This design comes from an exercise in tuning for a short achievable clock period on the open sky130 flow, not from production work.
Where RTL was checked, it was by simulation tests only, not by an equivalence proof against the original.
The series may have gaps, and a smaller design here may also do less where the tests do not look.
Only the layout flow was run in runs 4, 5 and 7; the RTL was not checked for function there.
In run 7 the design's own scripts or RTL, not TritonCTS, make the clock network.
The flow treats the clock pin as an ideal source. Dropping or thinning the clock tree relies on that and would not hold on a real chip.

--- design/flow/config.mk ---
export PLATFORM = sky130hd
export DESIGN_NAME = mtm_Alu
export DESIGN_NICKNAME = mtm_Alu
export VERILOG_FILES = /design/flow/design.v
export SDC_FILE = /design/flow/constraint.sdc
export NUM_CORES = 4
export LEC_CHECK = 0
export CAP_MARGIN = 20
export CORE_MARGIN = 2
export CORE_UTILIZATION = 40
export PLACE_DENSITY = 0.6
export SLEW_MARGIN = 20
--- design/flow/design.v ---
module mtm_Alu_deserializer (
  input wire clk,
  input wire rst_n,
  input wire sin,
  output reg [31:0] A,
  output reg [31:0] B,
  output reg [7:0] CTL
);
localparam IDLE = 2'd0;
localparam LOAD = 2'd1;
localparam DATA_ERR = 2'd2;
localparam STOP = 2'd3;
reg [7:0] bit_counter;
reg [1:0] state;
reg [98:0] OUT;
reg [7:0] bit_counter_v;
reg [1:0] state_v;
reg [3:0] CRC_v;
reg [98:0] OUT_v;
reg [7:0] CTL_v;
reg [31:0] A_v;
reg [31:0] B_v;
always @(posedge clk) begin
  state_v = state;
  bit_counter_v = bit_counter;
  CRC_v = 4'b0000;
  OUT_v = OUT;
  CTL_v = CTL;
  A_v = A;
  B_v = B;
  if (!rst_n) begin
    state_v = IDLE;
    bit_counter_v = 0;
    CTL_v = 8'b11111111;
    OUT_v = 99'b111111111111111111111111111111111111111111111111111111111111111111111111111111111111111111111111111;
  end
  else begin
    case(state_v)
      IDLE: begin
        if (sin == 0) begin
          bit_counter_v = 97;
          state_v = LOAD;
          OUT_v = {OUT_v,sin};
        end
        else begin
          state_v = IDLE;
        end
      end
      LOAD: begin
        if (bit_counter_v % 11 == 10 && sin == 1) begin
          state_v = LOAD;
        end
        else if (bit_counter_v == 9 && sin == 0) begin
          state_v = DATA_ERR;
          bit_counter_v = 9;
          CTL_v = 8'b11001001;
        end
        else if (bit_counter_v != 9 && bit_counter_v % 11 == 9 && sin == 1) begin
          state_v = DATA_ERR;
          bit_counter_v = 9;
          CTL_v = 8'b11001001;
        end
        else if (bit_counter_v % 11 == 0 && sin == 0) begin
          state_v = DATA_ERR;
          bit_counter_v = 0;
          CTL_v = 8'b11001001;
        end
        else if (bit_counter_v == 0 && sin == 1) begin
          OUT_v = {OUT_v,sin};
          CRC_v = nextCRC4_D68({OUT_v[96:89],OUT_v[85:78],OUT_v[74:67],OUT_v[63:56],OUT_v[52:45],OUT_v[41:34],OUT_v[30:23],OUT_v[19:12],1'b1,OUT_v[7:5]},4'b0000);
          bit_counter_v = 2;
          if (CRC_v == OUT_v[4:1]) begin
            A_v = {OUT_v[96:89],OUT_v[85:78],OUT_v[74:67],OUT_v[63:56]};
            B_v = {OUT_v[52:45],OUT_v[41:34],OUT_v[30:23],OUT_v[19:12]};
            CTL_v = OUT_v[8:1];
            state_v = STOP;
          end
          else begin
            CTL_v = 8'b10100101;
            state_v = DATA_ERR;
          end
        end
        else begin
          OUT_v = {OUT_v,sin};
          bit_counter_v = bit_counter_v - 1;
        end
      end
      DATA_ERR: begin
        if (bit_counter_v > 0) begin
          bit_counter_v = bit_counter_v - 1;
        end
        else begin
          state_v = IDLE;
          CTL_v = 8'b11111111;
        end
      end
      STOP: begin
        if (bit_counter_v > 0) begin
          bit_counter_v = bit_counter_v - 1;
        end
        else begin
          A_v = 32'b11111111111111111111111111111111;
          B_v = 32'b11111111111111111111111111111111;
          CTL_v = 32'b11111111;
          state_v = IDLE;
        end
      end
      endcase
    end
  state <= state_v;
  bit_counter <= bit_counter_v;
  OUT <= OUT_v;
  CTL <= CTL_v;
  A <= A_v;
  B <= B_v;
end
function [3:0] nextCRC4_D68;
  input [67:0] Data;
  input [3:0] crc;
  reg [67:0] d;
  reg [3:0] c;
  reg [3:0] newcrc;
begin
  d = Data;
  c = crc;
  newcrc[0] = d[66] ^ d[64] ^ d[63] ^ d[60] ^ d[56] ^ d[55] ^ d[54] ^ d[53] ^ d[51] ^ d[49] ^ d[48] ^ d[45] ^ d[41] ^ d[40] ^ d[39] ^ d[38] ^ d[36] ^ d[34] ^ d[33] ^ d[30] ^ d[26] ^ d[25] ^ d[24] ^ d[23] ^ d[21] ^ d[19] ^ d[18] ^ d[15] ^ d[11] ^ d[10] ^ d[9] ^ d[8] ^ d[6] ^ d[4] ^ d[3] ^ d[0] ^ c[0] ^ c[2];
  newcrc[1] = d[67] ^ d[66] ^ d[65] ^ d[63] ^ d[61] ^ d[60] ^ d[57] ^ d[53] ^ d[52] ^ d[51] ^ d[50] ^ d[48] ^ d[46] ^ d[45] ^ d[42] ^ d[38] ^ d[37] ^ d[36] ^ d[35] ^ d[33] ^ d[31] ^ d[30] ^ d[27] ^ d[23] ^ d[22] ^ d[21] ^ d[20] ^ d[18] ^ d[16] ^ d[15] ^ d[12] ^ d[8] ^ d[7] ^ d[6] ^ d[5] ^ d[3] ^ d[1] ^ d[0] ^ c[1] ^ c[2] ^ c[3];
  newcrc[2] = d[67] ^ d[66] ^ d[64] ^ d[62] ^ d[61] ^ d[58] ^ d[54] ^ d[53] ^ d[52] ^ d[51] ^ d[49] ^ d[47] ^ d[46] ^ d[43] ^ d[39] ^ d[38] ^ d[37] ^ d[36] ^ d[34] ^ d[32] ^ d[31] ^ d[28] ^ d[24] ^ d[23] ^ d[22] ^ d[21] ^ d[19] ^ d[17] ^ d[16] ^ d[13] ^ d[9] ^ d[8] ^ d[7] ^ d[6] ^ d[4] ^ d[2] ^ d[1] ^ c[0] ^ c[2] ^ c[3];
  newcrc[3] = d[67] ^ d[65] ^ d[63] ^ d[62] ^ d[59] ^ d[55] ^ d[54] ^ d[53] ^ d[52] ^ d[50] ^ d[48] ^ d[47] ^ d[44] ^ d[40] ^ d[39] ^ d[38] ^ d[37] ^ d[35] ^ d[33] ^ d[32] ^ d[29] ^ d[25] ^ d[24] ^ d[23] ^ d[22] ^ d[20] ^ d[18] ^ d[17] ^ d[14] ^ d[10] ^ d[9] ^ d[8] ^ d[7] ^ d[5] ^ d[3] ^ d[2] ^ c[1] ^ c[3];
  nextCRC4_D68 = newcrc;
end
endfunction
    endmodule
module mtm_Alu_core(
  input wire clk,
  input wire rst_n,
  input wire [31:0] A,
  input wire [31:0] B,
  input wire [7:0] CTL,
  output reg [31:0] C,
  output reg [7:0] CTL_out
  );
wire [2:0] OP;
assign OP = CTL[6:4];
localparam  AND = 3'b000;
localparam OR = 3'b001;
localparam ADD = 3'b100;
localparam SUB = 3'b101;
reg cr,of,zr,neg;
reg cr_v,of_v,zr_v,neg_v;
reg [31:0] C_v;
reg [7:0] CTL_out_v;
always @(posedge clk) begin
  cr_v = cr; of_v = of; zr_v = zr; neg_v = neg;
  C_v = C;
  CTL_out_v = CTL_out;
  if (!rst_n) begin
    cr_v = 0; of_v = 0; zr_v = 0; neg_v = 0;
    CTL_out_v = 8'b11111111;
    C_v = 0;
  end
  else if (CTL[7] == 0) begin
    case(OP)
      AND: begin
        C_v = A & B;
        CTL_out_v = {1'b0,cr_v,of_v,zr_v,neg_v,nextCRC3_D36({C_v,1'b0,cr_v,of_v,zr_v,neg_v},4'b0000)};
      end
      OR: begin
        C_v = A | B;
        CTL_out_v = {1'b0,cr_v,of_v,zr_v,neg_v,nextCRC3_D36({C_v,1'b0,cr_v,of_v,zr_v,neg_v},4'b0000)};
      end
      ADD: begin
        {cr_v,C_v} = A + B;
        zr_v = (C_v == 0);
        of_v = ((A[31] == 0 && B[31] == 0 && C_v[31] == 1) || (A[31] == 1 && B[31] == 1 && C_v[31] == 0));
        neg_v = (C_v[31] == 1);
        CTL_out_v = {1'b0,cr_v,of_v,zr_v,neg_v,nextCRC3_D36({C_v,1'b0,cr_v,of_v,zr_v,neg_v},4'b0000)};
      end
      SUB: begin
        {cr_v,C_v} = A - B;
        zr_v = (C_v == 0);
        of_v = ((A[31] == 0 && B[31] == 0 && C_v[31] == 1) || (A[31] == 1 && B[31] == 1 && C_v[31] == 0));
        neg_v = (A < B);
        CTL_out_v = {1'b0,cr_v,of_v,zr_v,neg_v,nextCRC3_D36({C_v,1'b0,cr_v,of_v,zr_v,neg_v},4'b0000)};
      end
      default: begin
        CTL_out_v = 8'b10010011;
      end
    endcase
    end
    else if( CTL == 8'b10100101 || CTL == 8'b11001001) begin
      CTL_out_v = CTL;
    end
    else begin
    cr_v = 0;  
    of_v = 0;
    zr_v = 0;
    neg_v = 0;
    CTL_out_v = 8'b11111111;
    end
  cr <= cr_v; of <= of_v; zr <= zr_v; neg <= neg_v;
  C <= C_v;
  CTL_out <= CTL_out_v;
end
function [2:0] nextCRC3_D36;
  input [35:0] Data;
  input [2:0] crc;
  reg [35:0] d;
  reg [2:0] c;
  reg [2:0] newcrc;
begin
  d = Data;
  c = crc;
  newcrc[0] = d[35] ^ d[32] ^ d[31] ^ d[30] ^ d[28] ^ d[25] ^ d[24] ^ d[23] ^ d[21] ^ d[18] ^ d[17] ^ d[16] ^ d[14] ^ d[11] ^ d[10] ^ d[9] ^ d[7] ^ d[4] ^ d[3] ^ d[2] ^ d[0] ^ c[2];
  newcrc[1] = d[35] ^ d[33] ^ d[30] ^ d[29] ^ d[28] ^ d[26] ^ d[23] ^ d[22] ^ d[21] ^ d[19] ^ d[16] ^ d[15] ^ d[14] ^ d[12] ^ d[9] ^ d[8] ^ d[7] ^ d[5] ^ d[2] ^ d[1] ^ d[0] ^ c[0] ^ c[2];
  newcrc[2] = d[34] ^ d[31] ^ d[30] ^ d[29] ^ d[27] ^ d[24] ^ d[23] ^ d[22] ^ d[20] ^ d[17] ^ d[16] ^ d[15] ^ d[13] ^ d[10] ^ d[9] ^ d[8] ^ d[6] ^ d[3] ^ d[2] ^ d[1] ^ c[1];
  nextCRC3_D36 = newcrc;
end
endfunction
endmodule
module mtm_Alu_serializer(
  input  wire clk,    
  input  wire rst_n,
  input wire [31:0] C,
  input wire [7:0] CTL_out,
  output reg sout
  );
  localparam IDLE = 4'd0;   
  localparam SERIAL_C = 4'd1;
  localparam SERIAL_CTL = 4'd2;
  localparam BEGIN = 4'd3;  
  localparam BEGIN_2 = 4'd4;   
  localparam FINISH = 4'd5;    
  localparam NEXT = 4'd6;
  reg [7:0] bit_counter;
  reg [7:0] byte_counter;
  reg [2:0] state;
  reg [31:0] C_nxt;
  reg [7:0] CTL_nxt;
  reg [7:0] bit_counter_v;
  reg [7:0] byte_counter_v;
  reg [2:0] state_v;
  reg [31:0] C_nxt_v;
  reg [7:0] CTL_nxt_v;
  reg sout_v;
  always @(posedge clk) begin
    bit_counter_v = bit_counter;
    byte_counter_v = byte_counter;
    state_v = state;
    C_nxt_v = C_nxt;
    CTL_nxt_v = CTL_nxt;
    sout_v = sout;
    if (!rst_n) begin
      state_v = IDLE;
      bit_counter_v = 0;
      byte_counter_v = 0;
      CTL_nxt_v = 0;
      C_nxt_v = 0;
      sout_v = 1;
    end
    else begin
      case(state_v)
        IDLE: begin
          if (CTL_out[7] == 0) begin
            state_v = BEGIN;
            C_nxt_v = C;
            CTL_nxt_v = CTL_out;
            byte_counter_v = 5;
            bit_counter_v = 31;
          end
          else if (CTL_out[7:0] == 8'b11001001 || CTL_out[7:0] == 8'b10010011 || CTL_out[7:0] == 8'b10100101) begin
            state_v = BEGIN;
            C_nxt_v = C;
            CTL_nxt_v = CTL_out;
            byte_counter_v = 1;
          end
          else begin
            sout_v = 1;
          end
        end
        BEGIN: begin
          state_v = BEGIN_2;
          sout_v = 0;
          end
        BEGIN_2: begin
          if (byte_counter_v > 1) begin
            sout_v = 0;
            state_v = SERIAL_C;
          end
          else begin
            sout_v = 1;
            state_v = SERIAL_CTL;
            bit_counter_v = 7;
          end
        end
        SERIAL_C: begin
          if ((bit_counter_v+1)% 8 == 1) begin
            sout_v = C_nxt_v[bit_counter_v];
            state_v = FINISH;
            byte_counter_v = byte_counter_v - 1;
            bit_counter_v = bit_counter_v - 1;
          end
          else begin
            sout_v = C_nxt_v[bit_counter_v];
            bit_counter_v = bit_counter_v - 1;
          end
        end
        SERIAL_CTL: begin
          if (bit_counter_v == 0) begin
            sout_v = CTL_nxt_v[bit_counter_v];
            state_v = FINISH;
            byte_counter_v = byte_counter_v - 1;
          end
          else begin
            sout_v = CTL_nxt_v[bit_counter_v];
            bit_counter_v = bit_counter_v - 1;
          end
        end
        FINISH: begin
          sout_v = 1;
          if (byte_counter_v == 0) begin
            state_v = IDLE;
            end
            else
          state_v = BEGIN;
          end
      endcase
    end
    bit_counter <= bit_counter_v;
    byte_counter <= byte_counter_v;
    state <= state_v;
    C_nxt <= C_nxt_v;
    CTL_nxt <= CTL_nxt_v;
    sout <= sout_v;
  end
endmodule
module mtm_Alu (
    input  wire clk,    
    input  wire rst_n,  
    input  wire sin,    
    output wire sout    
);
wire [31:0] A;
wire [31:0] B;
wire [31:0] C;
wire [7:0] CTL;
wire [7:0] CTL_out;
mtm_Alu_deserializer u_mtm_Alu_deserializer(
  .clk    (clk),
  .rst_n  (rst_n),
  .sin (sin),
  .A (A),
  .B  (B),
  .CTL(CTL)
);
mtm_Alu_core u_mtm_Alu_core(
  .clk    (clk),
  .rst_n  (rst_n),
  .A (A),
  .B  (B),
  .CTL(CTL),
  .C(C),
  .CTL_out(CTL_out)
);
mtm_Alu_serializer u_mtm_Alu_serializer(
  .clk(clk),
  .rst_n(rst_n),
  .C(C),
  .CTL_out(CTL_out),
  .sout(sout)
);
endmodule
--- design/flow/constraint.sdc ---
create_clock -name core_clock -period 8.0 [get_ports {clk}]
set_input_delay 1.6000 -clock core_clock [delete_from_list [all_inputs] [get_ports {clk}]]
set_output_delay 1.6000 -clock core_clock [all_outputs]
set_load 0.01 [all_outputs]
--- design/flow/run.sh ---
#!/bin/bash
# synth_recipe.tcl (not shown) runs the flow's synth.tcl, then flattens the netlist and writes it again
# the make line also repeats each setting of config.mk as NAME=value (left out here)
make -C /OpenROAD-flow-scripts/flow DESIGN_CONFIG=/design/flow/config.mk WORK_HOME=/design/flow/orfs CLKGATE_MAP_FILE= SYNTH_SCRIPT=/design/flow/synth_recipe.tcl finish
==> summary.txt, run 1 <==
* Status: complete, no violations
* Slowest Stage Delay on Critical Path at 0.59 ns
* Residual overflow from global routing at 0
* Root Buffer: clkbuf_16
* Synth Register Bits at 282
* Fraction of the mapped netlist area in simple logic gates at 18.0%
* Relative area change from synthesis to final layout at 8.48%
* Clock skew at 0.0147 ns
* Cells after Synth at 2350
* Clock sinks at 282
* Worst Setup SP: u_mtm_Alu_deserializer.bit_counter[4]$_SDFFE_PN0P_
* Met3 Use GR at 2.47%
* Post-route met1 wirelength at 25600 um
* Critical path data required time at 8.43 ns
* Setup repair after global routing missed its margin: false
* Number of setup buffers added after CTS at 0
* Biggest area contributors in the synthesized netlist: dfxtp_1, xnor2_1, edfxtp_1, ha_1, mux2i_1
* Vias/cell at 5.57
* Critical path destination: u_mtm_Alu_deserializer.OUT[54]$_SDFFE_PN1P_
* Peak fanout along the critical path at 31
* End of the worst register-to-register path: u_mtm_Alu_deserializer.OUT[54]$_SDFFE_PN1P_
* Setup violators final at 0
* Netlist Area Pre-Place at 0.0201 sq mm
* Count of nets left with antenna violations after detail routing at 0
* Number of antenna violations at the first check in global routing at 0
* Hold-critical path depth at 2
* Area of the die at 0.0522 sq mm
* Fraction of the mapped netlist area in compound gates at 15.7%
* Critical path class: flop to flop
* Post-synthesis sequential area ratio at 31.2%
* Clock tree from TritonCTS: yes
* Worst min-delay path endpoint: u_mtm_Alu_serializer.C_nxt[21]$_SDFFE_PN0P_
* Slew at the pin closest to its max-slew limit at 1.03 ns
* Total nets after synthesis at 2463
* Total clock buffers created by CTS at 31
* Share of synthesized area spent on multiplexers at 9.68%
* Post-synthesis share of cell area spent on xor and xnor gates at 13.0%
* Routed wire per std cell at 19.4 um
* Post-cts sizing count at 0
* Class of the tightest hold or removal check: flop to flop
* DP HPWL at 44100 um
* Worst rel slew slack at 31.1%
* Gp weighted congestion at 0.989
* Slack of the worst reg-to-reg path at 0.58 ns
* Post-layout minimum cycle time at 7.42 ns
* Initial Util at 40.3%
* Number of library cell types mapped by synthesis at 91
* Synthesis Warnings at 3
* Count of pins over their slew limit at 0
* Largest family of logic cells by synthesized area: simple AND/OR/NAND/NOR gates
* Hold bufs inserted after CTS at 0
* Insertion delay to the later sink of the worst-skew pair at 0.60 ns
* Port bufs at 3
* Capturing element type of the critical path: flop
* Number of antenna diodes at 0
* Post-synth EDFFs at 64
* Layout cells sized above 1 at 7.01%
* Met3 wirelength from detailed routing at 2570 um
* Met2 Track Usage GR at 36.0%
* Critical R2R Launch: u_mtm_Alu_deserializer.bit_counter[4]$_SDFFE_PN0P_
* Length of routed met2 wiring at 27000 um
* Fmax at 135 MHz
* Total count of hold-check failures in the final report at 0
* Maximum number of pins on one net before global-route repair at 103
* Number of iterations in the first detailed-routing pass at 6
* Final Cycle Share at 92.8%
* Min setup slack post-route at 0.576 ns
* Via count at 16500
* Cells on worst reg2reg path at 28
* Worst setup slack before clock tree synthesis at 0.666 ns
* Cell with the most instances after synthesis: nand2_1
* Critical Path Source Type: flop
* Arrival time reported for the critical path endpoint at 7.85 ns
* CTS clock-pin slew for the worst setup and hold paths at 0.06 ns
* Adder and majority gate portion of the synthesized area at 6.91%
* Dominant synthesized flop cell: dfxtp_1
* Max layer used: met4
* Via count of the first global-routing pass at 15800
* Area share of the leading cell type in the synthesized netlist at 21.7%
* Busiest layer in global routing: met2
* Htree depth at 1
* Global routing usage summed across all routing layers at 21.6%
* Met1 layer usage reported by global route at 28.9%
* Cell with the largest stage delay on the worst path: nor4_2
* FFs w/ async S/R, synth at 0%
* Number of nets in the final layout at 2384
* Global-route wire length before repair at 91000 um
* Max capacitance violation total at 0
* Hold Startpoint: u_mtm_Alu_core.C[21]$_SDFFE_PN0P_
* Mean post-synth cell area at 8.57 sq um
* Top cells by instance count after synthesis: nand2_1, xnor2_1, dfxtp_1
* Buffer levels on the longest clock path at 3
* Cell type with the largest total area after synthesis: dfxtp_1
* Total DRC errors in the routed layout at 0
* Detailed Route Iter0 Violations at 1432
## run 1: critical path, delay by kind of cell, from the launching register on
kind            cells  cell delay [ns]
buf+inv             3             0.62
fa+ha+maj           3             0.63
simple gates        8             1.88
mux                 2             0.34
flops               1             0.33
compound gates     11             3.12
xor+xnor            1             0.26
## run 1: layout make-up
cell class,instances,area [sq um]
Tap cell,672,841
Fill cell,4906,28100
Clock inverter,22,260
Sequential cell,282,6290
Timing Repair Buffer,25,243
Inverter,137,514
Clock buffer,36,805
Multi-Input combinational cell,1794,12900
## run 1: cells by family (layout without fill, tap and decap cells)
kind of cell	after synthesis	after routing
buf+inv	274	220
compound gates	482	482
xor+xnor	292	292
mux	159	159
simple gates	751	751
fa+ha+maj	110	110
flops	282	282
## run 1: metrics by stage
step           area [sq um]  cells  hold slack [ns]  TNS, ns
3_3_place_gp          20800   2910            0.439        0
5_1_grt               21800   2968            0.469        0
4_1_cts               21800   2968            0.451        0
6_report              21800   2968            0.450        0
3_5_place_dp          20800   2910            0.445        0
2_1_floorplan         20300   2350            0.429    -6.47
## run 1: state kept, by name, summed over array words and instances, names as in the netlist, 2 cells and up
register,count
u_mtm_Alu_core.C,32
u_mtm_Alu_core.CTL_out,8
u_mtm_Alu_deserializer.A,32
u_mtm_Alu_deserializer.B,32
u_mtm_Alu_deserializer.CTL,8
u_mtm_Alu_deserializer.OUT,96
u_mtm_Alu_deserializer.bit_counter,8
u_mtm_Alu_deserializer.state,2
u_mtm_Alu_serializer.CTL_nxt,8
u_mtm_Alu_serializer.C_nxt,32
u_mtm_Alu_serializer.bit_counter,8
u_mtm_Alu_serializer.byte_counter,8
u_mtm_Alu_serializer.state,3
## run 1: cells in the final DEF (no fill, tap or decap), types with 15 or more instances in the layout
cell type	n
nand2_1	283
xnor2_1	238
dfxtp_1	215
a21oi_1	167
nor2_1	146
inv_1	134
mux2i_1	116
ha_1	105
nand2b_1	85
o21ai_0	74
edfxtp_1	64
nor3_1	50
xor2_1	48
a211oi_1	42
nor2b_1	34
clkbuf_16	31
nand3_1	28
mux4_2	27
buf_4	19
o21bai_1	17
nor4_1	16
mux2_2	15
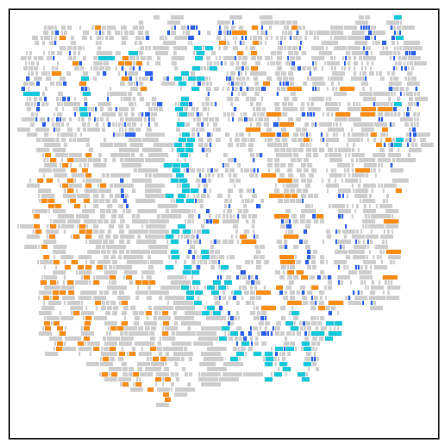
run_1/logic_types.png
- cyan: adder and majority cells (cells 110)
- orange: multiplexers (cells 159; where all over the die)
- blue: NOR gates (cells 263; where all over the die)

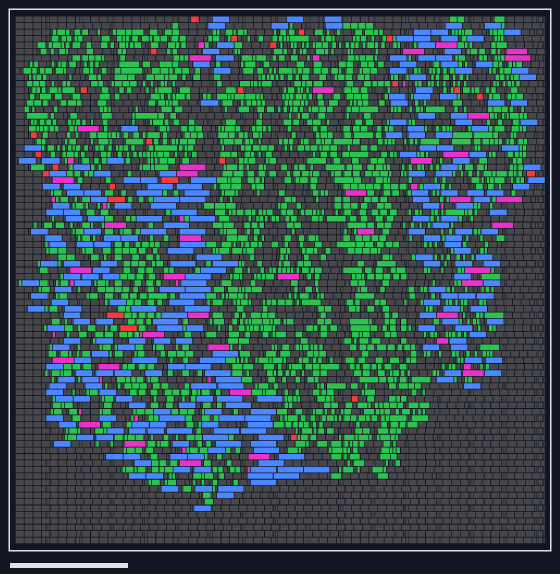
run_1/placement_by_type.png
Scale bar: 50 um. Fill, decap, tap and diode cells in gray.
- magenta: clock drivers and dummy loads (cells 58)
- red: other buffers and delay cells (cells 25)
- green: combinational and other logic (cells 1931)
- blue: flops (cells 282)
core region area: 0.0500 sq mm
final core utilization: 43.7%
fraction of standard cell area that is sequential: 28.8%
std cell rows: 82
post-layout instance area: 0.0218 sq mm

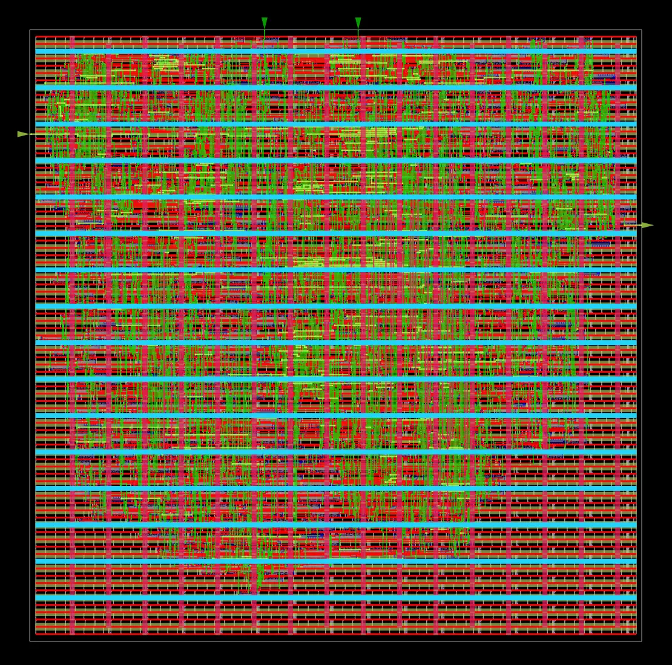
run_1/layout.png
io pins: 4
overall die width: 228 um
post-layout instance count excluding filler cells: 2968
Total Wirelength: 57400 um

run_1/wires.png
Scale bar: 50 um.
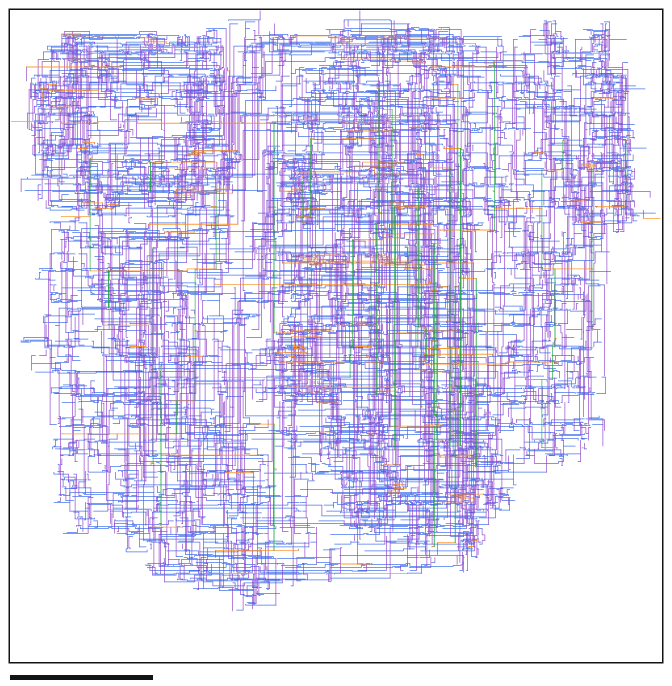

--- run 2 (changed files replaced; the others as in run 1) ---
removed: design/flow/run.sh
==> design/flow/design.v <==
module mtm_Alu_deserializer (
  input  wire       clk,
  input  wire       rst_n,
  input  wire       sin,
  output wire       ab_shift,  
  output wire [3:0] step,      
  output reg  [2:0] op,
  output reg        res,       
  output reg        e_c9,      
  output reg        e_a5,      
  output reg        e_93       
);
localparam IDLE     = 2'd0;
localparam LOAD     = 2'd1;
localparam DATA_ERR = 2'd2;
localparam STOP     = 2'd3;
reg [1:0] state;
reg [3:0] q;
reg [3:0] r;
reg [3:0] crc;
reg [7:0] ctl;
wire load    = (state == LOAD);
wire payload = load && (r != 4'd0) && (r <= 4'd8);
wire last    = (q == 4'd0);
assign ab_shift = payload && !last;
assign step[0]  = load && last && (r == 4'd4);
assign step[1]  = load && last && (r == 4'd3);
assign step[2]  = load && last && (r == 4'd2);
assign step[3]  = load && last && (r == 4'd1);
wire       crc_in = (last && r == 4'd8) ? 1'b1 : sin;
wire       fb     = crc[3] ^ crc_in;
wire [3:0] crc_nx = {crc[2:0], 1'b0} ^ {2'b00, fb, fb};
wire op_ok = (ctl[6:4] == 3'b000) || (ctl[6:4] == 3'b001) ||
             (ctl[6:4] == 3'b100) || (ctl[6:4] == 3'b101);
always @(posedge clk) begin
  if (!rst_n) begin
    state <= IDLE;
    q     <= 4'd0;
    r     <= 4'd0;
    res   <= 1'b0;
    e_c9  <= 1'b0;
    e_a5  <= 1'b0;
    e_93  <= 1'b0;
  end
  else begin
    case (state)
      IDLE: begin
        if (!sin) begin
          state <= LOAD;
          q     <= 4'd8;
          r     <= 4'd9;
          crc   <= 4'd0;
        end
      end
      LOAD: begin
        if (r == 4'd10) begin
          if (!sin) r <= 4'd9;
        end
        else if (r == 4'd9) begin
          if (last ? !sin : sin) begin
            state <= DATA_ERR;
            e_c9  <= 1'b1;
          end
          else begin
            r <= 4'd8;
          end
        end
        else if (r == 4'd0) begin
          if (!sin) begin
            state <= DATA_ERR;
            e_c9  <= 1'b1;
          end
          else if (!last) begin
            r <= 4'd10;
            q <= q - 4'd1;
          end
          else begin
            r <= 4'd2;
            if (crc == 4'd0) begin
              state <= STOP;
              if (!ctl[7]) begin
                if (op_ok) res  <= 1'b1;
                else       e_93 <= 1'b1;
              end
              else if (ctl == 8'b10100101) e_a5 <= 1'b1;
              else if (ctl == 8'b11001001) e_c9 <= 1'b1;
            end
            else begin
              state <= DATA_ERR;
              e_a5  <= 1'b1;
            end
          end
        end
        else begin
          r   <= r - 4'd1;
          crc <= crc_nx;
          if (last) ctl <= {ctl[6:0], sin};
          if (last && (r == 4'd7 || r == 4'd6 || r == 4'd5)) op <= {op[1:0], sin};
        end
      end
      default: begin  
        if (r != 4'd0) begin
          r <= r - 4'd1;
        end
        else begin
          state <= IDLE;
          res   <= 1'b0;
          e_c9  <= 1'b0;
          e_a5  <= 1'b0;
          e_93  <= 1'b0;
        end
      end
    endcase
  end
end
endmodule
module mtm_Alu_core(
  input  wire        clk,
  input  wire        rst_n,
  input  wire        sin,
  input  wire        ab_shift,
  input  wire [3:0]  step,
  input  wire [2:0]  op,
  input  wire        d_res,
  input  wire        d_c9,
  input  wire        d_a5,
  input  wire        d_93,
  output wire [31:0] C,
  output wire [7:0]  ctl_byte,
  output reg         o_res,
  output reg         o_c9,
  output reg         o_a5,
  output reg         o_93
);
reg [63:0] ab;
reg        cy;
reg        a31;
reg        cr, of, zr, neg;
reg [2:0]  crc3;
wire [31:0] A = ab[63:32];
wire [31:0] B = ab[31:0];
wire arith = op[2];
wire sub   = op[0];
wire [31:0] Bx    = sub ? ~B : B;
wire [31:0] lgc = sub ? (A | B) : (A & B);
wire [16:0] lo_sum = {1'b0, A[15:0]}  + {1'b0, Bx[15:0]}  + {16'd0, sub};
wire [16:0] hi_sum = {1'b0, A[31:16]} + {1'b0, Bx[31:16]} + {16'd0, cy};
assign C        = A;
assign ctl_byte = {1'b0, cr, of, zr, neg, crc3};
always @(posedge clk) begin
  if (ab_shift)
    ab <= {ab[62:0], sin};
  if (step[0]) begin
    ab[47:32] <= arith ? lo_sum[15:0] : lgc[15:0];
    cy        <= lo_sum[16];
    a31       <= A[31];
  end
  if (step[1]) begin
    ab[63:48] <= arith ? hi_sum[15:0] : lgc[31:16];
    cy        <= hi_sum[16];
  end
  if (step[2]) begin
    cr  <= arith && (sub ? !cy : cy);
    of  <= arith && (a31 == B[31]) && (A[31] != a31);
    zr  <= arith && (A == 32'd0);
    neg <= arith && (sub ? !cy : A[31]);
  end
  if (step[3])
    crc3 <= nextCRC3_D36({A, 1'b0, cr, of, zr, neg}, 3'b000);
end
always @(posedge clk) begin
  if (!rst_n) begin
    o_res <= 1'b0;
    o_c9  <= 1'b0;
    o_a5  <= 1'b0;
    o_93  <= 1'b0;
  end
  else begin
    o_res <= d_res;
    o_c9  <= d_c9;
    o_a5  <= d_a5;
    o_93  <= d_93;
  end
end
function [2:0] nextCRC3_D36;
  input [35:0] Data;
  input [2:0] crc;
  reg [35:0] d;
  reg [2:0] c;
  reg [2:0] newcrc;
begin
  d = Data;
  c = crc;
  newcrc[0] = d[35] ^ d[32] ^ d[31] ^ d[30] ^ d[28] ^ d[25] ^ d[24] ^ d[23] ^ d[21] ^ d[18] ^ d[17] ^ d[16] ^ d[14] ^ d[11] ^ d[10] ^ d[9] ^ d[7] ^ d[4] ^ d[3] ^ d[2] ^ d[0] ^ c[2];
  newcrc[1] = d[35] ^ d[33] ^ d[30] ^ d[29] ^ d[28] ^ d[26] ^ d[23] ^ d[22] ^ d[21] ^ d[19] ^ d[16] ^ d[15] ^ d[14] ^ d[12] ^ d[9] ^ d[8] ^ d[7] ^ d[5] ^ d[2] ^ d[1] ^ d[0] ^ c[0] ^ c[2];
  newcrc[2] = d[34] ^ d[31] ^ d[30] ^ d[29] ^ d[27] ^ d[24] ^ d[23] ^ d[22] ^ d[20] ^ d[17] ^ d[16] ^ d[15] ^ d[13] ^ d[10] ^ d[9] ^ d[8] ^ d[6] ^ d[3] ^ d[2] ^ d[1] ^ c[1];
  nextCRC3_D36 = newcrc;
end
endfunction
endmodule
module mtm_Alu_serializer(
  input  wire        clk,    
  input  wire        rst_n,
  input  wire [31:0] C,
  input  wire [7:0]  ctl_byte,
  input  wire        res,
  input  wire        e_c9,
  input  wire        e_a5,
  input  wire        e_93,
  output reg         sout
  );
  reg        idle;
  reg [3:0]  ph;    
  reg [2:0]  npk;   
  reg [31:0] sh;
  always @(posedge clk) begin
    if (!rst_n) begin
      idle <= 1'b1;
      sout <= 1'b1;
    end
    else if (idle) begin
      sout <= 1'b1;
      ph   <= 4'd0;
      if (res) begin
        idle <= 1'b0;
        npk  <= 3'd5;
        sh   <= C;
      end
      else if (e_c9 || e_a5 || e_93) begin
        idle <= 1'b0;
        npk  <= 3'd1;
        sh[31:24] <= e_c9 ? 8'b11001001 : (e_a5 ? 8'b10100101 : 8'b10010011);
      end
    end
    else begin
      if (ph == 4'd0)
        sout <= 1'b0;
      else if (ph == 4'd1)
        sout <= (npk == 3'd1);
      else if (ph == 4'd10)
        sout <= 1'b1;
      else begin
        sout <= sh[31];
        sh   <= {sh[30:0], 1'b0};
      end
      if (ph == 4'd10) begin
        ph  <= 4'd0;
        npk <= npk - 3'd1;
        if (npk == 3'd1) idle <= 1'b1;
        if (npk == 3'd2) sh[31:24] <= ctl_byte;
      end
      else begin
        ph <= ph + 4'd1;
      end
    end
  end
endmodule
module mtm_Alu (
    input  wire clk,    
    input  wire rst_n,  
    input  wire sin,    
    output wire sout    
);
wire        ab_shift;
wire [3:0]  step;
wire [2:0]  op;
wire        d_res, d_c9, d_a5, d_93;
wire        o_res, o_c9, o_a5, o_93;
wire [31:0] C;
wire [7:0]  ctl_byte;
mtm_Alu_deserializer u_mtm_Alu_deserializer(
  .clk      (clk),
  .rst_n    (rst_n),
  .sin      (sin),
  .ab_shift (ab_shift),
  .step     (step),
  .op       (op),
  .res      (d_res),
  .e_c9     (d_c9),
  .e_a5     (d_a5),
  .e_93     (d_93)
);
mtm_Alu_core u_mtm_Alu_core(
  .clk      (clk),
  .rst_n    (rst_n),
  .sin      (sin),
  .ab_shift (ab_shift),
  .step     (step),
  .op       (op),
  .d_res    (d_res),
  .d_c9     (d_c9),
  .d_a5     (d_a5),
  .d_93     (d_93),
  .C        (C),
  .ctl_byte (ctl_byte),
  .o_res    (o_res),
  .o_c9     (o_c9),
  .o_a5     (o_a5),
  .o_93     (o_93)
);
mtm_Alu_serializer u_mtm_Alu_serializer(
  .clk      (clk),
  .rst_n    (rst_n),
  .C        (C),
  .ctl_byte (ctl_byte),
  .res      (o_res),
  .e_c9     (o_c9),
  .e_a5     (o_a5),
  .e_93     (o_93),
  .sout     (sout)
);
endmodule
==> design/flow/flow/run.sh <==
#!/bin/bash
# Standard layout, with timing repair aimed below the clock period.
set -euo pipefail
bash standard.sh SETUP_SLACK_MARGIN=6 finish > standard_flow.log 2>&1
==> design/flow/standard.sh <==
#!/bin/bash
# synth_recipe.tcl (not shown) runs the flow's synth.tcl, then flattens the netlist and writes it again
# the make line also repeats each setting of config.mk as NAME=value (left out here)
make -C /OpenROAD-flow-scripts/flow DESIGN_CONFIG=/design/flow/config.mk WORK_HOME=/design/flow/orfs CLKGATE_MAP_FILE= SYNTH_SCRIPT=/design/flow/synth_recipe.tcl "${@:-finish}"
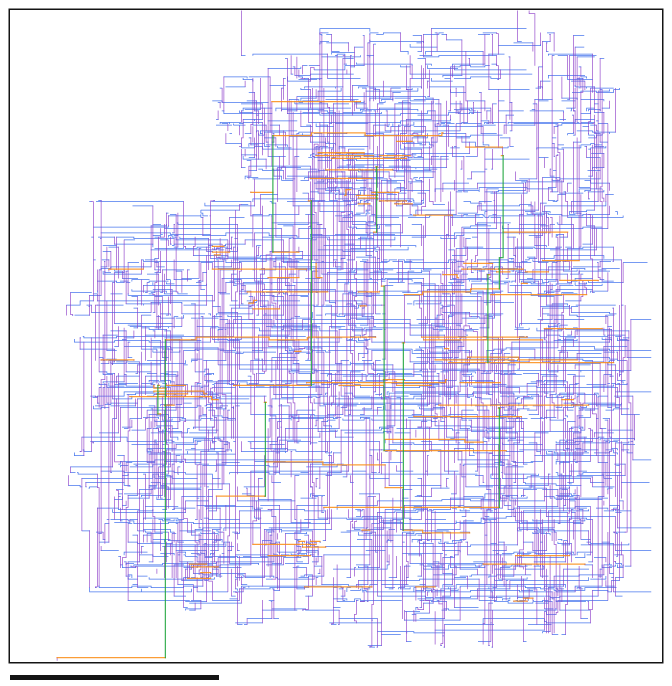
run_2/wires.png
Scale bar: 50 um.
- green: metal 4 (wire length 355 um)
- blue: metal 1 (wire length 11700 um)
- purple: metal 2 (wire length 12600 um)
- orange: metal 3 (wire length 1140 um)
Routed wire per std cell: 19.8 um
global routing usage summed across all routing layers: 20.8%

==> run 2 against run 1 <==
Against the previous run: non-clock buffer count up 91; still clean on timing, DRC and antenna; synthesized cell count down 61%; core utilization up 11 points; via count down 55%; critical path depth down 17; critical endpoint is now u_mtm_Alu_core.ab[46]$_DFFE_PP_; highest routed layer unchanged; hold slack worse by 0.0013 ns.
==> summary.txt, run 2 <==
* Status: complete, no violations
* Synthesis Warnings at 3
* Met2 Track Usage GR at 34.6%
* Die Height at 156 um
* Critical Path Source Type: flop
* Kind of cell with the highest combined delay on the critical path: compound AO/OA/AOI/OAI gates
* Capturing element type of the critical path: flop
* Highest-count cells in the layout ignoring fill and taps: edfxtp_1, a21oi_1, buf_4
* Top cells by instance count after synthesis: edfxtp_1, a21oi_1, nand2_1
* Global-route wire length before repair at 39000 um
* Total count of hold-check failures in the final report at 0
* Detailed Route Iter0 Violations at 527
* Arrival time reported for the critical path endpoint at 3.22 ns
* Max capacitance violation total at 0
* Core region area at 0.0227 sq mm
* Io pins at 4
* Critical path data required time at 8.30 ns
* Area of the multi-input gates at 0.00571 sq mm
* Count of pins over their slew limit at 0
* Length of routed met2 wiring at 12600 um
* FFs w/ async S/R, synth at 0%
* Clock sinks at 147
* Critical path class: flop to flop
* Htree depth at 4
* Post-synth EDFFs at 127
* Cells on worst reg2reg path at 11
* Class of the tightest hold or removal check: flop to flop
* Number of antenna violations at the first check in global routing at 0
* Biggest area contributors in the synthesized netlist: edfxtp_1, ha_1, a21oi_1, xor2_1, dfxtp_1
* Buffer levels on the longest clock path at 2
* Worst rel slew slack at 49.4%
* Met1 layer usage reported by global route at 28.0%
* Port bufs at 3
* Number of iterations in the first detailed-routing pass at 5
* Final Cycle Share at 36.6%
* Root Buffer: clkbuf_16
* Initial Util at 40.8%
* Cell with the largest stage delay on the worst path: edfxtp_1
* DP HPWL at 13900 um
* Clock tree from TritonCTS: yes
* Total DRC errors in the routed layout at 0
* Via count at 7481
* Min setup slack post-route at 5.07 ns
* Number of fill cells at 1915
* Setup violators final at 0
* Area share of the leading cell type in the synthesized netlist at 41.1%
* Max layer used: met4
* Netlist Area Pre-Place at 0.00928 sq mm
* Layout cells sized above 1 at 32.2%
* Mean post-synth cell area at 10.2 sq um
* Number of placed instances, taps included at 1154
* Post-layout minimum cycle time at 2.93 ns
* Slowest Stage Delay on Critical Path at 0.46 ns
* Cell breakdown of the critical path: buf_4 -> buf_4 -> bufbuf_16 -> xor2_1 -> ha_2 -> nand2_1 -> a32oi_2 -> o21ai_2 -> xor2_1 -> a221oi_1 -> a21o_1
* Met3 Use GR at 4.21%
* Area of the die at 0.0244 sq mm
* Number of antenna diodes at 0
* Cells after Synth at 905
* Number of library cell types mapped by synthesis at 77
* Footprint of the flip-flops and latches at 0.00423 sq mm
* Post-layout instance count excluding filler cells at 1304
* Insertion delay to the later sink of the worst-skew pair at 0.43 ns
* Register bank with the most flops: u_mtm_Alu_core.ab
* Std cell rows at 55
* Residual overflow from global routing at 0
* Synth Register Bits at 147
* Slew at the pin closest to its max-slew limit at 0.754 ns
* Busiest layer in global routing: met2
* Gp weighted congestion at 0.780
* Number of nets in the final layout at 1058
* Clock skew at 0.0107 ns
* Post-route met1 wirelength at 11700 um
* Total Wirelength at 25800 um
* Setup repair after global routing missed its margin: true
* Total nets after synthesis at 957
* Overall die width at 156 um
* Peak fanout along the critical path at 12
* Cell with the most instances after synthesis: edfxtp_1
* Final core utilization at 54.2%
* Fmax at 342 MHz
* Post-synthesis sequential area ratio at 45.4%
* Worst setup slack before clock tree synthesis at 4.16 ns
* Cell depth of the worst setup path at 11
* Maximum number of pins on one net before global-route repair at 53
* Cell type with the largest total area after synthesis: edfxtp_1
* Met3 wirelength from detailed routing at 1140 um
* Biggest regs: u_mtm_Alu_core.ab x64, u_mtm_Alu_serializer.sh x32, u_mtm_Alu_deserializer.ctl x8
* Hold-critical path depth at 0
* Total clock buffers created by CTS at 17
* Dominant synthesized flop cell: edfxtp_1
* Max reg flops at 64
* Most common cell after layout, fill and taps aside: edfxtp_1
* Combined buffer and inverter count along the critical path at 3
* Vias/cell at 5.74
* CTS clock-pin slew for the worst setup and hold paths at 0.06 ns
* Sum Neg Setup Slack at 0 ns
* Via count of the first global-routing pass at 6927
* Count of nets left with antenna violations after detail routing at 0
* Relative area change from synthesis to final layout at 32.8%
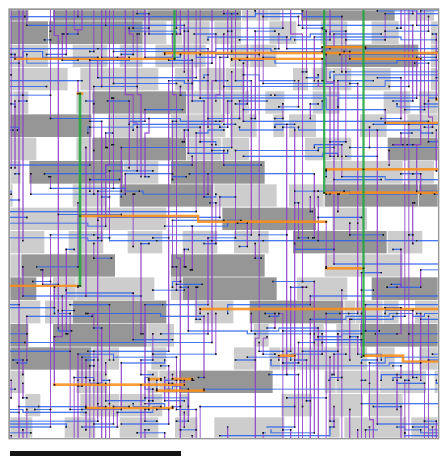
run_2/detail.png
Scale bar: 20 um. Region (53, 22) to (103, 72) um. Cells in gray, sequential cells in the stronger gray; small squares are vias.
- orange: metal 3
- green: metal 4
- purple: metal 2
- blue: metal 1
- sequential cells in the window: 22
- netlist names of flops here include: u_mtm_Alu_serializer.sh (15), u_mtm_Alu_core.ab (6)
- most frequent: edfxtp_1 (22), xnor2_1 (17), mux2_2 (14)
- cells with their middle in the window: 126

[run 2: cell count changes in the layout (fill, tap and decap cells not counted), sizes merged, moves of 27 or more]
cell | before | now
nand2 | 284 | 78
dfxtp | 218 | 20
xnor2 | 239 | 42
inv | 137 | 28
mux2i | 116 | 10
buf | 23 | 112
nor2 | 146 | 67
nand2b | 87 | 13
a21oi | 170 | 102
edfxtp | 64 | 127
ha | 108 | 46
nor2b | 35 | 4
mux4 | 27 | 0
[run 2: repair_timing]
| item | in CTS | in global routing |
|---|---|---|
| hold buffers | 0 | 0 |
| buffers inserted | 72 | 31 |
| endpoints found under the hold margin | 0 | 0 |
| gates cloned | 12 | 3 |
| resized for setup | 112 | 73 |
| endpoints found under the setup margin | 195 | 139 |
| pin swaps | 70 | 58 |
[run 2: per-stage QoR]
stage	hold slack (ns)	cell area, sq um
global placement	0.400	9850
CTS	0.422	11700
floorplan	0.400	9770
global route	0.451	12300
finish	0.448	12300
detailed placement	0.408	9850
[run 2: final timing paths]
path	start	end	slack, ns
setup / recovery	u_mtm_Alu_deserializer.op[0]$_DFFE_PP_	u_mtm_Alu_core.ab[46]$_DFFE_PP_	5.07
hold / removal	u_mtm_Alu_deserializer.ctl[0]$_DFFE_PP_	u_mtm_Alu_deserializer.ctl[1]$_DFFE_PP_	0.45
setup reg to reg	u_mtm_Alu_deserializer.op[0]$_DFFE_PP_	u_mtm_Alu_core.ab[46]$_DFFE_PP_	5.07
hold reg to reg	u_mtm_Alu_deserializer.ctl[0]$_DFFE_PP_	u_mtm_Alu_deserializer.ctl[1]$_DFFE_PP_	0.45
[run 2: final cells by class]
cell class,instances,area share (%)
timing repair buffer,116,10.5
tap,285,2.90
sequential,147,34.3
timing repair inverter,1,0.0610
clock buffer,18,3.48
inverter,31,1.18
clock inverter,14,1.14
multi-input combinational,692,46.4
[run 2: cells by family (layout without fill, tap and decap cells)]
kind of cell               count (synthesis)  after routing  synth area share [%]
buffers and inverters                     74            180                  3.43
AOI/OAI and AO/OA                        250            252                  16.8
adders and majority gates                 54             54                  7.39
and+or+nand+nor                          250            256                  13.9
xor gates and xnor gates                  94             94                  8.88
muxes                                     36             36                  4.24
DFF                                      147            147                  45.4
run_2/placement_by_type.png
Scale bar: 50 um. Fill, decap, tap and diode cells in gray.
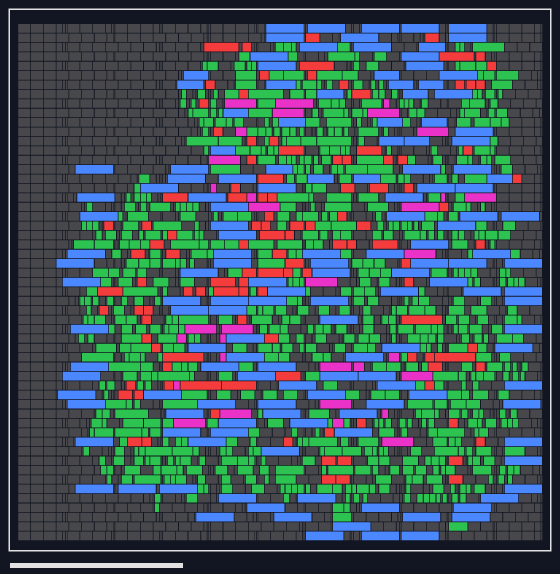

--- run 3 (diff from run 2) ---
==> design/flow/run.sh (new file) <==
#!/bin/bash
# synth_recipe.tcl (not shown) runs the flow's synth.tcl, then flattens the netlist and writes it again
# the make line also repeats each setting of config.mk as NAME=value (left out here)
make -C /OpenROAD-flow-scripts/flow DESIGN_CONFIG=/design/flow/config.mk WORK_HOME=/design/flow/orfs CLKGATE_MAP_FILE= SYNTH_SCRIPT=/design/flow/synth_recipe.tcl finish
removed: design/flow/flow/run.sh
removed: design/flow/standard.sh
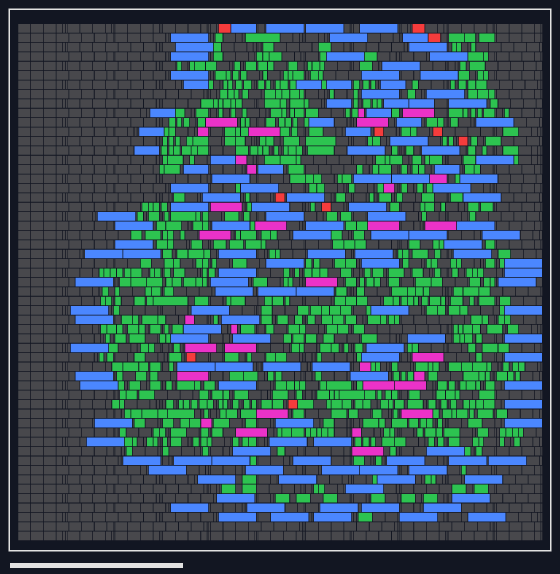
run_3/placement_by_type.png
Scale bar: 50 um. Fill, decap, tap and diode cells in gray.
- red: other buffers and delay cells (cells 10)
- green: combinational and other logic (cells 715)
- magenta: clock drivers and dummy loads (cells 32)
- blue: flops (cells 147)
core region area: 0.0227 sq mm
post-layout instance area: 0.0101 sq mm
fraction of standard cell area that is sequential: 41.7%

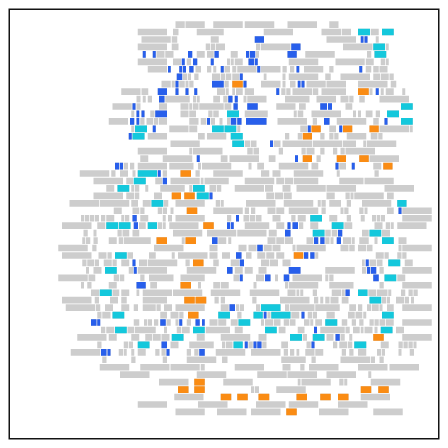
run_3/logic_types.png
- cyan: adder and majority cells (cells 54)
- blue: NOR gates (cells 122)
- orange: multiplexers (cells 36)

==> run 3 against run 2 <==
Against the previous run: highest routed layer unchanged; setup slack got worse by 1.1 ns; synthesized area unchanged; critical endpoint is now u_mtm_Alu_core.ab[62]$_DFFE_PP_; clock-buffer cell count increased by 3.
==> summary.txt, run 3 <==
* Max layer used: met4
* DP Area at 0.00952 sq mm
* Number of library cell types mapped by synthesis at 77
* Setup repair after global routing missed its margin: false
* Io pins at 4
* Arrival time reported for the critical path endpoint at 4.20 ns
* Worst setup slack before clock tree synthesis at 3.98 ns
* Fmax at 249 MHz
* Total DRC errors in the routed layout at 0
* CTS clock-pin slew for the worst setup and hold paths at 0.06 ns
* Class of the tightest hold or removal check: flop to flop
* Global routing usage summed across all routing layers at 17.1%
* Min setup slack post-route at 3.98 ns
* Footprint of the flip-flops and latches at 0.00421 sq mm
* Cells after Synth at 905
* Length of routed met2 wiring at 9200 um
* Met3 Use GR at 2.60%
* Clock sinks at 147
* DP HPWL at 13600 um
* Vias/cell at 5.49
* Post-layout instance count excluding filler cells at 1189
* Register bank with the most flops: u_mtm_Alu_core.ab
* Total Wirelength at 19900 um
* Slew at the pin closest to its max-slew limit at 0.903 ns
* Via count at 6532
* Biggest regs: u_mtm_Alu_core.ab x64, u_mtm_Alu_serializer.sh x32, u_mtm_Alu_deserializer.ctl x8
* Post-synth EDFFs at 127
* Biggest area contributors in the synthesized netlist: edfxtp_1, ha_1, a21oi_1, xor2_1, dfxtp_1
* Critical path data required time at 8.18 ns
* Final Cycle Share at 50.3%
* Busiest layer in global routing: met2
* Met1 layer usage reported by global route at 23.9%
* Synth Register Bits at 147
* Sum Neg Setup Slack at 0 ns
* Hold bufs inserted after CTS at 0
* Port bufs at 3
* Number of nets in the final layout at 943
* Number of fill cells at 2111
* Via count of the first global-routing pass at 6356
* Capturing element type of the critical path: flop
* Number of antenna diodes at 0
* Post-route met1 wirelength at 9910 um
* Total clock buffers created by CTS at 17
* Gp weighted congestion at 0.826
* Most common cell after layout, fill and taps aside: edfxtp_1
* Status: complete, no violations
* Netlist Area Pre-Place at 0.00928 sq mm
* Routed wire per std cell at 16.8 um
* Relative area change from synthesis to final layout at 9.08%
* Htree depth at 4
* Detailed Route Iter0 Violations at 381
* Post-layout minimum cycle time at 4.02 ns
* Overall die width at 156 um
* FFs w/ async S/R, synth at 0%
* Global-route wire length before repair at 33100 um
* Number of antenna violations at the first check in global routing at 0
* Mean post-synth cell area at 10.2 sq um
* Std cell rows at 55
* Residual overflow from global routing at 0
* Post-cts sizing count at 0
* Total count of hold-check failures in the final report at 0
* Area of the die at 0.0244 sq mm
* Insertion delay to the later sink of the worst-skew pair at 0.43 ns
* Cell with the most instances after synthesis: edfxtp_1
* Clock skew at 0.00759 ns
* Buffer levels on the longest clock path at 2
* Clock tree from TritonCTS: yes
* Critical path class: flop to flop
* Met3 wirelength from detailed routing at 563 um
* Peak fanout along the critical path at 48
* Count of nets left with antenna violations after detail routing at 0
* Total nets after synthesis at 957
* Critical Path Source Type: flop
* Max reg flops at 64
* Worst rel slew slack at 39.7%
* Count of pins over their slew limit at 0
* Die Height at 156 um
* Met2 Track Usage GR at 27.5%
* Maximum number of pins on one net before global-route repair at 53
* Dominant synthesized flop cell: edfxtp_1
* Post-synthesis sequential area ratio at 45.4%
* Number of iterations in the first detailed-routing pass at 4
* Root Buffer: clkbuf_16
* Area of the multi-input gates at 0.00475 sq mm
* Number of placed instances, taps included at 1157
* Area share of the leading cell type in the synthesized netlist at 41.1%
* Highest-count cells in the layout ignoring fill and taps: edfxtp_1, a21oi_1, nand2_1
* Initial Util at 40.8%
* Setup violators final at 0
* Synthesis Warnings at 3
* Top cells by instance count after synthesis: edfxtp_1, a21oi_1, nand2_1
* Cell type with the largest total area after synthesis: edfxtp_1
* Layout cells sized above 1 at 9.85%
* Max capacitance violation total at 0
* Number of setup buffers added after CTS at 0
* Final core utilization at 44.6%
==> run 3: cell count changes in the layout (fill, tap and decap cells not counted), moves of 10 or more <==
cell,change
buf_4,-65
o21ai_0,+29
o21ai_1,-23
buf_6,-21
a21oi_1,+13
buf_12,-11
ha_1,+11
a211oi_1,+10
inv_1,+10
==> run 3: cell families (layout without fill, tap and decap cells) <==
group,Yosys count,count (layout),share of synthesized area [%]
buffers and inverters,74,73,3.43
and+or+nand+nor,250,250,13.9
muxes,36,36,4.24
DFF,147,147,45.4
adders and majority gates,54,54,7.39
xor gates and xnor gates,94,94,8.88
AOI/OAI and AO/OA,250,250,16.8
==> run 3: area by class of cell <==
class	instances	area share (%)
well taps	285	3.52
clock inverters	11	0.841
inverters	31	1.15
repair buffers	10	0.816
flip-flops and latches	147	41.7
multi-input cells	684	46.9
clock buffers	21	5.08
==> run 3: critical path, cell delays in order (launching register included) <==
cell	delay, ns
edfxtp_1	0.32
buf_4	0.43
buf_4	0.56
xor2_1	0.18
fa_1	0.44
inv_1	0.10
fa_1	0.19
nand2b_1	0.15
a21oi_1	0.13
o31ai_1	0.34
a21oi_1	0.16
a221oi_1	0.45
mux2i_1	0.23
nand2_1	0.06
==> run 3: final timing paths <==
| kind | depth (start not counted) | slack, ns | to | startpoint |
|---|---|---|---|---|
| worst max-delay path | 13 | 3.98 | u_mtm_Alu_core.ab[62]$_DFFE_PP_ | u_mtm_Alu_deserializer.op[0]$_DFFE_PP_ |
| worst min-delay path | 0 | 0.42 | u_mtm_Alu_deserializer.op[2]$_DFFE_PP_ | u_mtm_Alu_deserializer.op[1]$_DFFE_PP_ |
| worst max register to register | 13 | 3.98 | u_mtm_Alu_core.ab[62]$_DFFE_PP_ | u_mtm_Alu_deserializer.op[0]$_DFFE_PP_ |
| worst min register to register | 0 | 0.42 | u_mtm_Alu_deserializer.op[2]$_DFFE_PP_ | u_mtm_Alu_deserializer.op[1]$_DFFE_PP_ |
==> run 3: stage by stage <==
step | hold slack (ns)
after floorplan | 0.400
after global placement | 0.403
after detailed placement | 0.408
after CTS | 0.422
after global routing | 0.428
final | 0.422
run_3/layout.png
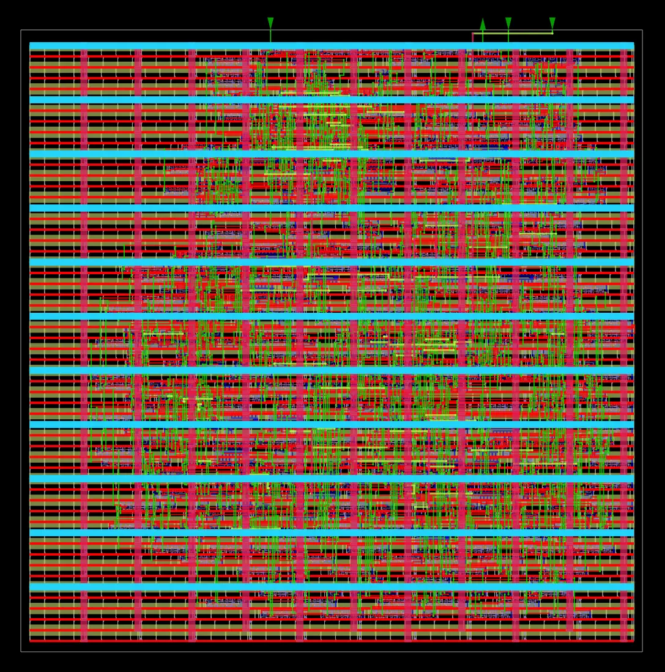

==> run 4: a larger rewrite; changed files in full <==
removed: design/flow/run.sh
==> design/flow/design.v <==
module mtm_Alu_deserializer (
  input  wire       clk,
  input  wire       rst_n,
  input  wire       sin,
  output wire       ab_shift,    
  output wire [3:0] step,        
  output wire       step_flags,  
  output wire       step_crc,    
  output wire [2:0] op,
  output reg        res,         
  output reg        e_c9,        
  output reg        e_a5,        
  output reg        e_93         
);
localparam IDLE     = 2'd0;
localparam LOAD     = 2'd1;
localparam DATA_ERR = 2'd2;
localparam STOP     = 2'd3;
reg [1:0] state;
reg [3:0] q;
reg [3:0] r;
reg [3:0] crc;
reg [3:0] ctl;
reg       m_a5, m_c9;
wire load    = (state == LOAD);
wire payload = load && (r != 4'd0) && (r <= 4'd8);
wire last    = (q == 4'd0);
assign ab_shift   = payload && !last;
assign step[0]    = load && last && (r == 4'd4);
assign step[1]    = load && last && (r == 4'd3);
assign step[2]    = load && last && (r == 4'd2);
assign step[3]    = load && last && (r == 4'd1);
assign step_flags = load && last && (r == 4'd0);
assign step_crc   = (state == STOP) && (r == 4'd2);
assign op         = ctl[2:0];
wire       crc_in = (last && r == 4'd8) ? 1'b1 : sin;
wire       fb     = crc[3] ^ crc_in;
wire [3:0] crc_nx = {crc[2:0], 1'b0} ^ {2'b00, fb, fb};
wire op_ok = (ctl[2:0] == 3'b000) || (ctl[2:0] == 3'b001) ||
             (ctl[2:0] == 3'b100) || (ctl[2:0] == 3'b101);
always @(posedge clk) begin
  if (!rst_n) begin
    state <= IDLE;
    q     <= 4'd0;
    r     <= 4'd0;
    res   <= 1'b0;
    e_c9  <= 1'b0;
    e_a5  <= 1'b0;
    e_93  <= 1'b0;
  end
  else begin
    case (state)
      IDLE: begin
        if (!sin) begin
          state <= LOAD;
          q     <= 4'd8;
          r     <= 4'd9;
          crc   <= 4'd0;
        end
      end
      LOAD: begin
        if (r == 4'd10) begin
          if (!sin) r <= 4'd9;
        end
        else if (r == 4'd9) begin
          if (last ? !sin : sin) begin
            state <= DATA_ERR;
            e_c9  <= 1'b1;
          end
          else begin
            r <= 4'd8;
          end
        end
        else if (r == 4'd0) begin
          if (!sin) begin
            state <= DATA_ERR;
            e_c9  <= 1'b1;
          end
          else if (!last) begin
            r <= 4'd10;
            q <= q - 4'd1;
          end
          else begin
            r <= 4'd2;
            if (crc == 4'd0) begin
              state <= STOP;
              if (!ctl[3]) begin
                if (op_ok) res  <= 1'b1;
                else       e_93 <= 1'b1;
              end
              else if (ctl == 4'b1010 && m_a5) e_a5 <= 1'b1;
              else if (ctl == 4'b1100 && m_c9) e_c9 <= 1'b1;
            end
            else begin
              state <= DATA_ERR;
              e_a5  <= 1'b1;
            end
          end
        end
        else begin
          r   <= r - 4'd1;
          crc <= crc_nx;
          if (last) begin
            if (r >= 4'd5) ctl <= {ctl[2:0], sin};
            case (r)
              4'd4: begin m_a5 <= !sin;          m_c9 <= sin;          end
              4'd3: begin m_a5 <= m_a5 && sin;   m_c9 <= m_c9 && !sin; end
              4'd2: begin m_a5 <= m_a5 && !sin;  m_c9 <= m_c9 && !sin; end
              4'd1: begin m_a5 <= m_a5 && sin;   m_c9 <= m_c9 && sin;  end
              default: ;
            endcase
          end
        end
      end
      default: begin  
        if (r != 4'd0) begin
          r <= r - 4'd1;
        end
        else begin
          state <= IDLE;
          res   <= 1'b0;
          e_c9  <= 1'b0;
          e_a5  <= 1'b0;
          e_93  <= 1'b0;
        end
      end
    endcase
  end
end
endmodule
module mtm_Alu_core(
  input  wire        clk,
  input  wire        rst_n,
  input  wire        sin,
  input  wire        ab_shift,
  input  wire [3:0]  step,
  input  wire        step_flags,
  input  wire        step_crc,
  input  wire [2:0]  op,
  input  wire        d_res,
  input  wire        d_c9,
  input  wire        d_a5,
  input  wire        d_93,
  output wire [31:0] C,
  output wire [7:0]  ctl_byte,
  output reg         o_res,
  output reg         o_c9,
  output reg         o_a5,
  output reg         o_93
);
reg [63:0] ab;
reg        cy;
reg        a31;
reg        cr, of, zr, neg;
reg [2:0]  crc3;
wire [31:0] A = ab[63:32];
wire [31:0] B = ab[31:0];
wire arith = op[2];
wire sub   = op[0];
function [8:0] add8;
  input [7:0] a;
  input [7:0] b;
  input       ci;
  reg   [7:0] g, p, gg, pp, g2, p2;
  reg   [8:0] c;
  integer i, d;
begin
  p = a ^ b;
  g = a & b;
  g[0] = g[0] | (p[0] & ci);
  gg = g;
  pp = p;
  for (d = 1; d < 8; d = d * 2) begin
    g2 = gg;
    p2 = pp;
    for (i = d; i < 8; i = i + 1) begin
      g2[i] = gg[i] | (pp[i] & gg[i-d]);
      p2[i] = pp[i] & pp[i-d];
    end
    gg = g2;
    pp = p2;
  end
  c = {gg, ci};
  add8 = {c[8], p ^ c[7:0]};
end
endfunction
wire [7:0] a_byte [0:3];
wire [7:0] b_byte [0:3];
wire [7:0] r_byte [0:3];
wire [3:0] co;
genvar k;
generate
  for (k = 0; k < 4; k = k + 1) begin : g_byte
    assign a_byte[k] = A[8*k+7:8*k];
    assign b_byte[k] = B[8*k+7:8*k];
    wire [8:0] s = add8(a_byte[k], b_byte[k] ^ {8{sub}}, (k == 0) ? sub : cy);
    assign co[k]     = s[8];
    assign r_byte[k] = arith ? s[7:0] : (sub ? (a_byte[k] | b_byte[k]) : (a_byte[k] & b_byte[k]));
  end
endgenerate
assign C        = A;
assign ctl_byte = {1'b0, cr, of, zr, neg, crc3};
always @(posedge clk) begin
  if (ab_shift)
    ab <= {ab[62:0], sin};
  if (step[0]) begin
    ab[39:32] <= r_byte[0];
    cy        <= co[0];
    a31       <= A[31];
  end
  if (step[1]) begin
    ab[47:40] <= r_byte[1];
    cy        <= co[1];
  end
  if (step[2]) begin
    ab[55:48] <= r_byte[2];
    cy        <= co[2];
  end
  if (step[3]) begin
    ab[63:56] <= r_byte[3];
    cy        <= co[3];
  end
  if (step_flags) begin
    cr  <= arith && (sub ? !cy : cy);
    of  <= arith && (a31 == B[31]) && (A[31] != a31);
    zr  <= arith && (A == 32'd0);
    neg <= arith && (sub ? !cy : A[31]);
  end
  if (step_crc)
    crc3 <= nextCRC3_D36({A, 1'b0, cr, of, zr, neg}, 3'b000);
end
always @(posedge clk) begin
  if (!rst_n) begin
    o_res <= 1'b0;
    o_c9  <= 1'b0;
    o_a5  <= 1'b0;
    o_93  <= 1'b0;
  end
  else begin
    o_res <= d_res;
    o_c9  <= d_c9;
    o_a5  <= d_a5;
    o_93  <= d_93;
  end
end
function [2:0] nextCRC3_D36;
  input [35:0] Data;
  input [2:0] crc;
  reg [35:0] d;
  reg [2:0] c;
  reg [2:0] newcrc;
begin
  d = Data;
  c = crc;
  newcrc[0] = d[35] ^ d[32] ^ d[31] ^ d[30] ^ d[28] ^ d[25] ^ d[24] ^ d[23] ^ d[21] ^ d[18] ^ d[17] ^ d[16] ^ d[14] ^ d[11] ^ d[10] ^ d[9] ^ d[7] ^ d[4] ^ d[3] ^ d[2] ^ d[0] ^ c[2];
  newcrc[1] = d[35] ^ d[33] ^ d[30] ^ d[29] ^ d[28] ^ d[26] ^ d[23] ^ d[22] ^ d[21] ^ d[19] ^ d[16] ^ d[15] ^ d[14] ^ d[12] ^ d[9] ^ d[8] ^ d[7] ^ d[5] ^ d[2] ^ d[1] ^ d[0] ^ c[0] ^ c[2];
  newcrc[2] = d[34] ^ d[31] ^ d[30] ^ d[29] ^ d[27] ^ d[24] ^ d[23] ^ d[22] ^ d[20] ^ d[17] ^ d[16] ^ d[15] ^ d[13] ^ d[10] ^ d[9] ^ d[8] ^ d[6] ^ d[3] ^ d[2] ^ d[1] ^ c[1];
  nextCRC3_D36 = newcrc;
end
endfunction
endmodule
module mtm_Alu_serializer(
  input  wire        clk,    
  input  wire        rst_n,
  input  wire [31:0] C,
  input  wire [7:0]  ctl_byte,
  input  wire        res,
  input  wire        e_c9,
  input  wire        e_a5,
  input  wire        e_93,
  output reg         sout
  );
  reg        idle;
  reg [3:0]  ph;    
  reg [2:0]  npk;   
  reg [31:0] sh;
  always @(posedge clk) begin
    if (!rst_n) begin
      idle <= 1'b1;
      sout <= 1'b1;
    end
    else if (idle) begin
      sout <= 1'b1;
      ph   <= 4'd0;
      if (res) begin
        idle <= 1'b0;
        npk  <= 3'd5;
        sh   <= C;
      end
      else if (e_c9 || e_a5 || e_93) begin
        idle <= 1'b0;
        npk  <= 3'd1;
        sh[31:24] <= e_c9 ? 8'b11001001 : (e_a5 ? 8'b10100101 : 8'b10010011);
      end
    end
    else begin
      if (ph == 4'd0)
        sout <= 1'b0;
      else if (ph == 4'd1)
        sout <= (npk == 3'd1);
      else if (ph == 4'd10)
        sout <= 1'b1;
      else begin
        sout <= sh[31];
        sh   <= {sh[30:0], 1'b0};
      end
      if (ph == 4'd10) begin
        ph  <= 4'd0;
        npk <= npk - 3'd1;
        if (npk == 3'd1) idle <= 1'b1;
        if (npk == 3'd2) sh[31:24] <= ctl_byte;
      end
      else begin
        ph <= ph + 4'd1;
      end
    end
  end
endmodule
module mtm_Alu (
    input  wire clk,    
    input  wire rst_n,  
    input  wire sin,    
    output wire sout    
);
wire        ab_shift;
wire [3:0]  step;
wire        step_flags;
wire        step_crc;
wire [2:0]  op;
wire        d_res, d_c9, d_a5, d_93;
wire        o_res, o_c9, o_a5, o_93;
wire [31:0] C;
wire [7:0]  ctl_byte;
mtm_Alu_deserializer u_mtm_Alu_deserializer(
  .clk        (clk),
  .rst_n      (rst_n),
  .sin        (sin),
  .ab_shift   (ab_shift),
  .step       (step),
  .step_flags (step_flags),
  .step_crc   (step_crc),
  .op         (op),
  .res        (d_res),
  .e_c9       (d_c9),
  .e_a5       (d_a5),
  .e_93       (d_93)
);
mtm_Alu_core u_mtm_Alu_core(
  .clk        (clk),
  .rst_n      (rst_n),
  .sin        (sin),
  .ab_shift   (ab_shift),
  .step       (step),
  .step_flags (step_flags),
  .step_crc   (step_crc),
  .op         (op),
  .d_res      (d_res),
  .d_c9       (d_c9),
  .d_a5       (d_a5),
  .d_93       (d_93),
  .C          (C),
  .ctl_byte   (ctl_byte),
  .o_res      (o_res),
  .o_c9       (o_c9),
  .o_a5       (o_a5),
  .o_93       (o_93)
);
mtm_Alu_serializer u_mtm_Alu_serializer(
  .clk      (clk),
  .rst_n    (rst_n),
  .C        (C),
  .ctl_byte (ctl_byte),
  .res      (o_res),
  .e_c9     (o_c9),
  .e_a5     (o_a5),
  .e_93     (o_93),
  .sout     (sout)
);
endmodule
==> design/flow/flow/run.sh <==
#!/bin/bash
# Standard layout, with timing repair aimed below the clock period.
set -euo pipefail
bash standard.sh SETUP_SLACK_MARGIN=6 finish > standard_flow.log 2>&1
==> design/flow/standard.sh <==
#!/bin/bash
# synth_recipe.tcl (not shown) runs the flow's synth.tcl, then flattens the netlist and writes it again
# the make line also repeats each setting of config.mk as NAME=value (left out here)
make -C /OpenROAD-flow-scripts/flow DESIGN_CONFIG=/design/flow/config.mk WORK_HOME=/design/flow/orfs CLKGATE_MAP_FILE= SYNTH_SCRIPT=/design/flow/synth_recipe.tcl "${@:-finish}"
==> design/flow/config.mk <==
export PLATFORM = sky130hd
export DESIGN_NAME = mtm_Alu
export DESIGN_NICKNAME = mtm_Alu
export VERILOG_FILES = /design/flow/design.v
export SDC_FILE = /design/flow/constraint.sdc
export NUM_CORES = 4
export LEC_CHECK = 0
export CAP_MARGIN = 20
export CORE_MARGIN = 2
export CORE_UTILIZATION = 60
export CTS_CLUSTER_DIAMETER = 300
export CTS_CLUSTER_SIZE = 50
export PLACE_DENSITY = 0.7
export SLEW_MARGIN = 20
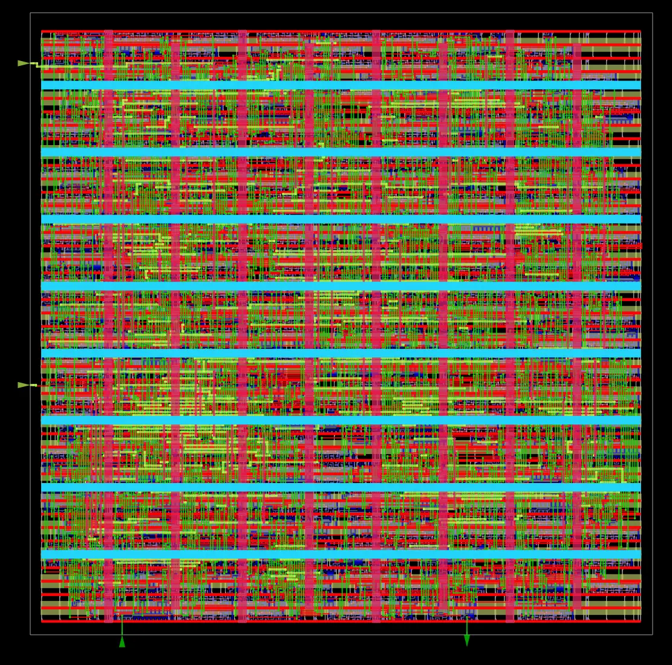
run_4/layout.png
post-layout instance count excluding filler cells: 1207
Total Wirelength: 27300 um
area of the die: 0.0159 sq mm

==> run 4 against run 3 <==
Against the previous run: still clean; final cell count grew 1.5%; register-to-register slack improved by 1.2 ns; clock skew rose by 0.0031 ns; via count grew 21%; critical path type unchanged.
==> summary.txt, run 4 <==
* Std cell rows at 44
* Detailed Route Iter0 Violations at 766
* DP HPWL at 14200 um
* Status: complete, no violations
* Buffer levels on the longest clock path at 2
* Max capacitance violation total at 0
* Htree depth at 4
* Gp weighted congestion at 0.832
* Hold Startpoint: u_mtm_Alu_deserializer.res$_SDFFE_PN0P_
* Sum Neg Setup Slack at 0 ns
* Post-layout minimum cycle time at 2.82 ns
* Synthesis Warnings at 3
* Post-layout instance area at 0.0120 sq mm
* Clock tree from TritonCTS: yes
* FFs w/ async S/R, synth at 0%
* Dominant synthesized flop cell: edfxtp_1
* Capturing element type of the critical path: flop
* Arrival time reported for the critical path endpoint at 3.00 ns
* Fmax at 355 MHz
* Highest-count cells in the layout ignoring fill and taps: edfxtp_1, buf_4, a21oi_1
* Min setup slack post-route at 5.18 ns
* Peak fanout along the critical path at 8
* Maximum number of pins on one net before global-route repair at 57
* Class of the tightest hold or removal check: flop to flop
* Top cells by instance count after synthesis: edfxtp_1, a21oi_1, nand2_1
* Io pins at 4
* Mean post-synth cell area at 9.98 sq um
* Global-route wire length before repair at 39000 um
* Number of placed instances, taps included at 1047
* Via count of the first global-routing pass at 7270
* Count of nets left with antenna violations after detail routing at 0
* Initial Util at 61.6%
* Overall die width at 126 um
* Number of antenna violations at the first check in global routing at 0
* Die Height at 126 um
* Most common cell after layout, fill and taps aside: edfxtp_1
* Register bank with the most flops: u_mtm_Alu_core.ab
* Synth Register Bits at 142
* Worst hold margin at 0.483 ns
* Insertion delay to the later sink of the worst-skew pair at 0.44 ns
* Worst rel slew slack at 20.2%
* Root Buffer: clkbuf_16
* Cell type with the largest total area after synthesis: edfxtp_1
* Total nets after synthesis at 950
* Number of iterations in the first detailed-routing pass at 5
* Final Cycle Share at 35.2%
* Worst setup slack before clock tree synthesis at 4.05 ns
* Critical R2R Launch: u_mtm_Alu_deserializer.ctl[0]$_DFFE_PP_
* Worst Setup SP: u_mtm_Alu_deserializer.ctl[0]$_DFFE_PP_
* Critical Path Source Type: flop
* Slew at the pin closest to its max-slew limit at 1.19 ns
* Port bufs at 3
* Via count at 7903
* Clock skew at 0.0107 ns
* Max reg flops at 64
* Setup violators final at 0
* Vias/cell at 6.55
* Cell with the most instances after synthesis: edfxtp_1
* Total count of hold-check failures in the final report at 0
* Biggest regs: u_mtm_Alu_core.ab x64, u_mtm_Alu_serializer.sh x32
* Count of pins over their slew limit at 0
* Number of library cell types mapped by synthesis at 64
* Global routing usage summed across all routing layers at 31.3%
* Routed wire per std cell at 22.6 um
* Clock sinks at 142
* Post-synthesis sequential area ratio at 45.4%
* Core region area at 0.0145 sq mm
* Number of antenna diodes at 0
* Residual overflow from global routing at 0
* DP Area at 0.00940 sq mm
* Critical path class: flop to flop
* Biggest area contributors in the synthesized netlist: edfxtp_1, ha_1, a21oi_1, dfxtp_1, xor2_1
* Netlist Area Pre-Place at 0.00896 sq mm
* CTS clock-pin slew for the worst setup and hold paths at 0.07 ns
* Critical path data required time at 8.18 ns
* Area share of the leading cell type in the synthesized netlist at 40.9%
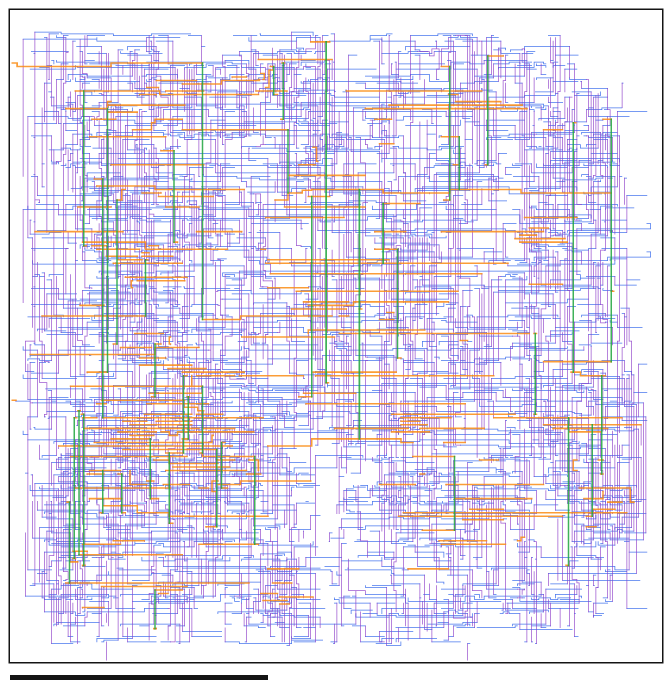
run_4/wires.png
Scale bar: 50 um.
- blue: metal 1 (wire length 10900 um)
- green: metal 4 (wire length 930 um)
- purple: metal 2 (wire length 13200 um)
- orange: metal 3 (wire length 2330 um)

==> run 4: changes by cell type after synthesis, moves of 7 or more <==
cell	change
xor2_1	-10
nor2_1	+9
clkbuf_1	+11
a21o_1	-7
buf_2	-8
==> run 4: final timing paths <==
check,slack [ns],to,cells past startpoint
setup / recovery,5.18,u_mtm_Alu_core.ab[39]$_DFFE_PP_,11
setup reg to reg,5.18,u_mtm_Alu_core.ab[39]$_DFFE_PP_,11
hold / removal,0.48,u_mtm_Alu_deserializer.res$_SDFFE_PN0P_,2
hold reg to reg,0.48,u_mtm_Alu_deserializer.res$_SDFFE_PN0P_,2
==> run 4: cell families (layout without fill, tap and decap cells) <==
group                    count (synthesis)  count (layout)  synth area share [%]
AO/OA/AOI/OAI                          237             239                  16.1
XOR/XNOR                                83              83                  8.11
adder cells (fa/ha/maj)                 59              59                  8.55
buffers and inverters                   80             202                  3.44
flip-flops                             142             142                  45.4
multiplexers                            36              36                  4.36
AND/OR/NAND/NOR                        261             262                  14.1
==> run 4: final cells by class <==
cell class	instances	area [sq um]
clock buffer	20	437
clock inverter	12	191
fill	758	2500
inverter	37	158
multi-input combinational	679	5490
sequential	142	4080
tap	184	230
timing repair buffer	132	1440
timing repair inverter	1	7.51
==> run 4: repair_timing <==
item	CTS	global route
endpoints found under the setup margin	188	129
cloned	9	0
buffers inserted	77	42
resized for setup	115	114
pin swaps	54	69
hold buffers	0	0
==> run 4: worst max-delay path, cell delays in order (launching register included) <==
cell	delay [ns]
edfxtp_1	0.38
buf_6	0.16
buf_6	0.11
buf_6	0.12
buf_16	0.14
xor2_1	0.17
ha_2	0.24
a21oi_2	0.21
nor3_1	0.08
or4_1	0.54
o32ai_2	0.29
o21ai_1	0.10
==> run 4: routing by layer <==
metal  vias to the layer above  GRT usage, %  wire length (um)
met3                        89          6.12              2330
met1                      3866          42.4             10900
met4                         0          9.50               930
met5                         -             0                 0
met2                       441          51.5             13200
li1                       3507             -                 -
run_4/logic_types.png
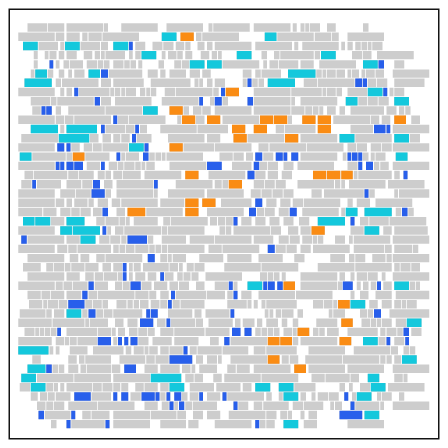

--- run 5 (diff from run 4) ---
--- a/design/flow/config.mk
+++ b/design/flow/config.mk
@@ -8,7 +8,5 @@
 export CAP_MARGIN = 20
 export CORE_MARGIN = 2
-export CORE_UTILIZATION = 60
-export CTS_CLUSTER_DIAMETER = 300
-export CTS_CLUSTER_SIZE = 50
-export PLACE_DENSITY = 0.7
+export CORE_UTILIZATION = 40
+export PLACE_DENSITY = 0.6
 export SLEW_MARGIN = 20
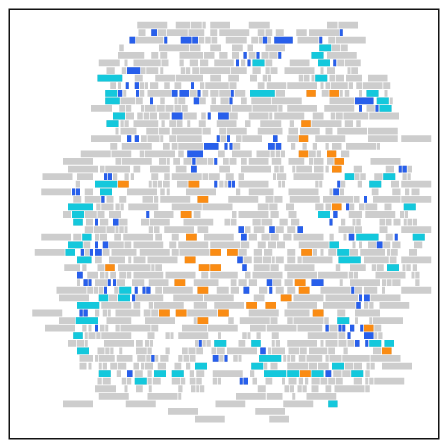
run_5/logic_types.png
- orange: multiplexers (cells 36)
- blue: NOR gates (cells 120; where all over the die)
- cyan: adder and majority cells (cells 59; where all over the die)

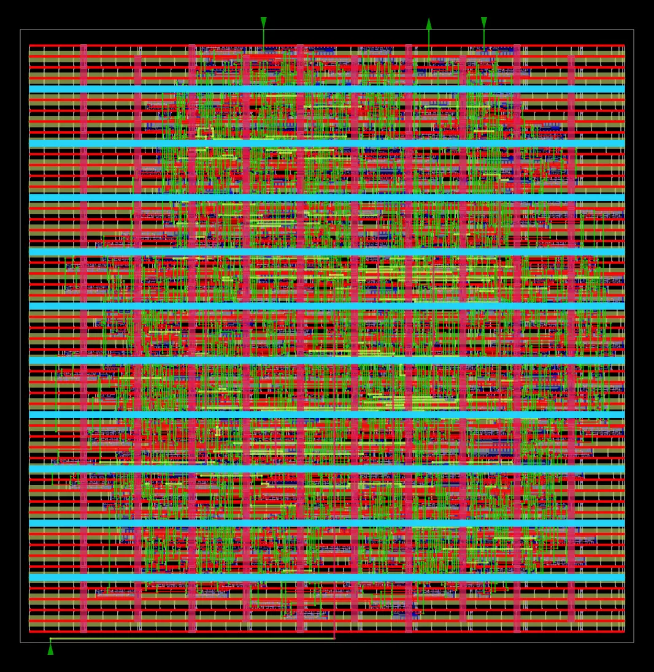
run_5/layout.png
Total Wirelength: 24900 um
std cell rows: 54
Die Height: 154 um

==> run 5 against run 4 <==
Against the previous run: sequential cell count stayed put; final cell count is 6.0% higher; clock skew is 0.0040 ns higher; die area is 48% higher; critical endpoint is now u_mtm_Alu_core.cy$_DFFE_PP_; clock-buffer cell count is 4 higher; core utilization is 29 points lower; first-iteration DRC count is 26% lower; critical path depth is 1 higher; synthesized cell count stayed put; critical path type unchanged; hold slack worse by 0.017 ns.
==> summary.txt, run 5 <==
* Capturing element type of the critical path: flop
* Worst min-delay path endpoint: u_mtm_Alu_core.o_a5$_SDFF_PN0_
* Count of pins over their slew limit at 0
* Vias/cell at 5.71
* Insertion delay to the later sink of the worst-skew pair at 0.43 ns
* Highest-count cells in the layout ignoring fill and taps: edfxtp_1, a21oi_1, buf_4
* Post-layout instance count excluding filler cells at 1279
* Cell breakdown of the critical path: buf_12 -> buf_16 -> xor2_2 -> fa_2 -> inv_2 -> fa_2 -> nand2b_4 -> a21boi_4 -> o31a_1 -> o31a_1 -> nor4_2 -> a21oi_1
* Cell with the largest stage delay on the worst path: edfxtp_1
* Cells after Synth at 898
* CTS clock-pin slew for the worst setup and hold paths at 0.06 ns
* Total clock buffers created by CTS at 17
* Count of nets left with antenna violations after detail routing at 0
* Area share of the leading cell type in the synthesized netlist at 40.9%
* Gp weighted congestion at 0.807
* Worst Setup SP: u_mtm_Alu_deserializer.ctl[0]$_DFFE_PP_
* Synthesis Warnings at 3
* Worst setup slack before clock tree synthesis at 4.46 ns
* Area of the die at 0.0236 sq mm
* Maximum number of pins on one net before global-route repair at 58
* Initial Util at 40.9%
* Number of antenna violations at the first check in global routing at 0
* Hold-critical path depth at 1
* Setup violators final at 0
* Combined buffer and inverter count along the critical path at 3
* Post-layout instance area at 0.0117 sq mm
* Max capacitance violation total at 0
* Sum Neg Setup Slack at 0 ns
* Hold bufs inserted after CTS at 0
* Critical path destination: u_mtm_Alu_core.cy$_DFFE_PP_
* Slew at the pin closest to its max-slew limit at 0.986 ns
* Kind of cell with the highest combined delay on the critical path: compound AO/OA/AOI/OAI gates
* Clock skew at 0.0147 ns
* Detailed Route Iter0 Violations at 569
* Htree depth at 4
* Peak fanout along the critical path at 6
* Overall die width at 154 um
* Cells on worst reg2reg path at 12
* Port bufs at 3
* Post-layout minimum cycle time at 2.77 ns
* Via count of the first global-routing pass at 6989
* Cell depth of the worst setup path at 12
* Critical path data required time at 8.17 ns
* Residual overflow from global routing at 0
* Most common cell after layout, fill and taps aside: edfxtp_1
* Clock tree from TritonCTS: yes
* Root Buffer: clkbuf_16
* FFs w/ async S/R, synth at 0%
* Core region area at 0.0219 sq mm
* Register bank with the most flops: u_mtm_Alu_core.ab
* Number of nets in the final layout at 1038
* Io pins at 4
* Number of library cell types mapped by synthesis at 64
* Number of placed instances, taps included at 1145
* Critical R2R Launch: u_mtm_Alu_deserializer.ctl[0]$_DFFE_PP_
* Routed wire per std cell at 19.5 um
* Status: complete, no violations
* Worst rel slew slack at 33.7%
* Via count at 7301
* Biggest area contributors in the synthesized netlist: edfxtp_1, ha_1, a21oi_1, dfxtp_1, xor2_1
* Number of antenna diodes at 0
* Post-synth EDFFs at 122
* Critical Path Source Type: flop
* Relative area change from synthesis to final layout at 30.9%
* Global-route wire length before repair at 38100 um
* Dominant synthesized flop cell: edfxtp_1
* Cell with the most instances after synthesis: edfxtp_1
* Total nets after synthesis at 950
* Class of the tightest hold or removal check: flop to flop
* Critical path class: flop to flop
* Cell type with the largest total area after synthesis: edfxtp_1
* Min setup slack post-route at 5.23 ns
* Arrival time reported for the critical path endpoint at 2.95 ns
* Buffer levels on the longest clock path at 2
* Post-synthesis sequential area ratio at 45.4%
* End of the worst register-to-register path: u_mtm_Alu_core.cy$_DFFE_PP_
* Number of iterations in the first detailed-routing pass at 5
* Synth Register Bits at 142
* Total DRC errors in the routed layout at 0
* DP Area at 0.00953 sq mm
* Slack of the worst reg-to-reg path at 5.23 ns
* Netlist Area Pre-Place at 0.00896 sq mm
* Final Cycle Share at 34.6%
* DP HPWL at 14100 um
* Layout cells sized above 1 at 30.7%
* Top cells by instance count after synthesis: edfxtp_1, a21oi_1, nand2_1
* Setup repair after global routing missed its margin: true
* Global routing usage summed across all routing layers at 20.5%
* Mean post-synth cell area at 9.98 sq um
* Clock sinks at 142
* Slowest Stage Delay on Critical Path at 0.44 ns
* Hold Startpoint: u_mtm_Alu_deserializer.e_a5$_SDFFE_PN0P_
* Max reg flops at 64
* Biggest regs: u_mtm_Alu_core.ab x64, u_mtm_Alu_serializer.sh x32
* Total count of hold-check failures in the final report at 0
* Fmax at 361 MHz
[run 5: cell count changes in the layout (fill, tap and decap cells not counted), moves of 4 or more]
cell,previous run,this run
a21oi_1,70,76
a31oi_1,8,4
o21ai_0,25,30
buf_6,35,19
xor2_4,5,0
a21oi_2,18,13
o21ai_1,25,21
bufinv_16,5,0
buf_8,8,1
clkbuf_8,0,4
[run 5: cell families after synthesis]
group,Yosys count,share of synthesized area [%]
AO/OA/AOI/OAI,237,16.1
XOR/XNOR,83,8.11
adder cells (fa/ha/maj),59,8.55
buffers and inverters,80,3.44
flip-flops,142,45.4
multiplexers,36,4.36
AND/OR/NAND/NOR,261,14.1
[run 5: stage by stage]
stage,utilization (%),hold slack [ns]
2_1_floorplan,-,0.428
3_3_place_gp,43.5,0.447
3_5_place_dp,43.5,0.451
4_1_cts,50.9,0.467
5_1_grt,53.6,0.478
6_report,53.6,0.466
[run 5: final cells by class]
type	count	area [sq um]
flip-flops and latches	142	4080
inverters	37	156
well taps	280	350
repair inverters	1	7.51
clock buffers	24	513
repair buffers	107	1150
multi-input cells	680	5420
fillers	1894	10200
clock inverters	8	52.6
[run 5: what timing repair did]
action                     CTS  global route
cloned                       9             2
setup buffers               64            27
pin swaps                   61            47
resized for setup          105            70
setup endpoints to repair  191           162
hold endpoints to repair     0             0
[run 5: per-layer routing]
metal / vias up / GRT usage, % / wire [um]
met5: - / 0 / 0
met4: 0 / 6.03 / 410
met3: 25 / 3.95 / 1260
met2: 184 / 33.4 / 12100
met1: 3631 / 28.0 / 11200
li1: 3461 / - / -
run_5/placement_by_type.png
Scale bar: 50 um. Fill, decap, tap and diode cells in gray.
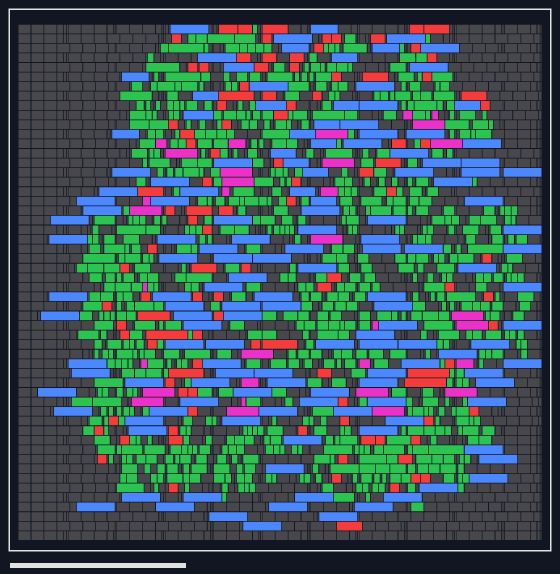

--- run 6 (changed files replaced; the others as in run 5) ---
==> design/flow/design.v <==
module mtm_Alu_deserializer (
  input  wire       clk,
  input  wire       rst_n,
  input  wire       sin,
  output reg        rst_q_n,     
  output wire       ab_write,    
  output wire [3:0] ab_slot,
  output reg  [7:0] ab_byte,
  output wire [4:0] step,        
  output wire       step_flags,  
  output wire       step_crc,    
  output wire [2:0] op,
  output reg        res,         
  output reg        e_c9,        
  output reg        e_a5,        
  output reg        e_93         
);
localparam IDLE     = 2'd0;
localparam LOAD     = 2'd1;
localparam DATA_ERR = 2'd2;
localparam STOP     = 2'd3;
reg       sin_q;
reg [1:0] state;
reg [3:0] q;
reg [3:0] r;
reg [3:0] crc;
reg [3:0] ctl;
reg       m_a5, m_c9;
wire load    = (state == LOAD);
wire payload = load && (r != 4'd0) && (r <= 4'd8);
wire last    = (q == 4'd0);
assign ab_write   = load && !last && (r == 4'd0);
assign ab_slot    = q;
assign step[0]    = load && last && (r == 4'd4);
assign step[1]    = load && last && (r == 4'd3);
assign step[2]    = load && last && (r == 4'd2);
assign step[3]    = load && last && (r == 4'd1);
assign step[4]    = load && last && (r == 4'd0);
assign step_flags = (state == STOP) && (r == 4'd2);
assign step_crc   = (state == STOP) && (r == 4'd1);
assign op         = ctl[2:0];
wire       crc_in = (last && r == 4'd8) ? 1'b1 : sin_q;
wire       fb     = crc[3] ^ crc_in;
wire [3:0] crc_nx = {crc[2:0], 1'b0} ^ {2'b00, fb, fb};
wire op_ok = (ctl[2:0] == 3'b000) || (ctl[2:0] == 3'b001) ||
             (ctl[2:0] == 3'b100) || (ctl[2:0] == 3'b101);
always @(posedge clk) begin
  sin_q   <= sin;
  rst_q_n <= rst_n;
end
always @(posedge clk) begin
  if (!rst_q_n) begin
    state <= IDLE;
    q     <= 4'd0;
    r     <= 4'd0;
    res   <= 1'b0;
    e_c9  <= 1'b0;
    e_a5  <= 1'b0;
    e_93  <= 1'b0;
  end
  else begin
    case (state)
      IDLE: begin
        if (!sin_q) begin
          state <= LOAD;
          q     <= 4'd8;
          r     <= 4'd9;
          crc   <= 4'd0;
        end
      end
      LOAD: begin
        if (r == 4'd10) begin
          if (!sin_q) r <= 4'd9;
        end
        else if (r == 4'd9) begin
          if (last ? !sin_q : sin_q) begin
            state <= DATA_ERR;
            e_c9  <= 1'b1;
          end
          else begin
            r <= 4'd8;
          end
        end
        else if (r == 4'd0) begin
          if (!sin_q) begin
            state <= DATA_ERR;
            e_c9  <= 1'b1;
          end
          else if (!last) begin
            r <= 4'd10;
            q <= q - 4'd1;
          end
          else begin
            r <= 4'd2;
            if (crc == 4'd0) begin
              state <= STOP;
              if (!ctl[3]) begin
                if (op_ok) res  <= 1'b1;
                else       e_93 <= 1'b1;
              end
              else if (ctl == 4'b1010 && m_a5) e_a5 <= 1'b1;
              else if (ctl == 4'b1100 && m_c9) e_c9 <= 1'b1;
            end
            else begin
              state <= DATA_ERR;
              e_a5  <= 1'b1;
            end
          end
        end
        else begin
          r       <= r - 4'd1;
          crc     <= crc_nx;
          ab_byte <= {ab_byte[6:0], sin_q};
          if (last) begin
            if (r >= 4'd5) ctl <= {ctl[2:0], sin_q};
            case (r)
              4'd4: begin m_a5 <= !sin_q;           m_c9 <= sin_q;           end
              4'd3: begin m_a5 <= m_a5 && sin_q;    m_c9 <= m_c9 && !sin_q;  end
              4'd2: begin m_a5 <= m_a5 && !sin_q;   m_c9 <= m_c9 && !sin_q;  end
              4'd1: begin m_a5 <= m_a5 && sin_q;    m_c9 <= m_c9 && sin_q;   end
              default: ;
            endcase
          end
        end
      end
      default: begin  
        if (r != 4'd0) begin
          r <= r - 4'd1;
        end
        else begin
          state <= IDLE;
          res   <= 1'b0;
          e_c9  <= 1'b0;
          e_a5  <= 1'b0;
          e_93  <= 1'b0;
        end
      end
    endcase
  end
end
endmodule
module mtm_Alu_core(
  input  wire        clk,
  input  wire        ab_write,
  input  wire [3:0]  ab_slot,
  input  wire [7:0]  ab_byte,
  input  wire [4:0]  step,
  input  wire        step_flags,
  input  wire        step_crc,
  input  wire [2:0]  op,
  output wire [31:0] C,
  output wire [7:0]  ctl_byte
);
reg [63:0] ab;
reg        cy;
reg        a31;
reg        cr, of, zr, neg;
reg [2:0]  crc3;
wire [31:0] A = ab[63:32];
wire [31:0] B = ab[31:0];
wire arith = op[2];
wire sub   = op[0];
wire inv   = arith && sub;    
function [8:0] add8;
  input [7:0] a;
  input [7:0] b;
  input       ci;
  reg   [7:0] g, p, gg, pp, g2, p2;
  reg   [8:0] c;
  integer i, d;
begin
  p = a ^ b;
  g = a & b;
  g[0] = g[0] | (p[0] & ci);
  gg = g;
  pp = p;
  for (d = 1; d < 8; d = d * 2) begin
    g2 = gg;
    p2 = pp;
    for (i = d; i < 8; i = i + 1) begin
      g2[i] = gg[i] | (pp[i] & gg[i-d]);
      p2[i] = pp[i] & pp[i-d];
    end
    gg = g2;
    pp = p2;
  end
  c = {gg, ci};
  add8 = {c[8], p ^ c[7:0]};
end
endfunction
wire [7:0] r_byte [0:3];
wire [3:0] co;
genvar k;
generate
  for (k = 0; k < 4; k = k + 1) begin : g_byte
    wire [7:0] a = A[8*k+7:8*k];
    wire [7:0] b = B[8*k+7:8*k];
    wire [8:0] s = add8(a, b, (k == 0) ? inv : cy);
    assign co[k]     = s[8];
    assign r_byte[k] = arith ? s[7:0] : (sub ? (a | b) : (a & b));
  end
endgenerate
assign C        = A;
assign ctl_byte = {1'b0, cr, of, zr, neg, crc3};
integer j;
always @(posedge clk) begin
  for (j = 0; j < 8; j = j + 1)
    if (ab_write && ab_slot == j + 1)
      ab[8*j +: 8] <= ab_byte;
  if (step[0]) begin
    if (inv) ab[31:0] <= ~ab[31:0];
    a31 <= A[31];
  end
  if (step[1]) begin
    ab[39:32] <= r_byte[0];
    cy        <= co[0];
  end
  if (step[2]) begin
    ab[47:40] <= r_byte[1];
    cy        <= co[1];
  end
  if (step[3]) begin
    ab[55:48] <= r_byte[2];
    cy        <= co[2];
  end
  if (step[4]) begin
    ab[63:56] <= r_byte[3];
    cy        <= co[3];
  end
  if (step_flags) begin
    cr  <= arith && (sub ? !cy : cy);
    of  <= arith && (a31 == (B[31] ^ sub)) && (A[31] != a31);
    zr  <= arith && (A == 32'd0);
    neg <= arith && (sub ? !cy : A[31]);
  end
  if (step_crc)
    crc3 <= nextCRC3_D36({A, 1'b0, cr, of, zr, neg}, 3'b000);
end
function [2:0] nextCRC3_D36;
  input [35:0] Data;
  input [2:0] crc;
  reg [35:0] d;
  reg [2:0] c;
  reg [2:0] newcrc;
begin
  d = Data;
  c = crc;
  newcrc[0] = d[35] ^ d[32] ^ d[31] ^ d[30] ^ d[28] ^ d[25] ^ d[24] ^ d[23] ^ d[21] ^ d[18] ^ d[17] ^ d[16] ^ d[14] ^ d[11] ^ d[10] ^ d[9] ^ d[7] ^ d[4] ^ d[3] ^ d[2] ^ d[0] ^ c[2];
  newcrc[1] = d[35] ^ d[33] ^ d[30] ^ d[29] ^ d[28] ^ d[26] ^ d[23] ^ d[22] ^ d[21] ^ d[19] ^ d[16] ^ d[15] ^ d[14] ^ d[12] ^ d[9] ^ d[8] ^ d[7] ^ d[5] ^ d[2] ^ d[1] ^ d[0] ^ c[0] ^ c[2];
  newcrc[2] = d[34] ^ d[31] ^ d[30] ^ d[29] ^ d[27] ^ d[24] ^ d[23] ^ d[22] ^ d[20] ^ d[17] ^ d[16] ^ d[15] ^ d[13] ^ d[10] ^ d[9] ^ d[8] ^ d[6] ^ d[3] ^ d[2] ^ d[1] ^ c[1];
  nextCRC3_D36 = newcrc;
end
endfunction
endmodule
module mtm_Alu_serializer(
  input  wire        clk,    
  input  wire        rst_n,
  input  wire        rst_q_n,
  input  wire [31:0] C,
  input  wire [7:0]  ctl_byte,
  input  wire        res,
  input  wire        e_c9,
  input  wire        e_a5,
  input  wire        e_93,
  output reg         sout
  );
  reg       idle;
  reg [3:0] ph;    
  reg [2:0] pk;    
  reg       err;   
  reg [1:0] ecode;  
  wire       last  = err || (pk == 3'd4);
  wire [2:0] bi    = 3'd7 - (ph[2:0] - 3'd2);         
  wire [7:0] cbyte = C[8*(3 - pk[1:0]) +: 8];
  wire [7:0] code  = (ecode == 2'd0) ? 8'b11001001 : ((ecode == 2'd1) ? 8'b10100101 : 8'b10010011);
  wire [7:0] dbyte = err ? code : ((pk == 3'd4) ? ctl_byte : cbyte);
  wire       go    = rst_q_n && (res || e_c9 || e_a5 || e_93);
  always @(posedge clk) begin
    if (!rst_n) begin
      idle <= 1'b1;
      sout <= 1'b1;
    end
    else if (idle) begin
      sout <= 1'b1;
      ph   <= 4'd0;
      pk   <= 3'd0;
      err  <= !res;
      ecode <= e_c9 ? 2'd0 : (e_a5 ? 2'd1 : 2'd2);
      if (go) idle <= 1'b0;
    end
    else begin
      if (ph == 4'd0)
        sout <= 1'b0;
      else if (ph == 4'd1)
        sout <= last;
      else if (ph == 4'd10)
        sout <= 1'b1;
      else
        sout <= dbyte[bi];
      if (ph == 4'd10) begin
        ph <= 4'd0;
        pk <= pk + 3'd1;
        if (last) idle <= 1'b1;
      end
      else begin
        ph <= ph + 4'd1;
      end
    end
  end
endmodule
module mtm_Alu (
    input  wire clk,    
    input  wire rst_n,  
    input  wire sin,    
    output wire sout    
);
wire        ab_shift;
wire        ab_write;
wire [3:0]  ab_slot;
wire [7:0]  ab_byte;
wire [4:0]  step;
wire        step_flags;
wire        step_crc;
wire [2:0]  op;
wire        rst_q_n;
wire        d_res, d_c9, d_a5, d_93;
wire [31:0] C;
wire [7:0]  ctl_byte;
mtm_Alu_deserializer u_mtm_Alu_deserializer(
  .clk        (clk),
  .rst_n      (rst_n),
  .sin        (sin),
  .rst_q_n    (rst_q_n),
  .ab_write   (ab_write),
  .ab_slot    (ab_slot),
  .ab_byte    (ab_byte),
  .step       (step),
  .step_flags (step_flags),
  .step_crc   (step_crc),
  .op         (op),
  .res        (d_res),
  .e_c9       (d_c9),
  .e_a5       (d_a5),
  .e_93       (d_93)
);
mtm_Alu_core u_mtm_Alu_core(
  .clk        (clk),
  .ab_write   (ab_write),
  .ab_slot    (ab_slot),
  .ab_byte    (ab_byte),
  .step       (step),
  .step_flags (step_flags),
  .step_crc   (step_crc),
  .op         (op),
  .C          (C),
  .ctl_byte   (ctl_byte)
);
mtm_Alu_serializer u_mtm_Alu_serializer(
  .clk      (clk),
  .rst_n    (rst_n),
  .rst_q_n  (rst_q_n),
  .C        (C),
  .ctl_byte (ctl_byte),
  .res      (d_res),
  .e_c9     (d_c9),
  .e_a5     (d_a5),
  .e_93     (d_93),
  .sout     (sout)
);
endmodule
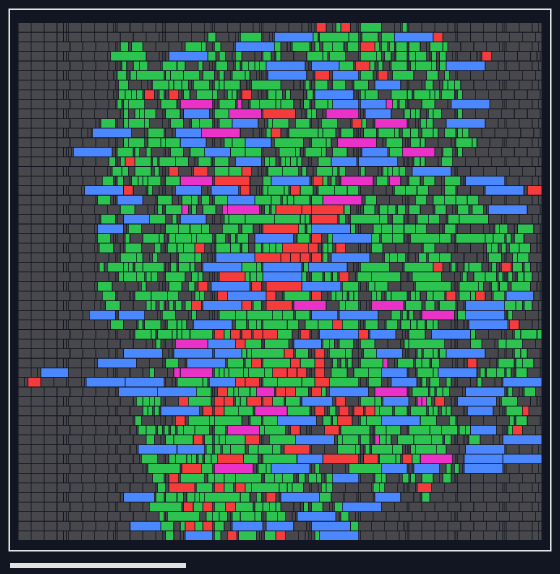
run_6/placement_by_type.png
Scale bar: 50 um. Fill, decap, tap and diode cells in gray.
- green: combinational and other logic (cells 820)
- magenta: clock drivers and dummy loads (cells 32)
- red: other buffers and delay cells (cells 122)
- blue: flops (cells 119)
post-layout instance area: 0.0118 sq mm
core region area: 0.0218 sq mm
final core utilization: 53.9%
fraction of standard cell area that is sequential: 26.4%

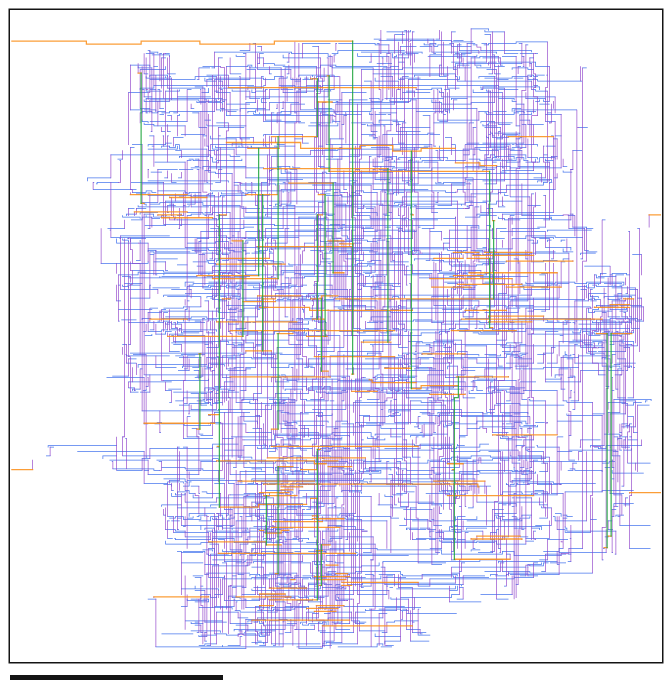
run_6/wires.png
Scale bar: 50 um.
- orange: metal 3 (wire length 1630 um)
- purple: metal 2 (wire length 12700 um)
- blue: metal 1 (wire length 11900 um)
- green: metal 4 (wire length 846 um)
Routed wire per std cell: 19.7 um
via count: 7813
global routing usage summed across all routing layers: 22.1%
Total Wirelength: 27100 um

==> run 6 against run 5 <==
Against the previous run: largest cell class unchanged; critical path depth decreased by 1; still clean on timing, DRC and antenna; final area rose by 0.28%; core utilization is 0.31 points higher.
==> summary.txt, run 6 <==
* Clock sinks at 119
* Area share of the leading cell type in the synthesized netlist at 23.3%
* Number of nets in the final layout at 1171
* Hold Startpoint: u_mtm_Alu_deserializer.res$_SDFFE_PN0P_
* Total clock buffers created by CTS at 17
* Root Buffer: clkbuf_16
* Number of antenna diodes at 0
* Sum Neg Setup Slack at 0 ns
* Cells after Synth at 992
* Biggest area contributors in the synthesized netlist: edfxtp_1, dfxtp_1, ha_1, nor2_1, xnor2_1
* Setup repair after global routing missed its margin: true
* Register bank with the most flops: u_mtm_Alu_core.ab
* FFs w/ async S/R, synth at 0%
* Class of the tightest hold or removal check: flop to flop
* Biggest regs: u_mtm_Alu_core.ab x64, u_mtm_Alu_deserializer.ab_byte x8
* Total nets after synthesis at 1083
* Footprint of the flip-flops and latches at 0.00310 sq mm
* Clock skew at 0.0129 ns
* Residual overflow from global routing at 0
* Total DRC errors in the routed layout at 0
* Post-synth EDFFs at 69
* Clock tree from TritonCTS: yes
* Die Height at 153 um
* Mean post-synth cell area at 8.98 sq um
* Max capacitance violation total at 0
* Hold bufs inserted after CTS at 0
* Fmax at 384 MHz
* Io pins at 4
* Relative area change from synthesis to final layout at 32.1%
* Cell type with the largest total area after synthesis: edfxtp_1
* Area of the die at 0.0235 sq mm
* Arrival time reported for the critical path endpoint at 2.77 ns
* Kind of cell with the highest combined delay on the critical path: compound AO/OA/AOI/OAI gates
* Detailed Route Iter0 Violations at 801
* Global-route wire length before repair at 40300 um
* Number of fill cells at 1839
* Slowest Stage Delay on Critical Path at 0.42 ns
* Critical path class: flop to flop
* Post-layout minimum cycle time at 2.60 ns
* Final Cycle Share at 32.5%
* Max reg flops at 64
* Number of iterations in the first detailed-routing pass at 7
* Critical Path Source Type: flop
* Number of library cell types mapped by synthesis at 73
* Worst rel slew slack at 51.9%
* Std cell rows at 54
* Vias/cell at 5.69
* Cell with the most instances after synthesis: nor2_1
* Critical path data required time at 8.17 ns
* Highest-count cells in the layout ignoring fill and taps: inv_1, buf_4, nor2_1
* Top cells by instance count after synthesis: nor2_1, inv_1, ha_1
* Setup violators final at 0
* Combined buffer and inverter count along the critical path at 3
* Port bufs at 3
* Status: complete, no violations
* Synth Register Bits at 119
* Via count of the first global-routing pass at 7201
* Capturing element type of the critical path: flop
* CTS clock-pin slew for the worst setup and hold paths at 0.06 ns
* Count of pins over their slew limit at 0
* DP HPWL at 16400 um
* Htree depth at 4
* Buffer levels on the longest clock path at 2
* Total count of hold-check failures in the final report at 0
* Count of nets left with antenna violations after detail routing at 0
* DP Area at 0.00921 sq mm
* Initial Util at 40.8%
* Post-synthesis sequential area ratio at 34.5%
* Synthesis Warnings at 3
* Maximum number of pins on one net before global-route repair at 64
* Most common cell after layout, fill and taps aside: inv_1
* Area of the multi-input gates at 0.00610 sq mm
* Critical R2R Launch: u_mtm_Alu_core.cy$_DFFE_PP_
* Netlist Area Pre-Place at 0.00890 sq mm
* Layout cells sized above 1 at 30.2%
* Gp weighted congestion at 0.887
* Insertion delay to the later sink of the worst-skew pair at 0.43 ns
* Overall die width at 153 um
* Cell with the largest stage delay on the worst path: edfxtp_1
* Peak fanout along the critical path at 3
* Number of antenna violations at the first check in global routing at 0
* Worst Setup SP: u_mtm_Alu_core.cy$_DFFE_PP_
* Dominant synthesized flop cell: edfxtp_1
* Slew at the pin closest to its max-slew limit at 0.715 ns
[run 6: cell count changes after synthesis, moves of 7 or more]
cell / before / now
mux2_2: 24 / 7
xor2_1: 42 / 8
a221o_1: 0 / 34
nor2_1: 74 / 115
dfxtp_1: 20 / 50
inv_1: 36 / 103
mux4_2: 0 / 8
edfxtp_1: 122 / 69
ha_1: 42 / 80
a21oi_1: 94 / 56
maj3_1: 10 / 0
xnor2_1: 41 / 48
[run 6: repair_timing]
item | 4_1_cts | 5_1_grt
gates resized for setup | 123 | 115
pin swaps | 36 | 49
buffers inserted | 75 | 36
cloned | 4 | 3
setup endpoints to repair | 141 | 111
[run 6: cells by family (layout without fill, tap and decap cells)]
logic type,Yosys count,in the layout,share of synthesized area (%)
fa+ha+maj,88,88,13.0
mux,33,33,4.93
flops,119,119,34.5
xor+xnor,56,56,5.51
compound gates,234,234,18.0
buf+inv,158,257,7.15
simple gates,304,306,16.8
[run 6: path summary, 6_finish.rpt]
path | end | slack [ns] | depth (start not counted)
hold / removal | u_mtm_Alu_serializer.err$_DFFE_PP_ | 0.49 | 1
setup reg to reg | u_mtm_Alu_core.cy$_DFFE_PP_ | 5.40 | 11
setup / recovery | u_mtm_Alu_core.cy$_DFFE_PP_ | 5.40 | 11
hold reg to reg | u_mtm_Alu_serializer.err$_DFFE_PP_ | 0.49 | 1
[run 6: routing by layer]
layer | share of wire [%] | track usage [%] | vias up
met4 | 3.1 | 7.80 | 0
met3 | 6.0 | 3.86 | 64
met2 | 47 | 35.1 | 270
met1 | 44 | 30.4 | 3772
li1 | - | - | 3707
met5 | 0 | 0 | -
[run 6: through the flow]
stage               instances  util [%]  hold slack [ns]  worst slack, ns
global placement         1223      42.2            0.467             5.14
floorplan                 992         -            0.424             5.65
CTS                      1334      50.0            0.487             5.46
global route             1373      53.9            0.505             5.33
finish                   1373      53.9            0.486             5.40
detailed placement       1223      42.2            0.471             5.06
[run 6: final cells by class]
| cell class | count | area share (%) |
|---|---|---|
| tap | 280 | 2.98 |
| clock inverter | 10 | 1.29 |
| timing repair buffer | 122 | 10.3 |
| sequential | 119 | 26.4 |
| inverter | 103 | 3.38 |
| clock buffer | 22 | 3.86 |
| multi-input combinational | 717 | 51.8 |
run_6/logic_types.png
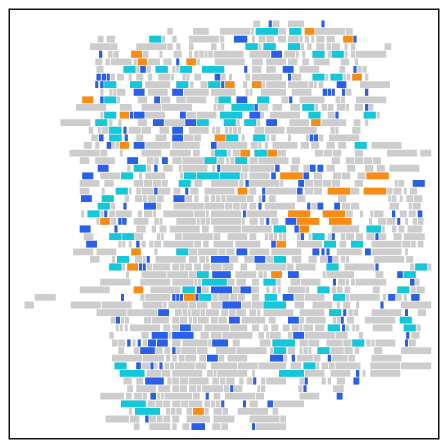

## Run 7: large edit since run 6, in outline
design/flow/design.v: 370 -> 433 lines; modules unchanged: 0
  mtm_Alu_deserializer: edited, 141 -> 160 lines
  mtm_Alu_core: edited, 113 -> 118 lines
  mtm_Alu_serializer: edited, 56 -> 96 lines
  mtm_Alu: edited, 60 -> 59 lines
==> module mtm_Alu_serializer as of run 7 <==
module mtm_Alu_serializer(
  input  wire        clk,    
  input  wire        rst_n,
  input  wire        rst_q_n,
  input  wire [31:0] C,
  input  wire [7:0]  ctl_byte,
  input  wire        res,
  input  wire        e_c9,
  input  wire        e_a5,
  input  wire        e_93,
  output wire        step_flags,
  output wire        step_crc,
  output reg         sout
  );
  reg       idle;
  reg [3:0] ph;     
  reg [2:0] pk;     
  reg       err;    
  reg [1:0] ecode;  
  wire ph0  = (ph == 4'd0);
  wire ph1  = (ph == 4'd1);
  wire ph10 = (ph == 4'd10);
  wire last = err || (pk == 3'd4);
  wire go   = rst_q_n && (res || e_c9 || e_a5 || e_93);
  assign step_flags = !idle && !err && (pk == 3'd0) && (ph == 4'd3);
  assign step_crc   = !idle && !err && (pk == 3'd0) && (ph == 4'd4);
  reg [7:0] dbyte;
  always @(*) begin
    if (err)
      case (ecode)
        2'd0:    dbyte = 8'b11001001;
        2'd1:    dbyte = 8'b10100101;
        default: dbyte = 8'b10010011;
      endcase
    else
      case (pk)
        3'd0:    dbyte = C[31:24];
        3'd1:    dbyte = C[23:16];
        3'd2:    dbyte = C[15:8];
        3'd3:    dbyte = C[7:0];
        default: dbyte = ctl_byte;
      endcase
  end
  reg dbit;
  always @(*) begin
    case (ph)
      4'd2:    dbit = dbyte[7];
      4'd3:    dbit = dbyte[6];
      4'd4:    dbit = dbyte[5];
      4'd5:    dbit = dbyte[4];
      4'd6:    dbit = dbyte[3];
      4'd7:    dbit = dbyte[2];
      4'd8:    dbit = dbyte[1];
      default: dbit = dbyte[0];
    endcase
  end
  reg [3:0] ph_inc;
  always @(*) begin
    case (ph)
      4'd0:    ph_inc = 4'd1;
      4'd1:    ph_inc = 4'd2;
      4'd2:    ph_inc = 4'd3;
      4'd3:    ph_inc = 4'd4;
      4'd4:    ph_inc = 4'd5;
      4'd5:    ph_inc = 4'd6;
      4'd6:    ph_inc = 4'd7;
      4'd7:    ph_inc = 4'd8;
      4'd8:    ph_inc = 4'd9;
      4'd9:    ph_inc = 4'd10;
      default: ph_inc = 4'd0;
    endcase
  end
  reg [2:0] pk_inc;
  always @(*) begin
    case (pk)
      3'd0:    pk_inc = 3'd1;
      3'd1:    pk_inc = 3'd2;
      3'd2:    pk_inc = 3'd3;
      default: pk_inc = 3'd4;
    endcase
  end
  wire       sout_busy = ph0 ? 1'b0 : (ph1 ? last : (ph10 ? 1'b1 : dbit));
  wire       idle_nx   = idle ? !go : (ph10 && last);
  wire [3:0] ph_nx     = idle ? 4'd0 : ph_inc;
  wire       pk_ld     = idle || ph10;
  wire [2:0] pk_new    = idle ? 3'd0 : pk_inc;
  wire [1:0] ecode_new = e_c9 ? 2'd0 : (e_a5 ? 2'd1 : 2'd2);
  always @(posedge clk) begin
    sout  <= !rst_n || idle || sout_busy;
    idle  <= !rst_n || idle_nx;
    ph    <= ph_nx;
    pk    <= ({3{pk_ld}} & pk_new) | ({3{!pk_ld}} & pk);
    err   <= (idle & !res) | (!idle & err);
    ecode <= ({2{idle}} & ecode_new) | ({2{!idle}} & ecode);
  end
endmodule
==> design/flow/flow/run.sh (replaced) <==
#!/bin/bash
# Standard layout with two changes:
#  - timing repair aims below the clock period (SETUP_SLACK_MARGIN),
#  - after CTS, flow/cts_post.tcl rebuilds the clock tree as two levels
#    of clock inverters: the clock port drives 4, each drives 2, each
#    drives a cluster of flip-flops.
# All tool output goes to standard_flow.log here and ORFS's own logs.
set -euo pipefail
here=$(pwd)
bash standard.sh SETUP_SLACK_MARGIN=6 POST_CTS_TCL="$here/flow/cts_post.tcl" finish > standard_flow.log 2>&1
==> design/flow/flow/cts_post.tcl (new file) <==
# POST_CTS hook: replace the clock tree TritonCTS built with a shallow,
# balanced tree of clock inverter pairs: the clock port drives 4 clock
# inverters (level 1), each at the middle of a quarter of the flip-flops
# (balanced k-means on their placed locations); each drives 2 clock
# inverters (level 2), each at the middle of half of that quarter and
# driving its flip-flops. Every flip-flop sees the clock through the same
# two inversions. Then legalize and repair timing again.
set n1 4
set n2 2
set cell1 sky130_fd_sc_hd__clkinv_16
set cell2 sky130_fd_sc_hd__clkinv_8

set db [ord::get_db]
set block [ord::get_db_block]
set clk [$block findNet clk]

# walk the clock network from the port: buffers, their nets, the sinks
set sinks {}
set bufs {}
set nets {}
set todo [list $clk]
while {[llength $todo]} {
  set n [lindex $todo 0]
  set todo [lrange $todo 1 end]
  foreach it [$n getITerms] {
    if {![$it isInputSignal] && [$it getIoType] ne "INPUT"} { continue }
    set inst [$it getInst]
    set m [$inst getMaster]
    set mname [$m getName]
    if {[$m isSequential] || [string match "*df*" $mname]} {
      lappend sinks $it
    } else {
      lappend bufs $inst
      foreach ot [$inst getITerms] {
        if {[$ot getIoType] eq "OUTPUT"} {
          set on [$ot getNet]
          if {$on ne "NULL"} { lappend nets $on; lappend todo $on }
        }
      }
    }
  }
}
puts "MYCTS: [llength $sinks] sinks, [llength $bufs] tree cells removed, [llength $nets] nets"
foreach it $sinks { $it disconnect }
foreach b $bufs { odb::dbInst_destroy $b }
foreach n $nets { odb::dbNet_destroy $n }


# balanced k-means: pts is a list of {x y}; returns {assignment centers}
proc kmeans {pts k} {
  set n [llength $pts]
  set order [lsort -real -indices [lmap p $pts {expr {[lindex $p 0] + 0.7 * [lindex $p 1]}}]]
  set cs {}
  for {set j 0} {$j < $k} {incr j} {
    lappend cs [lindex $pts [lindex $order [expr {int(($j + 0.5) * $n / $k)}]]]
  }
  set cap [expr {int(ceil(1.0 * $n / $k))}]
  set asg [lrepeat $n 0]
  for {set iter 0} {$iter < 40} {incr iter} {
    set cand {}
    for {set i 0} {$i < $n} {incr i} {
      set p [lindex $pts $i]
      for {set j 0} {$j < $k} {incr j} {
        set c [lindex $cs $j]
        lappend cand [list [expr {abs([lindex $p 0] - [lindex $c 0]) + abs([lindex $p 1] - [lindex $c 1])}] $i $j]
      }
    }
    set cand [lsort -real -index 0 $cand]
    set asg [lrepeat $n -1]
    set cnt [lrepeat $k 0]
    foreach c $cand {
      lassign $c d i j
      if {[lindex $asg $i] >= 0 || [lindex $cnt $j] >= $cap} { continue }
      lset asg $i $j
      lset cnt $j [expr {[lindex $cnt $j] + 1}]
    }
    set ncs {}
    for {set j 0} {$j < $k} {incr j} {
      set sx 0.0; set sy 0.0; set m 0
      for {set i 0} {$i < $n} {incr i} {
        if {[lindex $asg $i] == $j} {
          set sx [expr {$sx + [lindex $pts $i 0]}]
          set sy [expr {$sy + [lindex $pts $i 1]}]
          incr m
        }
      }
      if {$m} { lappend ncs [list [expr {$sx / $m}] [expr {$sy / $m}]] } else { lappend ncs [lindex $cs $j] }
    }
    set cs $ncs
  }
  return [list $asg $cs]
}

proc place_at {inst master xy} {
  lassign $xy x y
  $inst setLocation [expr {int($x - [$master getWidth] / 2)}] [expr {int($y - [$master getHeight] / 2)}]
  $inst setPlacementStatus PLACED
}

set pts {}
foreach it $sinks {
  set bb [[$it getInst] getBBox]
  lappend pts [list [expr {([$bb xMin] + [$bb xMax]) / 2.0}] [expr {([$bb yMin] + [$bb yMax]) / 2.0}]]
}
set m1 [$db findMaster $cell1]
set m2 [$db findMaster $cell2]
lassign [kmeans $pts $n1] asg1 cs1
for {set a 0} {$a < $n1} {incr a} {
  set idx {}
  for {set i 0} {$i < [llength $pts]} {incr i} {
    if {[lindex $asg1 $i] == $a} { lappend idx $i }
  }
  set inv1 [odb::dbInst_create $block $m1 "clkinv_my_$a"]
  set net1 [odb::dbNet_create $block "clknet_my_$a"]
  $net1 setSigType CLOCK
  [$inv1 findITerm A] connect $clk
  [$inv1 findITerm Y] connect $net1
  place_at $inv1 $m1 [lindex $cs1 $a]
  lassign [kmeans [lmap i $idx {lindex $pts $i}] $n2] asg2 cs2
  for {set b 0} {$b < $n2} {incr b} {
    set inv2 [odb::dbInst_create $block $m2 "clkinv_my_${a}_$b"]
    set net2 [odb::dbNet_create $block "clknet_my_${a}_$b"]
    $net2 setSigType CLOCK
    [$inv2 findITerm A] connect $net1
    [$inv2 findITerm Y] connect $net2
    place_at $inv2 $m2 [lindex $cs2 $b]
    set c 0
    for {set j 0} {$j < [llength $idx]} {incr j} {
      if {[lindex $asg2 $j] == $b} {
        [lindex $sinks [lindex $idx $j]] connect $net2
        incr c
      }
    }
    puts "MYCTS: group $a.$b: $c flip-flops"
  }
}
$clk setSigType CLOCK

detailed_placement
check_placement -verbose
estimate_parasitics -placement
report_clock_skew
repair_timing_helper
detailed_placement
check_placement -verbose
estimate_parasitics -placement
report_clock_skew
report_worst_slack -max
report_worst_slack -min
--- a/design/flow/config.mk
+++ b/design/flow/config.mk
@@ -8,5 +8,5 @@
 export CAP_MARGIN = 20
 export CORE_MARGIN = 2
-export CORE_UTILIZATION = 40
-export PLACE_DENSITY = 0.6
+export CORE_UTILIZATION = 60
+export PLACE_DENSITY = 0.75
 export SLEW_MARGIN = 20
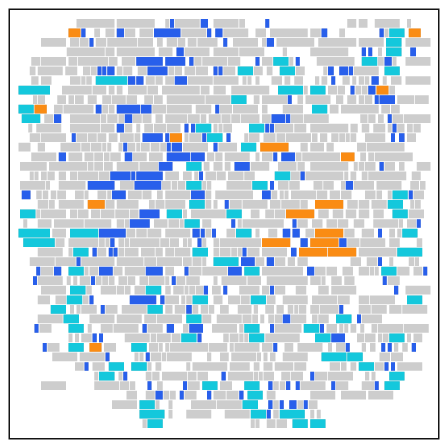
run_7/logic_types.png
- blue: NOR gates (cells 181; where all over the die)
- cyan: adder and majority cells (cells 83; where all over the die)
- orange: multiplexers (cells 16)
post-layout instance count excluding filler cells: 1195
most common cell after layout, fill and taps aside: nor2_1

==> run 7 against run 6 <==
Against the previous run: clock skew increased by 0.00074 ns; via count increased by 2.6%; register-to-register slack improved by 0.25 ns; critical path type unchanged; highest routed layer unchanged; final cell count decreased by 13%; core utilization increased by 20 points; maximum frequency increased by 11%.
==> summary.txt, run 7 <==
* Total DRC errors in the routed layout at 0
* Post-synthesis sequential area ratio at 31.8%
* Post-layout instance area at 0.0102 sq mm
* Via count of the first global-routing pass at 7376
* Global-route wire length before repair at 40200 um
* Layout cells sized above 1 at 22.4%
* Number of library cell types mapped by synthesis at 68
* Area of the die at 0.0149 sq mm
* Number of fill cells at 958
* Peak fanout along the critical path at 4
* Slew at the pin closest to its max-slew limit at 0.914 ns
* Synthesis Warnings at 3
* Critical path data required time at 8.01 ns
* Overall die width at 122 um
* Fmax at 426 MHz
* Capturing element type of the critical path: flop
* Dominant synthesized flop cell: dfxtp_1
* Status: complete, no violations
* Via count at 8015
* Maximum number of pins on one net before global-route repair at 35
* Clock skew at 0.0136 ns
* Global routing usage summed across all routing layers at 35.0%
* Arrival time reported for the critical path endpoint at 2.35 ns
* Total Wirelength at 26700 um
* CTS clock-pin slew for the worst setup and hold paths at 0.07 ns
* Final Cycle Share at 29.3%
* Residual overflow from global routing at 0
* Number of nets in the final layout at 1103
* Highest-count cells in the layout ignoring fill and taps: nor2_1, inv_1, dfxtp_1
* Detailed Route Iter0 Violations at 819
* Class of the tightest hold or removal check: flop to flop
* Vias/cell at 6.71
* Number of iterations in the first detailed-routing pass at 6
* Worst hold margin at 0.480 ns
* DP Area at 0.00862 sq mm
* Initial Util at 60.8%
* Insertion delay to the later sink of the worst-skew pair at 0.13 ns
* Count of nets left with antenna violations after detail routing at 0
* Biggest area contributors in the synthesized netlist: dfxtp_1, ha_1, edfxtp_1, nor2_1, a221o_1
* Relative area change from synthesis to final layout at 21.8%
* Post-layout minimum cycle time at 2.35 ns
* Routed wire per std cell at 22.3 um
* Post-synth EDFFs at 20
* Synth Register Bits at 123
* Top cells by instance count after synthesis: nor2_1, dfxtp_1, inv_1
* Die Height at 122 um
* Io pins at 4
* Gp weighted congestion at 0.918
* DP HPWL at 15300 um
* Worst rel slew slack at 38.4%
* Number of placed instances, taps included at 1105
* Number of antenna violations at the first check in global routing at 0
* Setup violators final at 0
* Cell type with the largest total area after synthesis: dfxtp_1
* FFs w/ async S/R, synth at 0%
* Port bufs at 3
* Cell with the most instances after synthesis: nor2_1
* Clock sinks at 123
* Number of antenna diodes at 0
* Cells after Synth at 964
* Std cell rows at 43
* Total nets after synthesis at 1050
* Sum Neg Setup Slack at 0 ns
* Core region area at 0.0138 sq mm
* Mean post-synth cell area at 8.68 sq um
* Critical path class: flop to flop
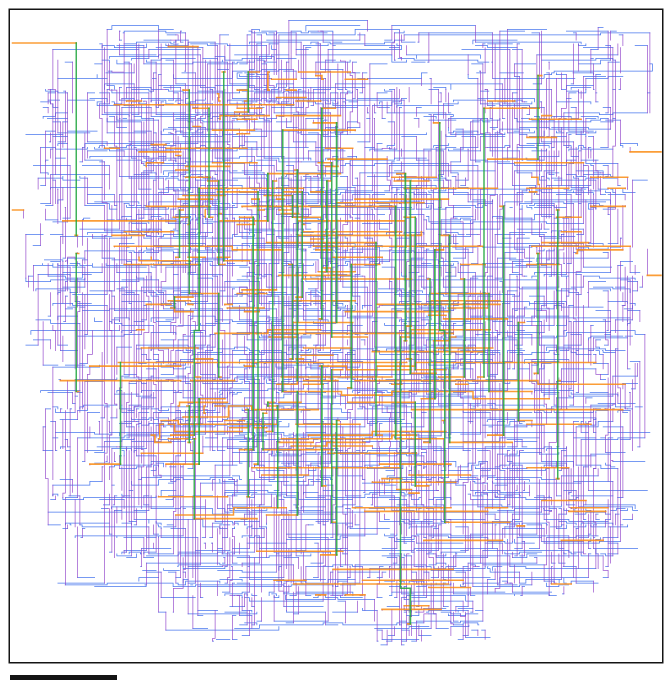
run_7/wires.png
Scale bar: 20 um.
- orange: metal 3 (wire length 2300 um)
- blue: metal 1 (wire length 10200 um)
- green: metal 4 (wire length 1530 um)
- purple: metal 2 (wire length 12600 um)

-- run 7: worst paths after layout --
path                                                from   end  slack (ns)  depth (start not counted)
setup / recovery  u_mtm_Alu_deserializer.q[0]$_SDFF_PN0_  flop        5.65                         12
hold reg to reg                                     flop  flop        0.48                          1
setup reg to reg  u_mtm_Alu_deserializer.q[0]$_SDFF_PN0_  flop        5.65                         12
hold / removal                                      flop  flop        0.48                          1
-- run 7: cell families (layout without fill, tap and decap cells) --
family          after synthesis  after routing  synth area share, %
compound gates              254            254                 21.1
xor+xnor                     64             64                 6.70
fa+ha+maj                    83             83                 13.0
buf+inv                     140            191                 6.47
flops                       123            123                 31.8
mux                          16             16                 3.12
simple gates                284            284                 17.7
-- run 7: final cells by class --
cell class	count	area [sq um]	share of cell area, %
inverter	105	601	5.89
multi-input combinational	701	5790	56.8
sequential	123	2700	26.5
tap	180	225	2.21
timing repair buffer	86	875	8.58
-- run 7: stage by stage --
| step | util, % | setup slack [ns] |
|---|---|---|
| after floorplan | - | 5.67 |
| after global placement | 62.6 | 5.06 |
| after detailed placement | 62.6 | 5.05 |
| after global routing | 74.0 | 5.52 |
| final | 74.0 | 5.65 |
-- run 7: per-layer routing --
layer | routed length (um) | vias to the layer above | global-route usage [%] | share of wire, %
li1 | - | 3543 | - | -
met1 | 10200 | 3840 | 43.9 | 38
met2 | 12600 | 506 | 58.2 | 47
met3 | 2300 | 126 | 5.38 | 8.6
met4 | 1530 | 0 | 18.7 | 5.8
met5 | 0 | - | 0 | 0
-- run 7: worst max-delay path, stage by stage (launching register included) --
cell and delay, ns:
dfxtp_4 0.35, nor4_4 0.33, inv_2 0.11, ha_4 0.23, nor3b_4 0.21, o21ai_1 0.11
a21oi_1 0.23, a21oi_2 0.07, nor2_2 0.14, inv_2 0.07, ha_4 0.17, mux2i_1 0.13
o22ai_1 0.10

## Gallery

Final layout.
(a)
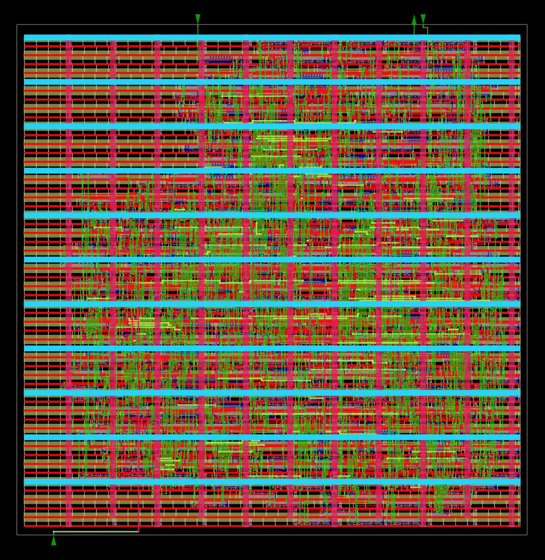
(b)
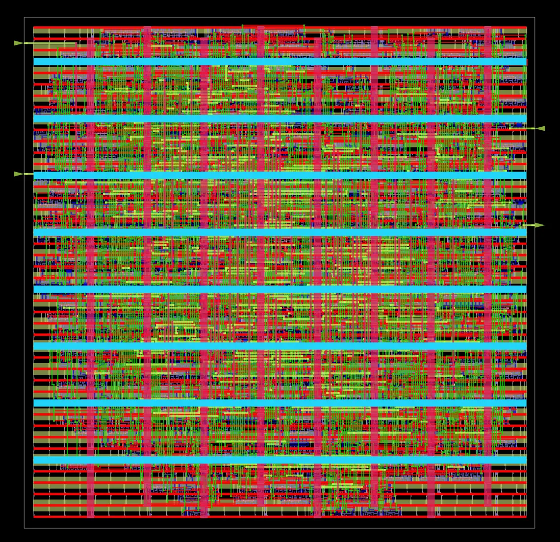
(c)
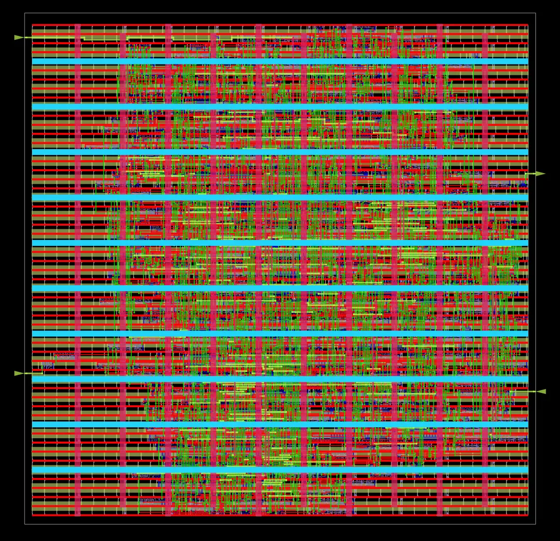
Of these, smallest die: (b)
run 2 -> (a)
run 7 -> (b)
run 6 -> (c)

[what the ideal ports hide]
No port has a modelled driver above. Below, the same layouts with a new extraction and two added sets of constraints. Step 1 (the two cells are an assumption about what drives the block):
set clk [get_ports {clk}]
set_driving_cell -lib_cell sky130_fd_sc_hd__clkbuf_16 $clk
set_driving_cell -lib_cell sky130_fd_sc_hd__buf_2 [delete_from_list [all_inputs] $clk]
Step 2 times the ports against the registers' clock, not the clock port: input delays grow and output delays shrink by t, the midpoint of the rising clock arrivals with the driver on. a / b / c = no drivers / after step 1 / after step 2; a / b = the first two.
| run | t (ns) | slack for setup (ns) | latest minus earliest clock arrival (ns) | worst data-port slew with drivers (ns) |
|---|---|---|---|---|
| run 1 | 0.644 | 0.576 / 0.576 / 0.576 | 0.016 / 0.016 | 0.03 |
| run 2 | 0.475 | 5.074 / 5.074 / 5.074 | 0.011 / 0.012 | 0.17 |
| run 3 | 0.469 | 3.979 / 3.979 / 3.979 | 0.008 / 0.008 | 0.03 |
| run 4 | 0.479 | 5.183 / 5.183 / 4.989 | 0.011 / 0.011 | 0.08 |
| run 5 | 0.471 | 5.228 / 5.228 / 5.072 | 0.016 / 0.016 | 0.05 |
| run 6 | 0.472 | 5.398 / 5.398 / 5.398 | 0.013 / 0.013 | 0.03 |
| run 7 | 0.331 | 5.652 / 5.633 / 5.562 | 0.014 / 0.015 | 0.04 |
After both steps every run listed still meets setup and hold. The setup slack of run 4, which loses most, moves by 0.000 ns with the drivers and by -0.194 ns with both steps.
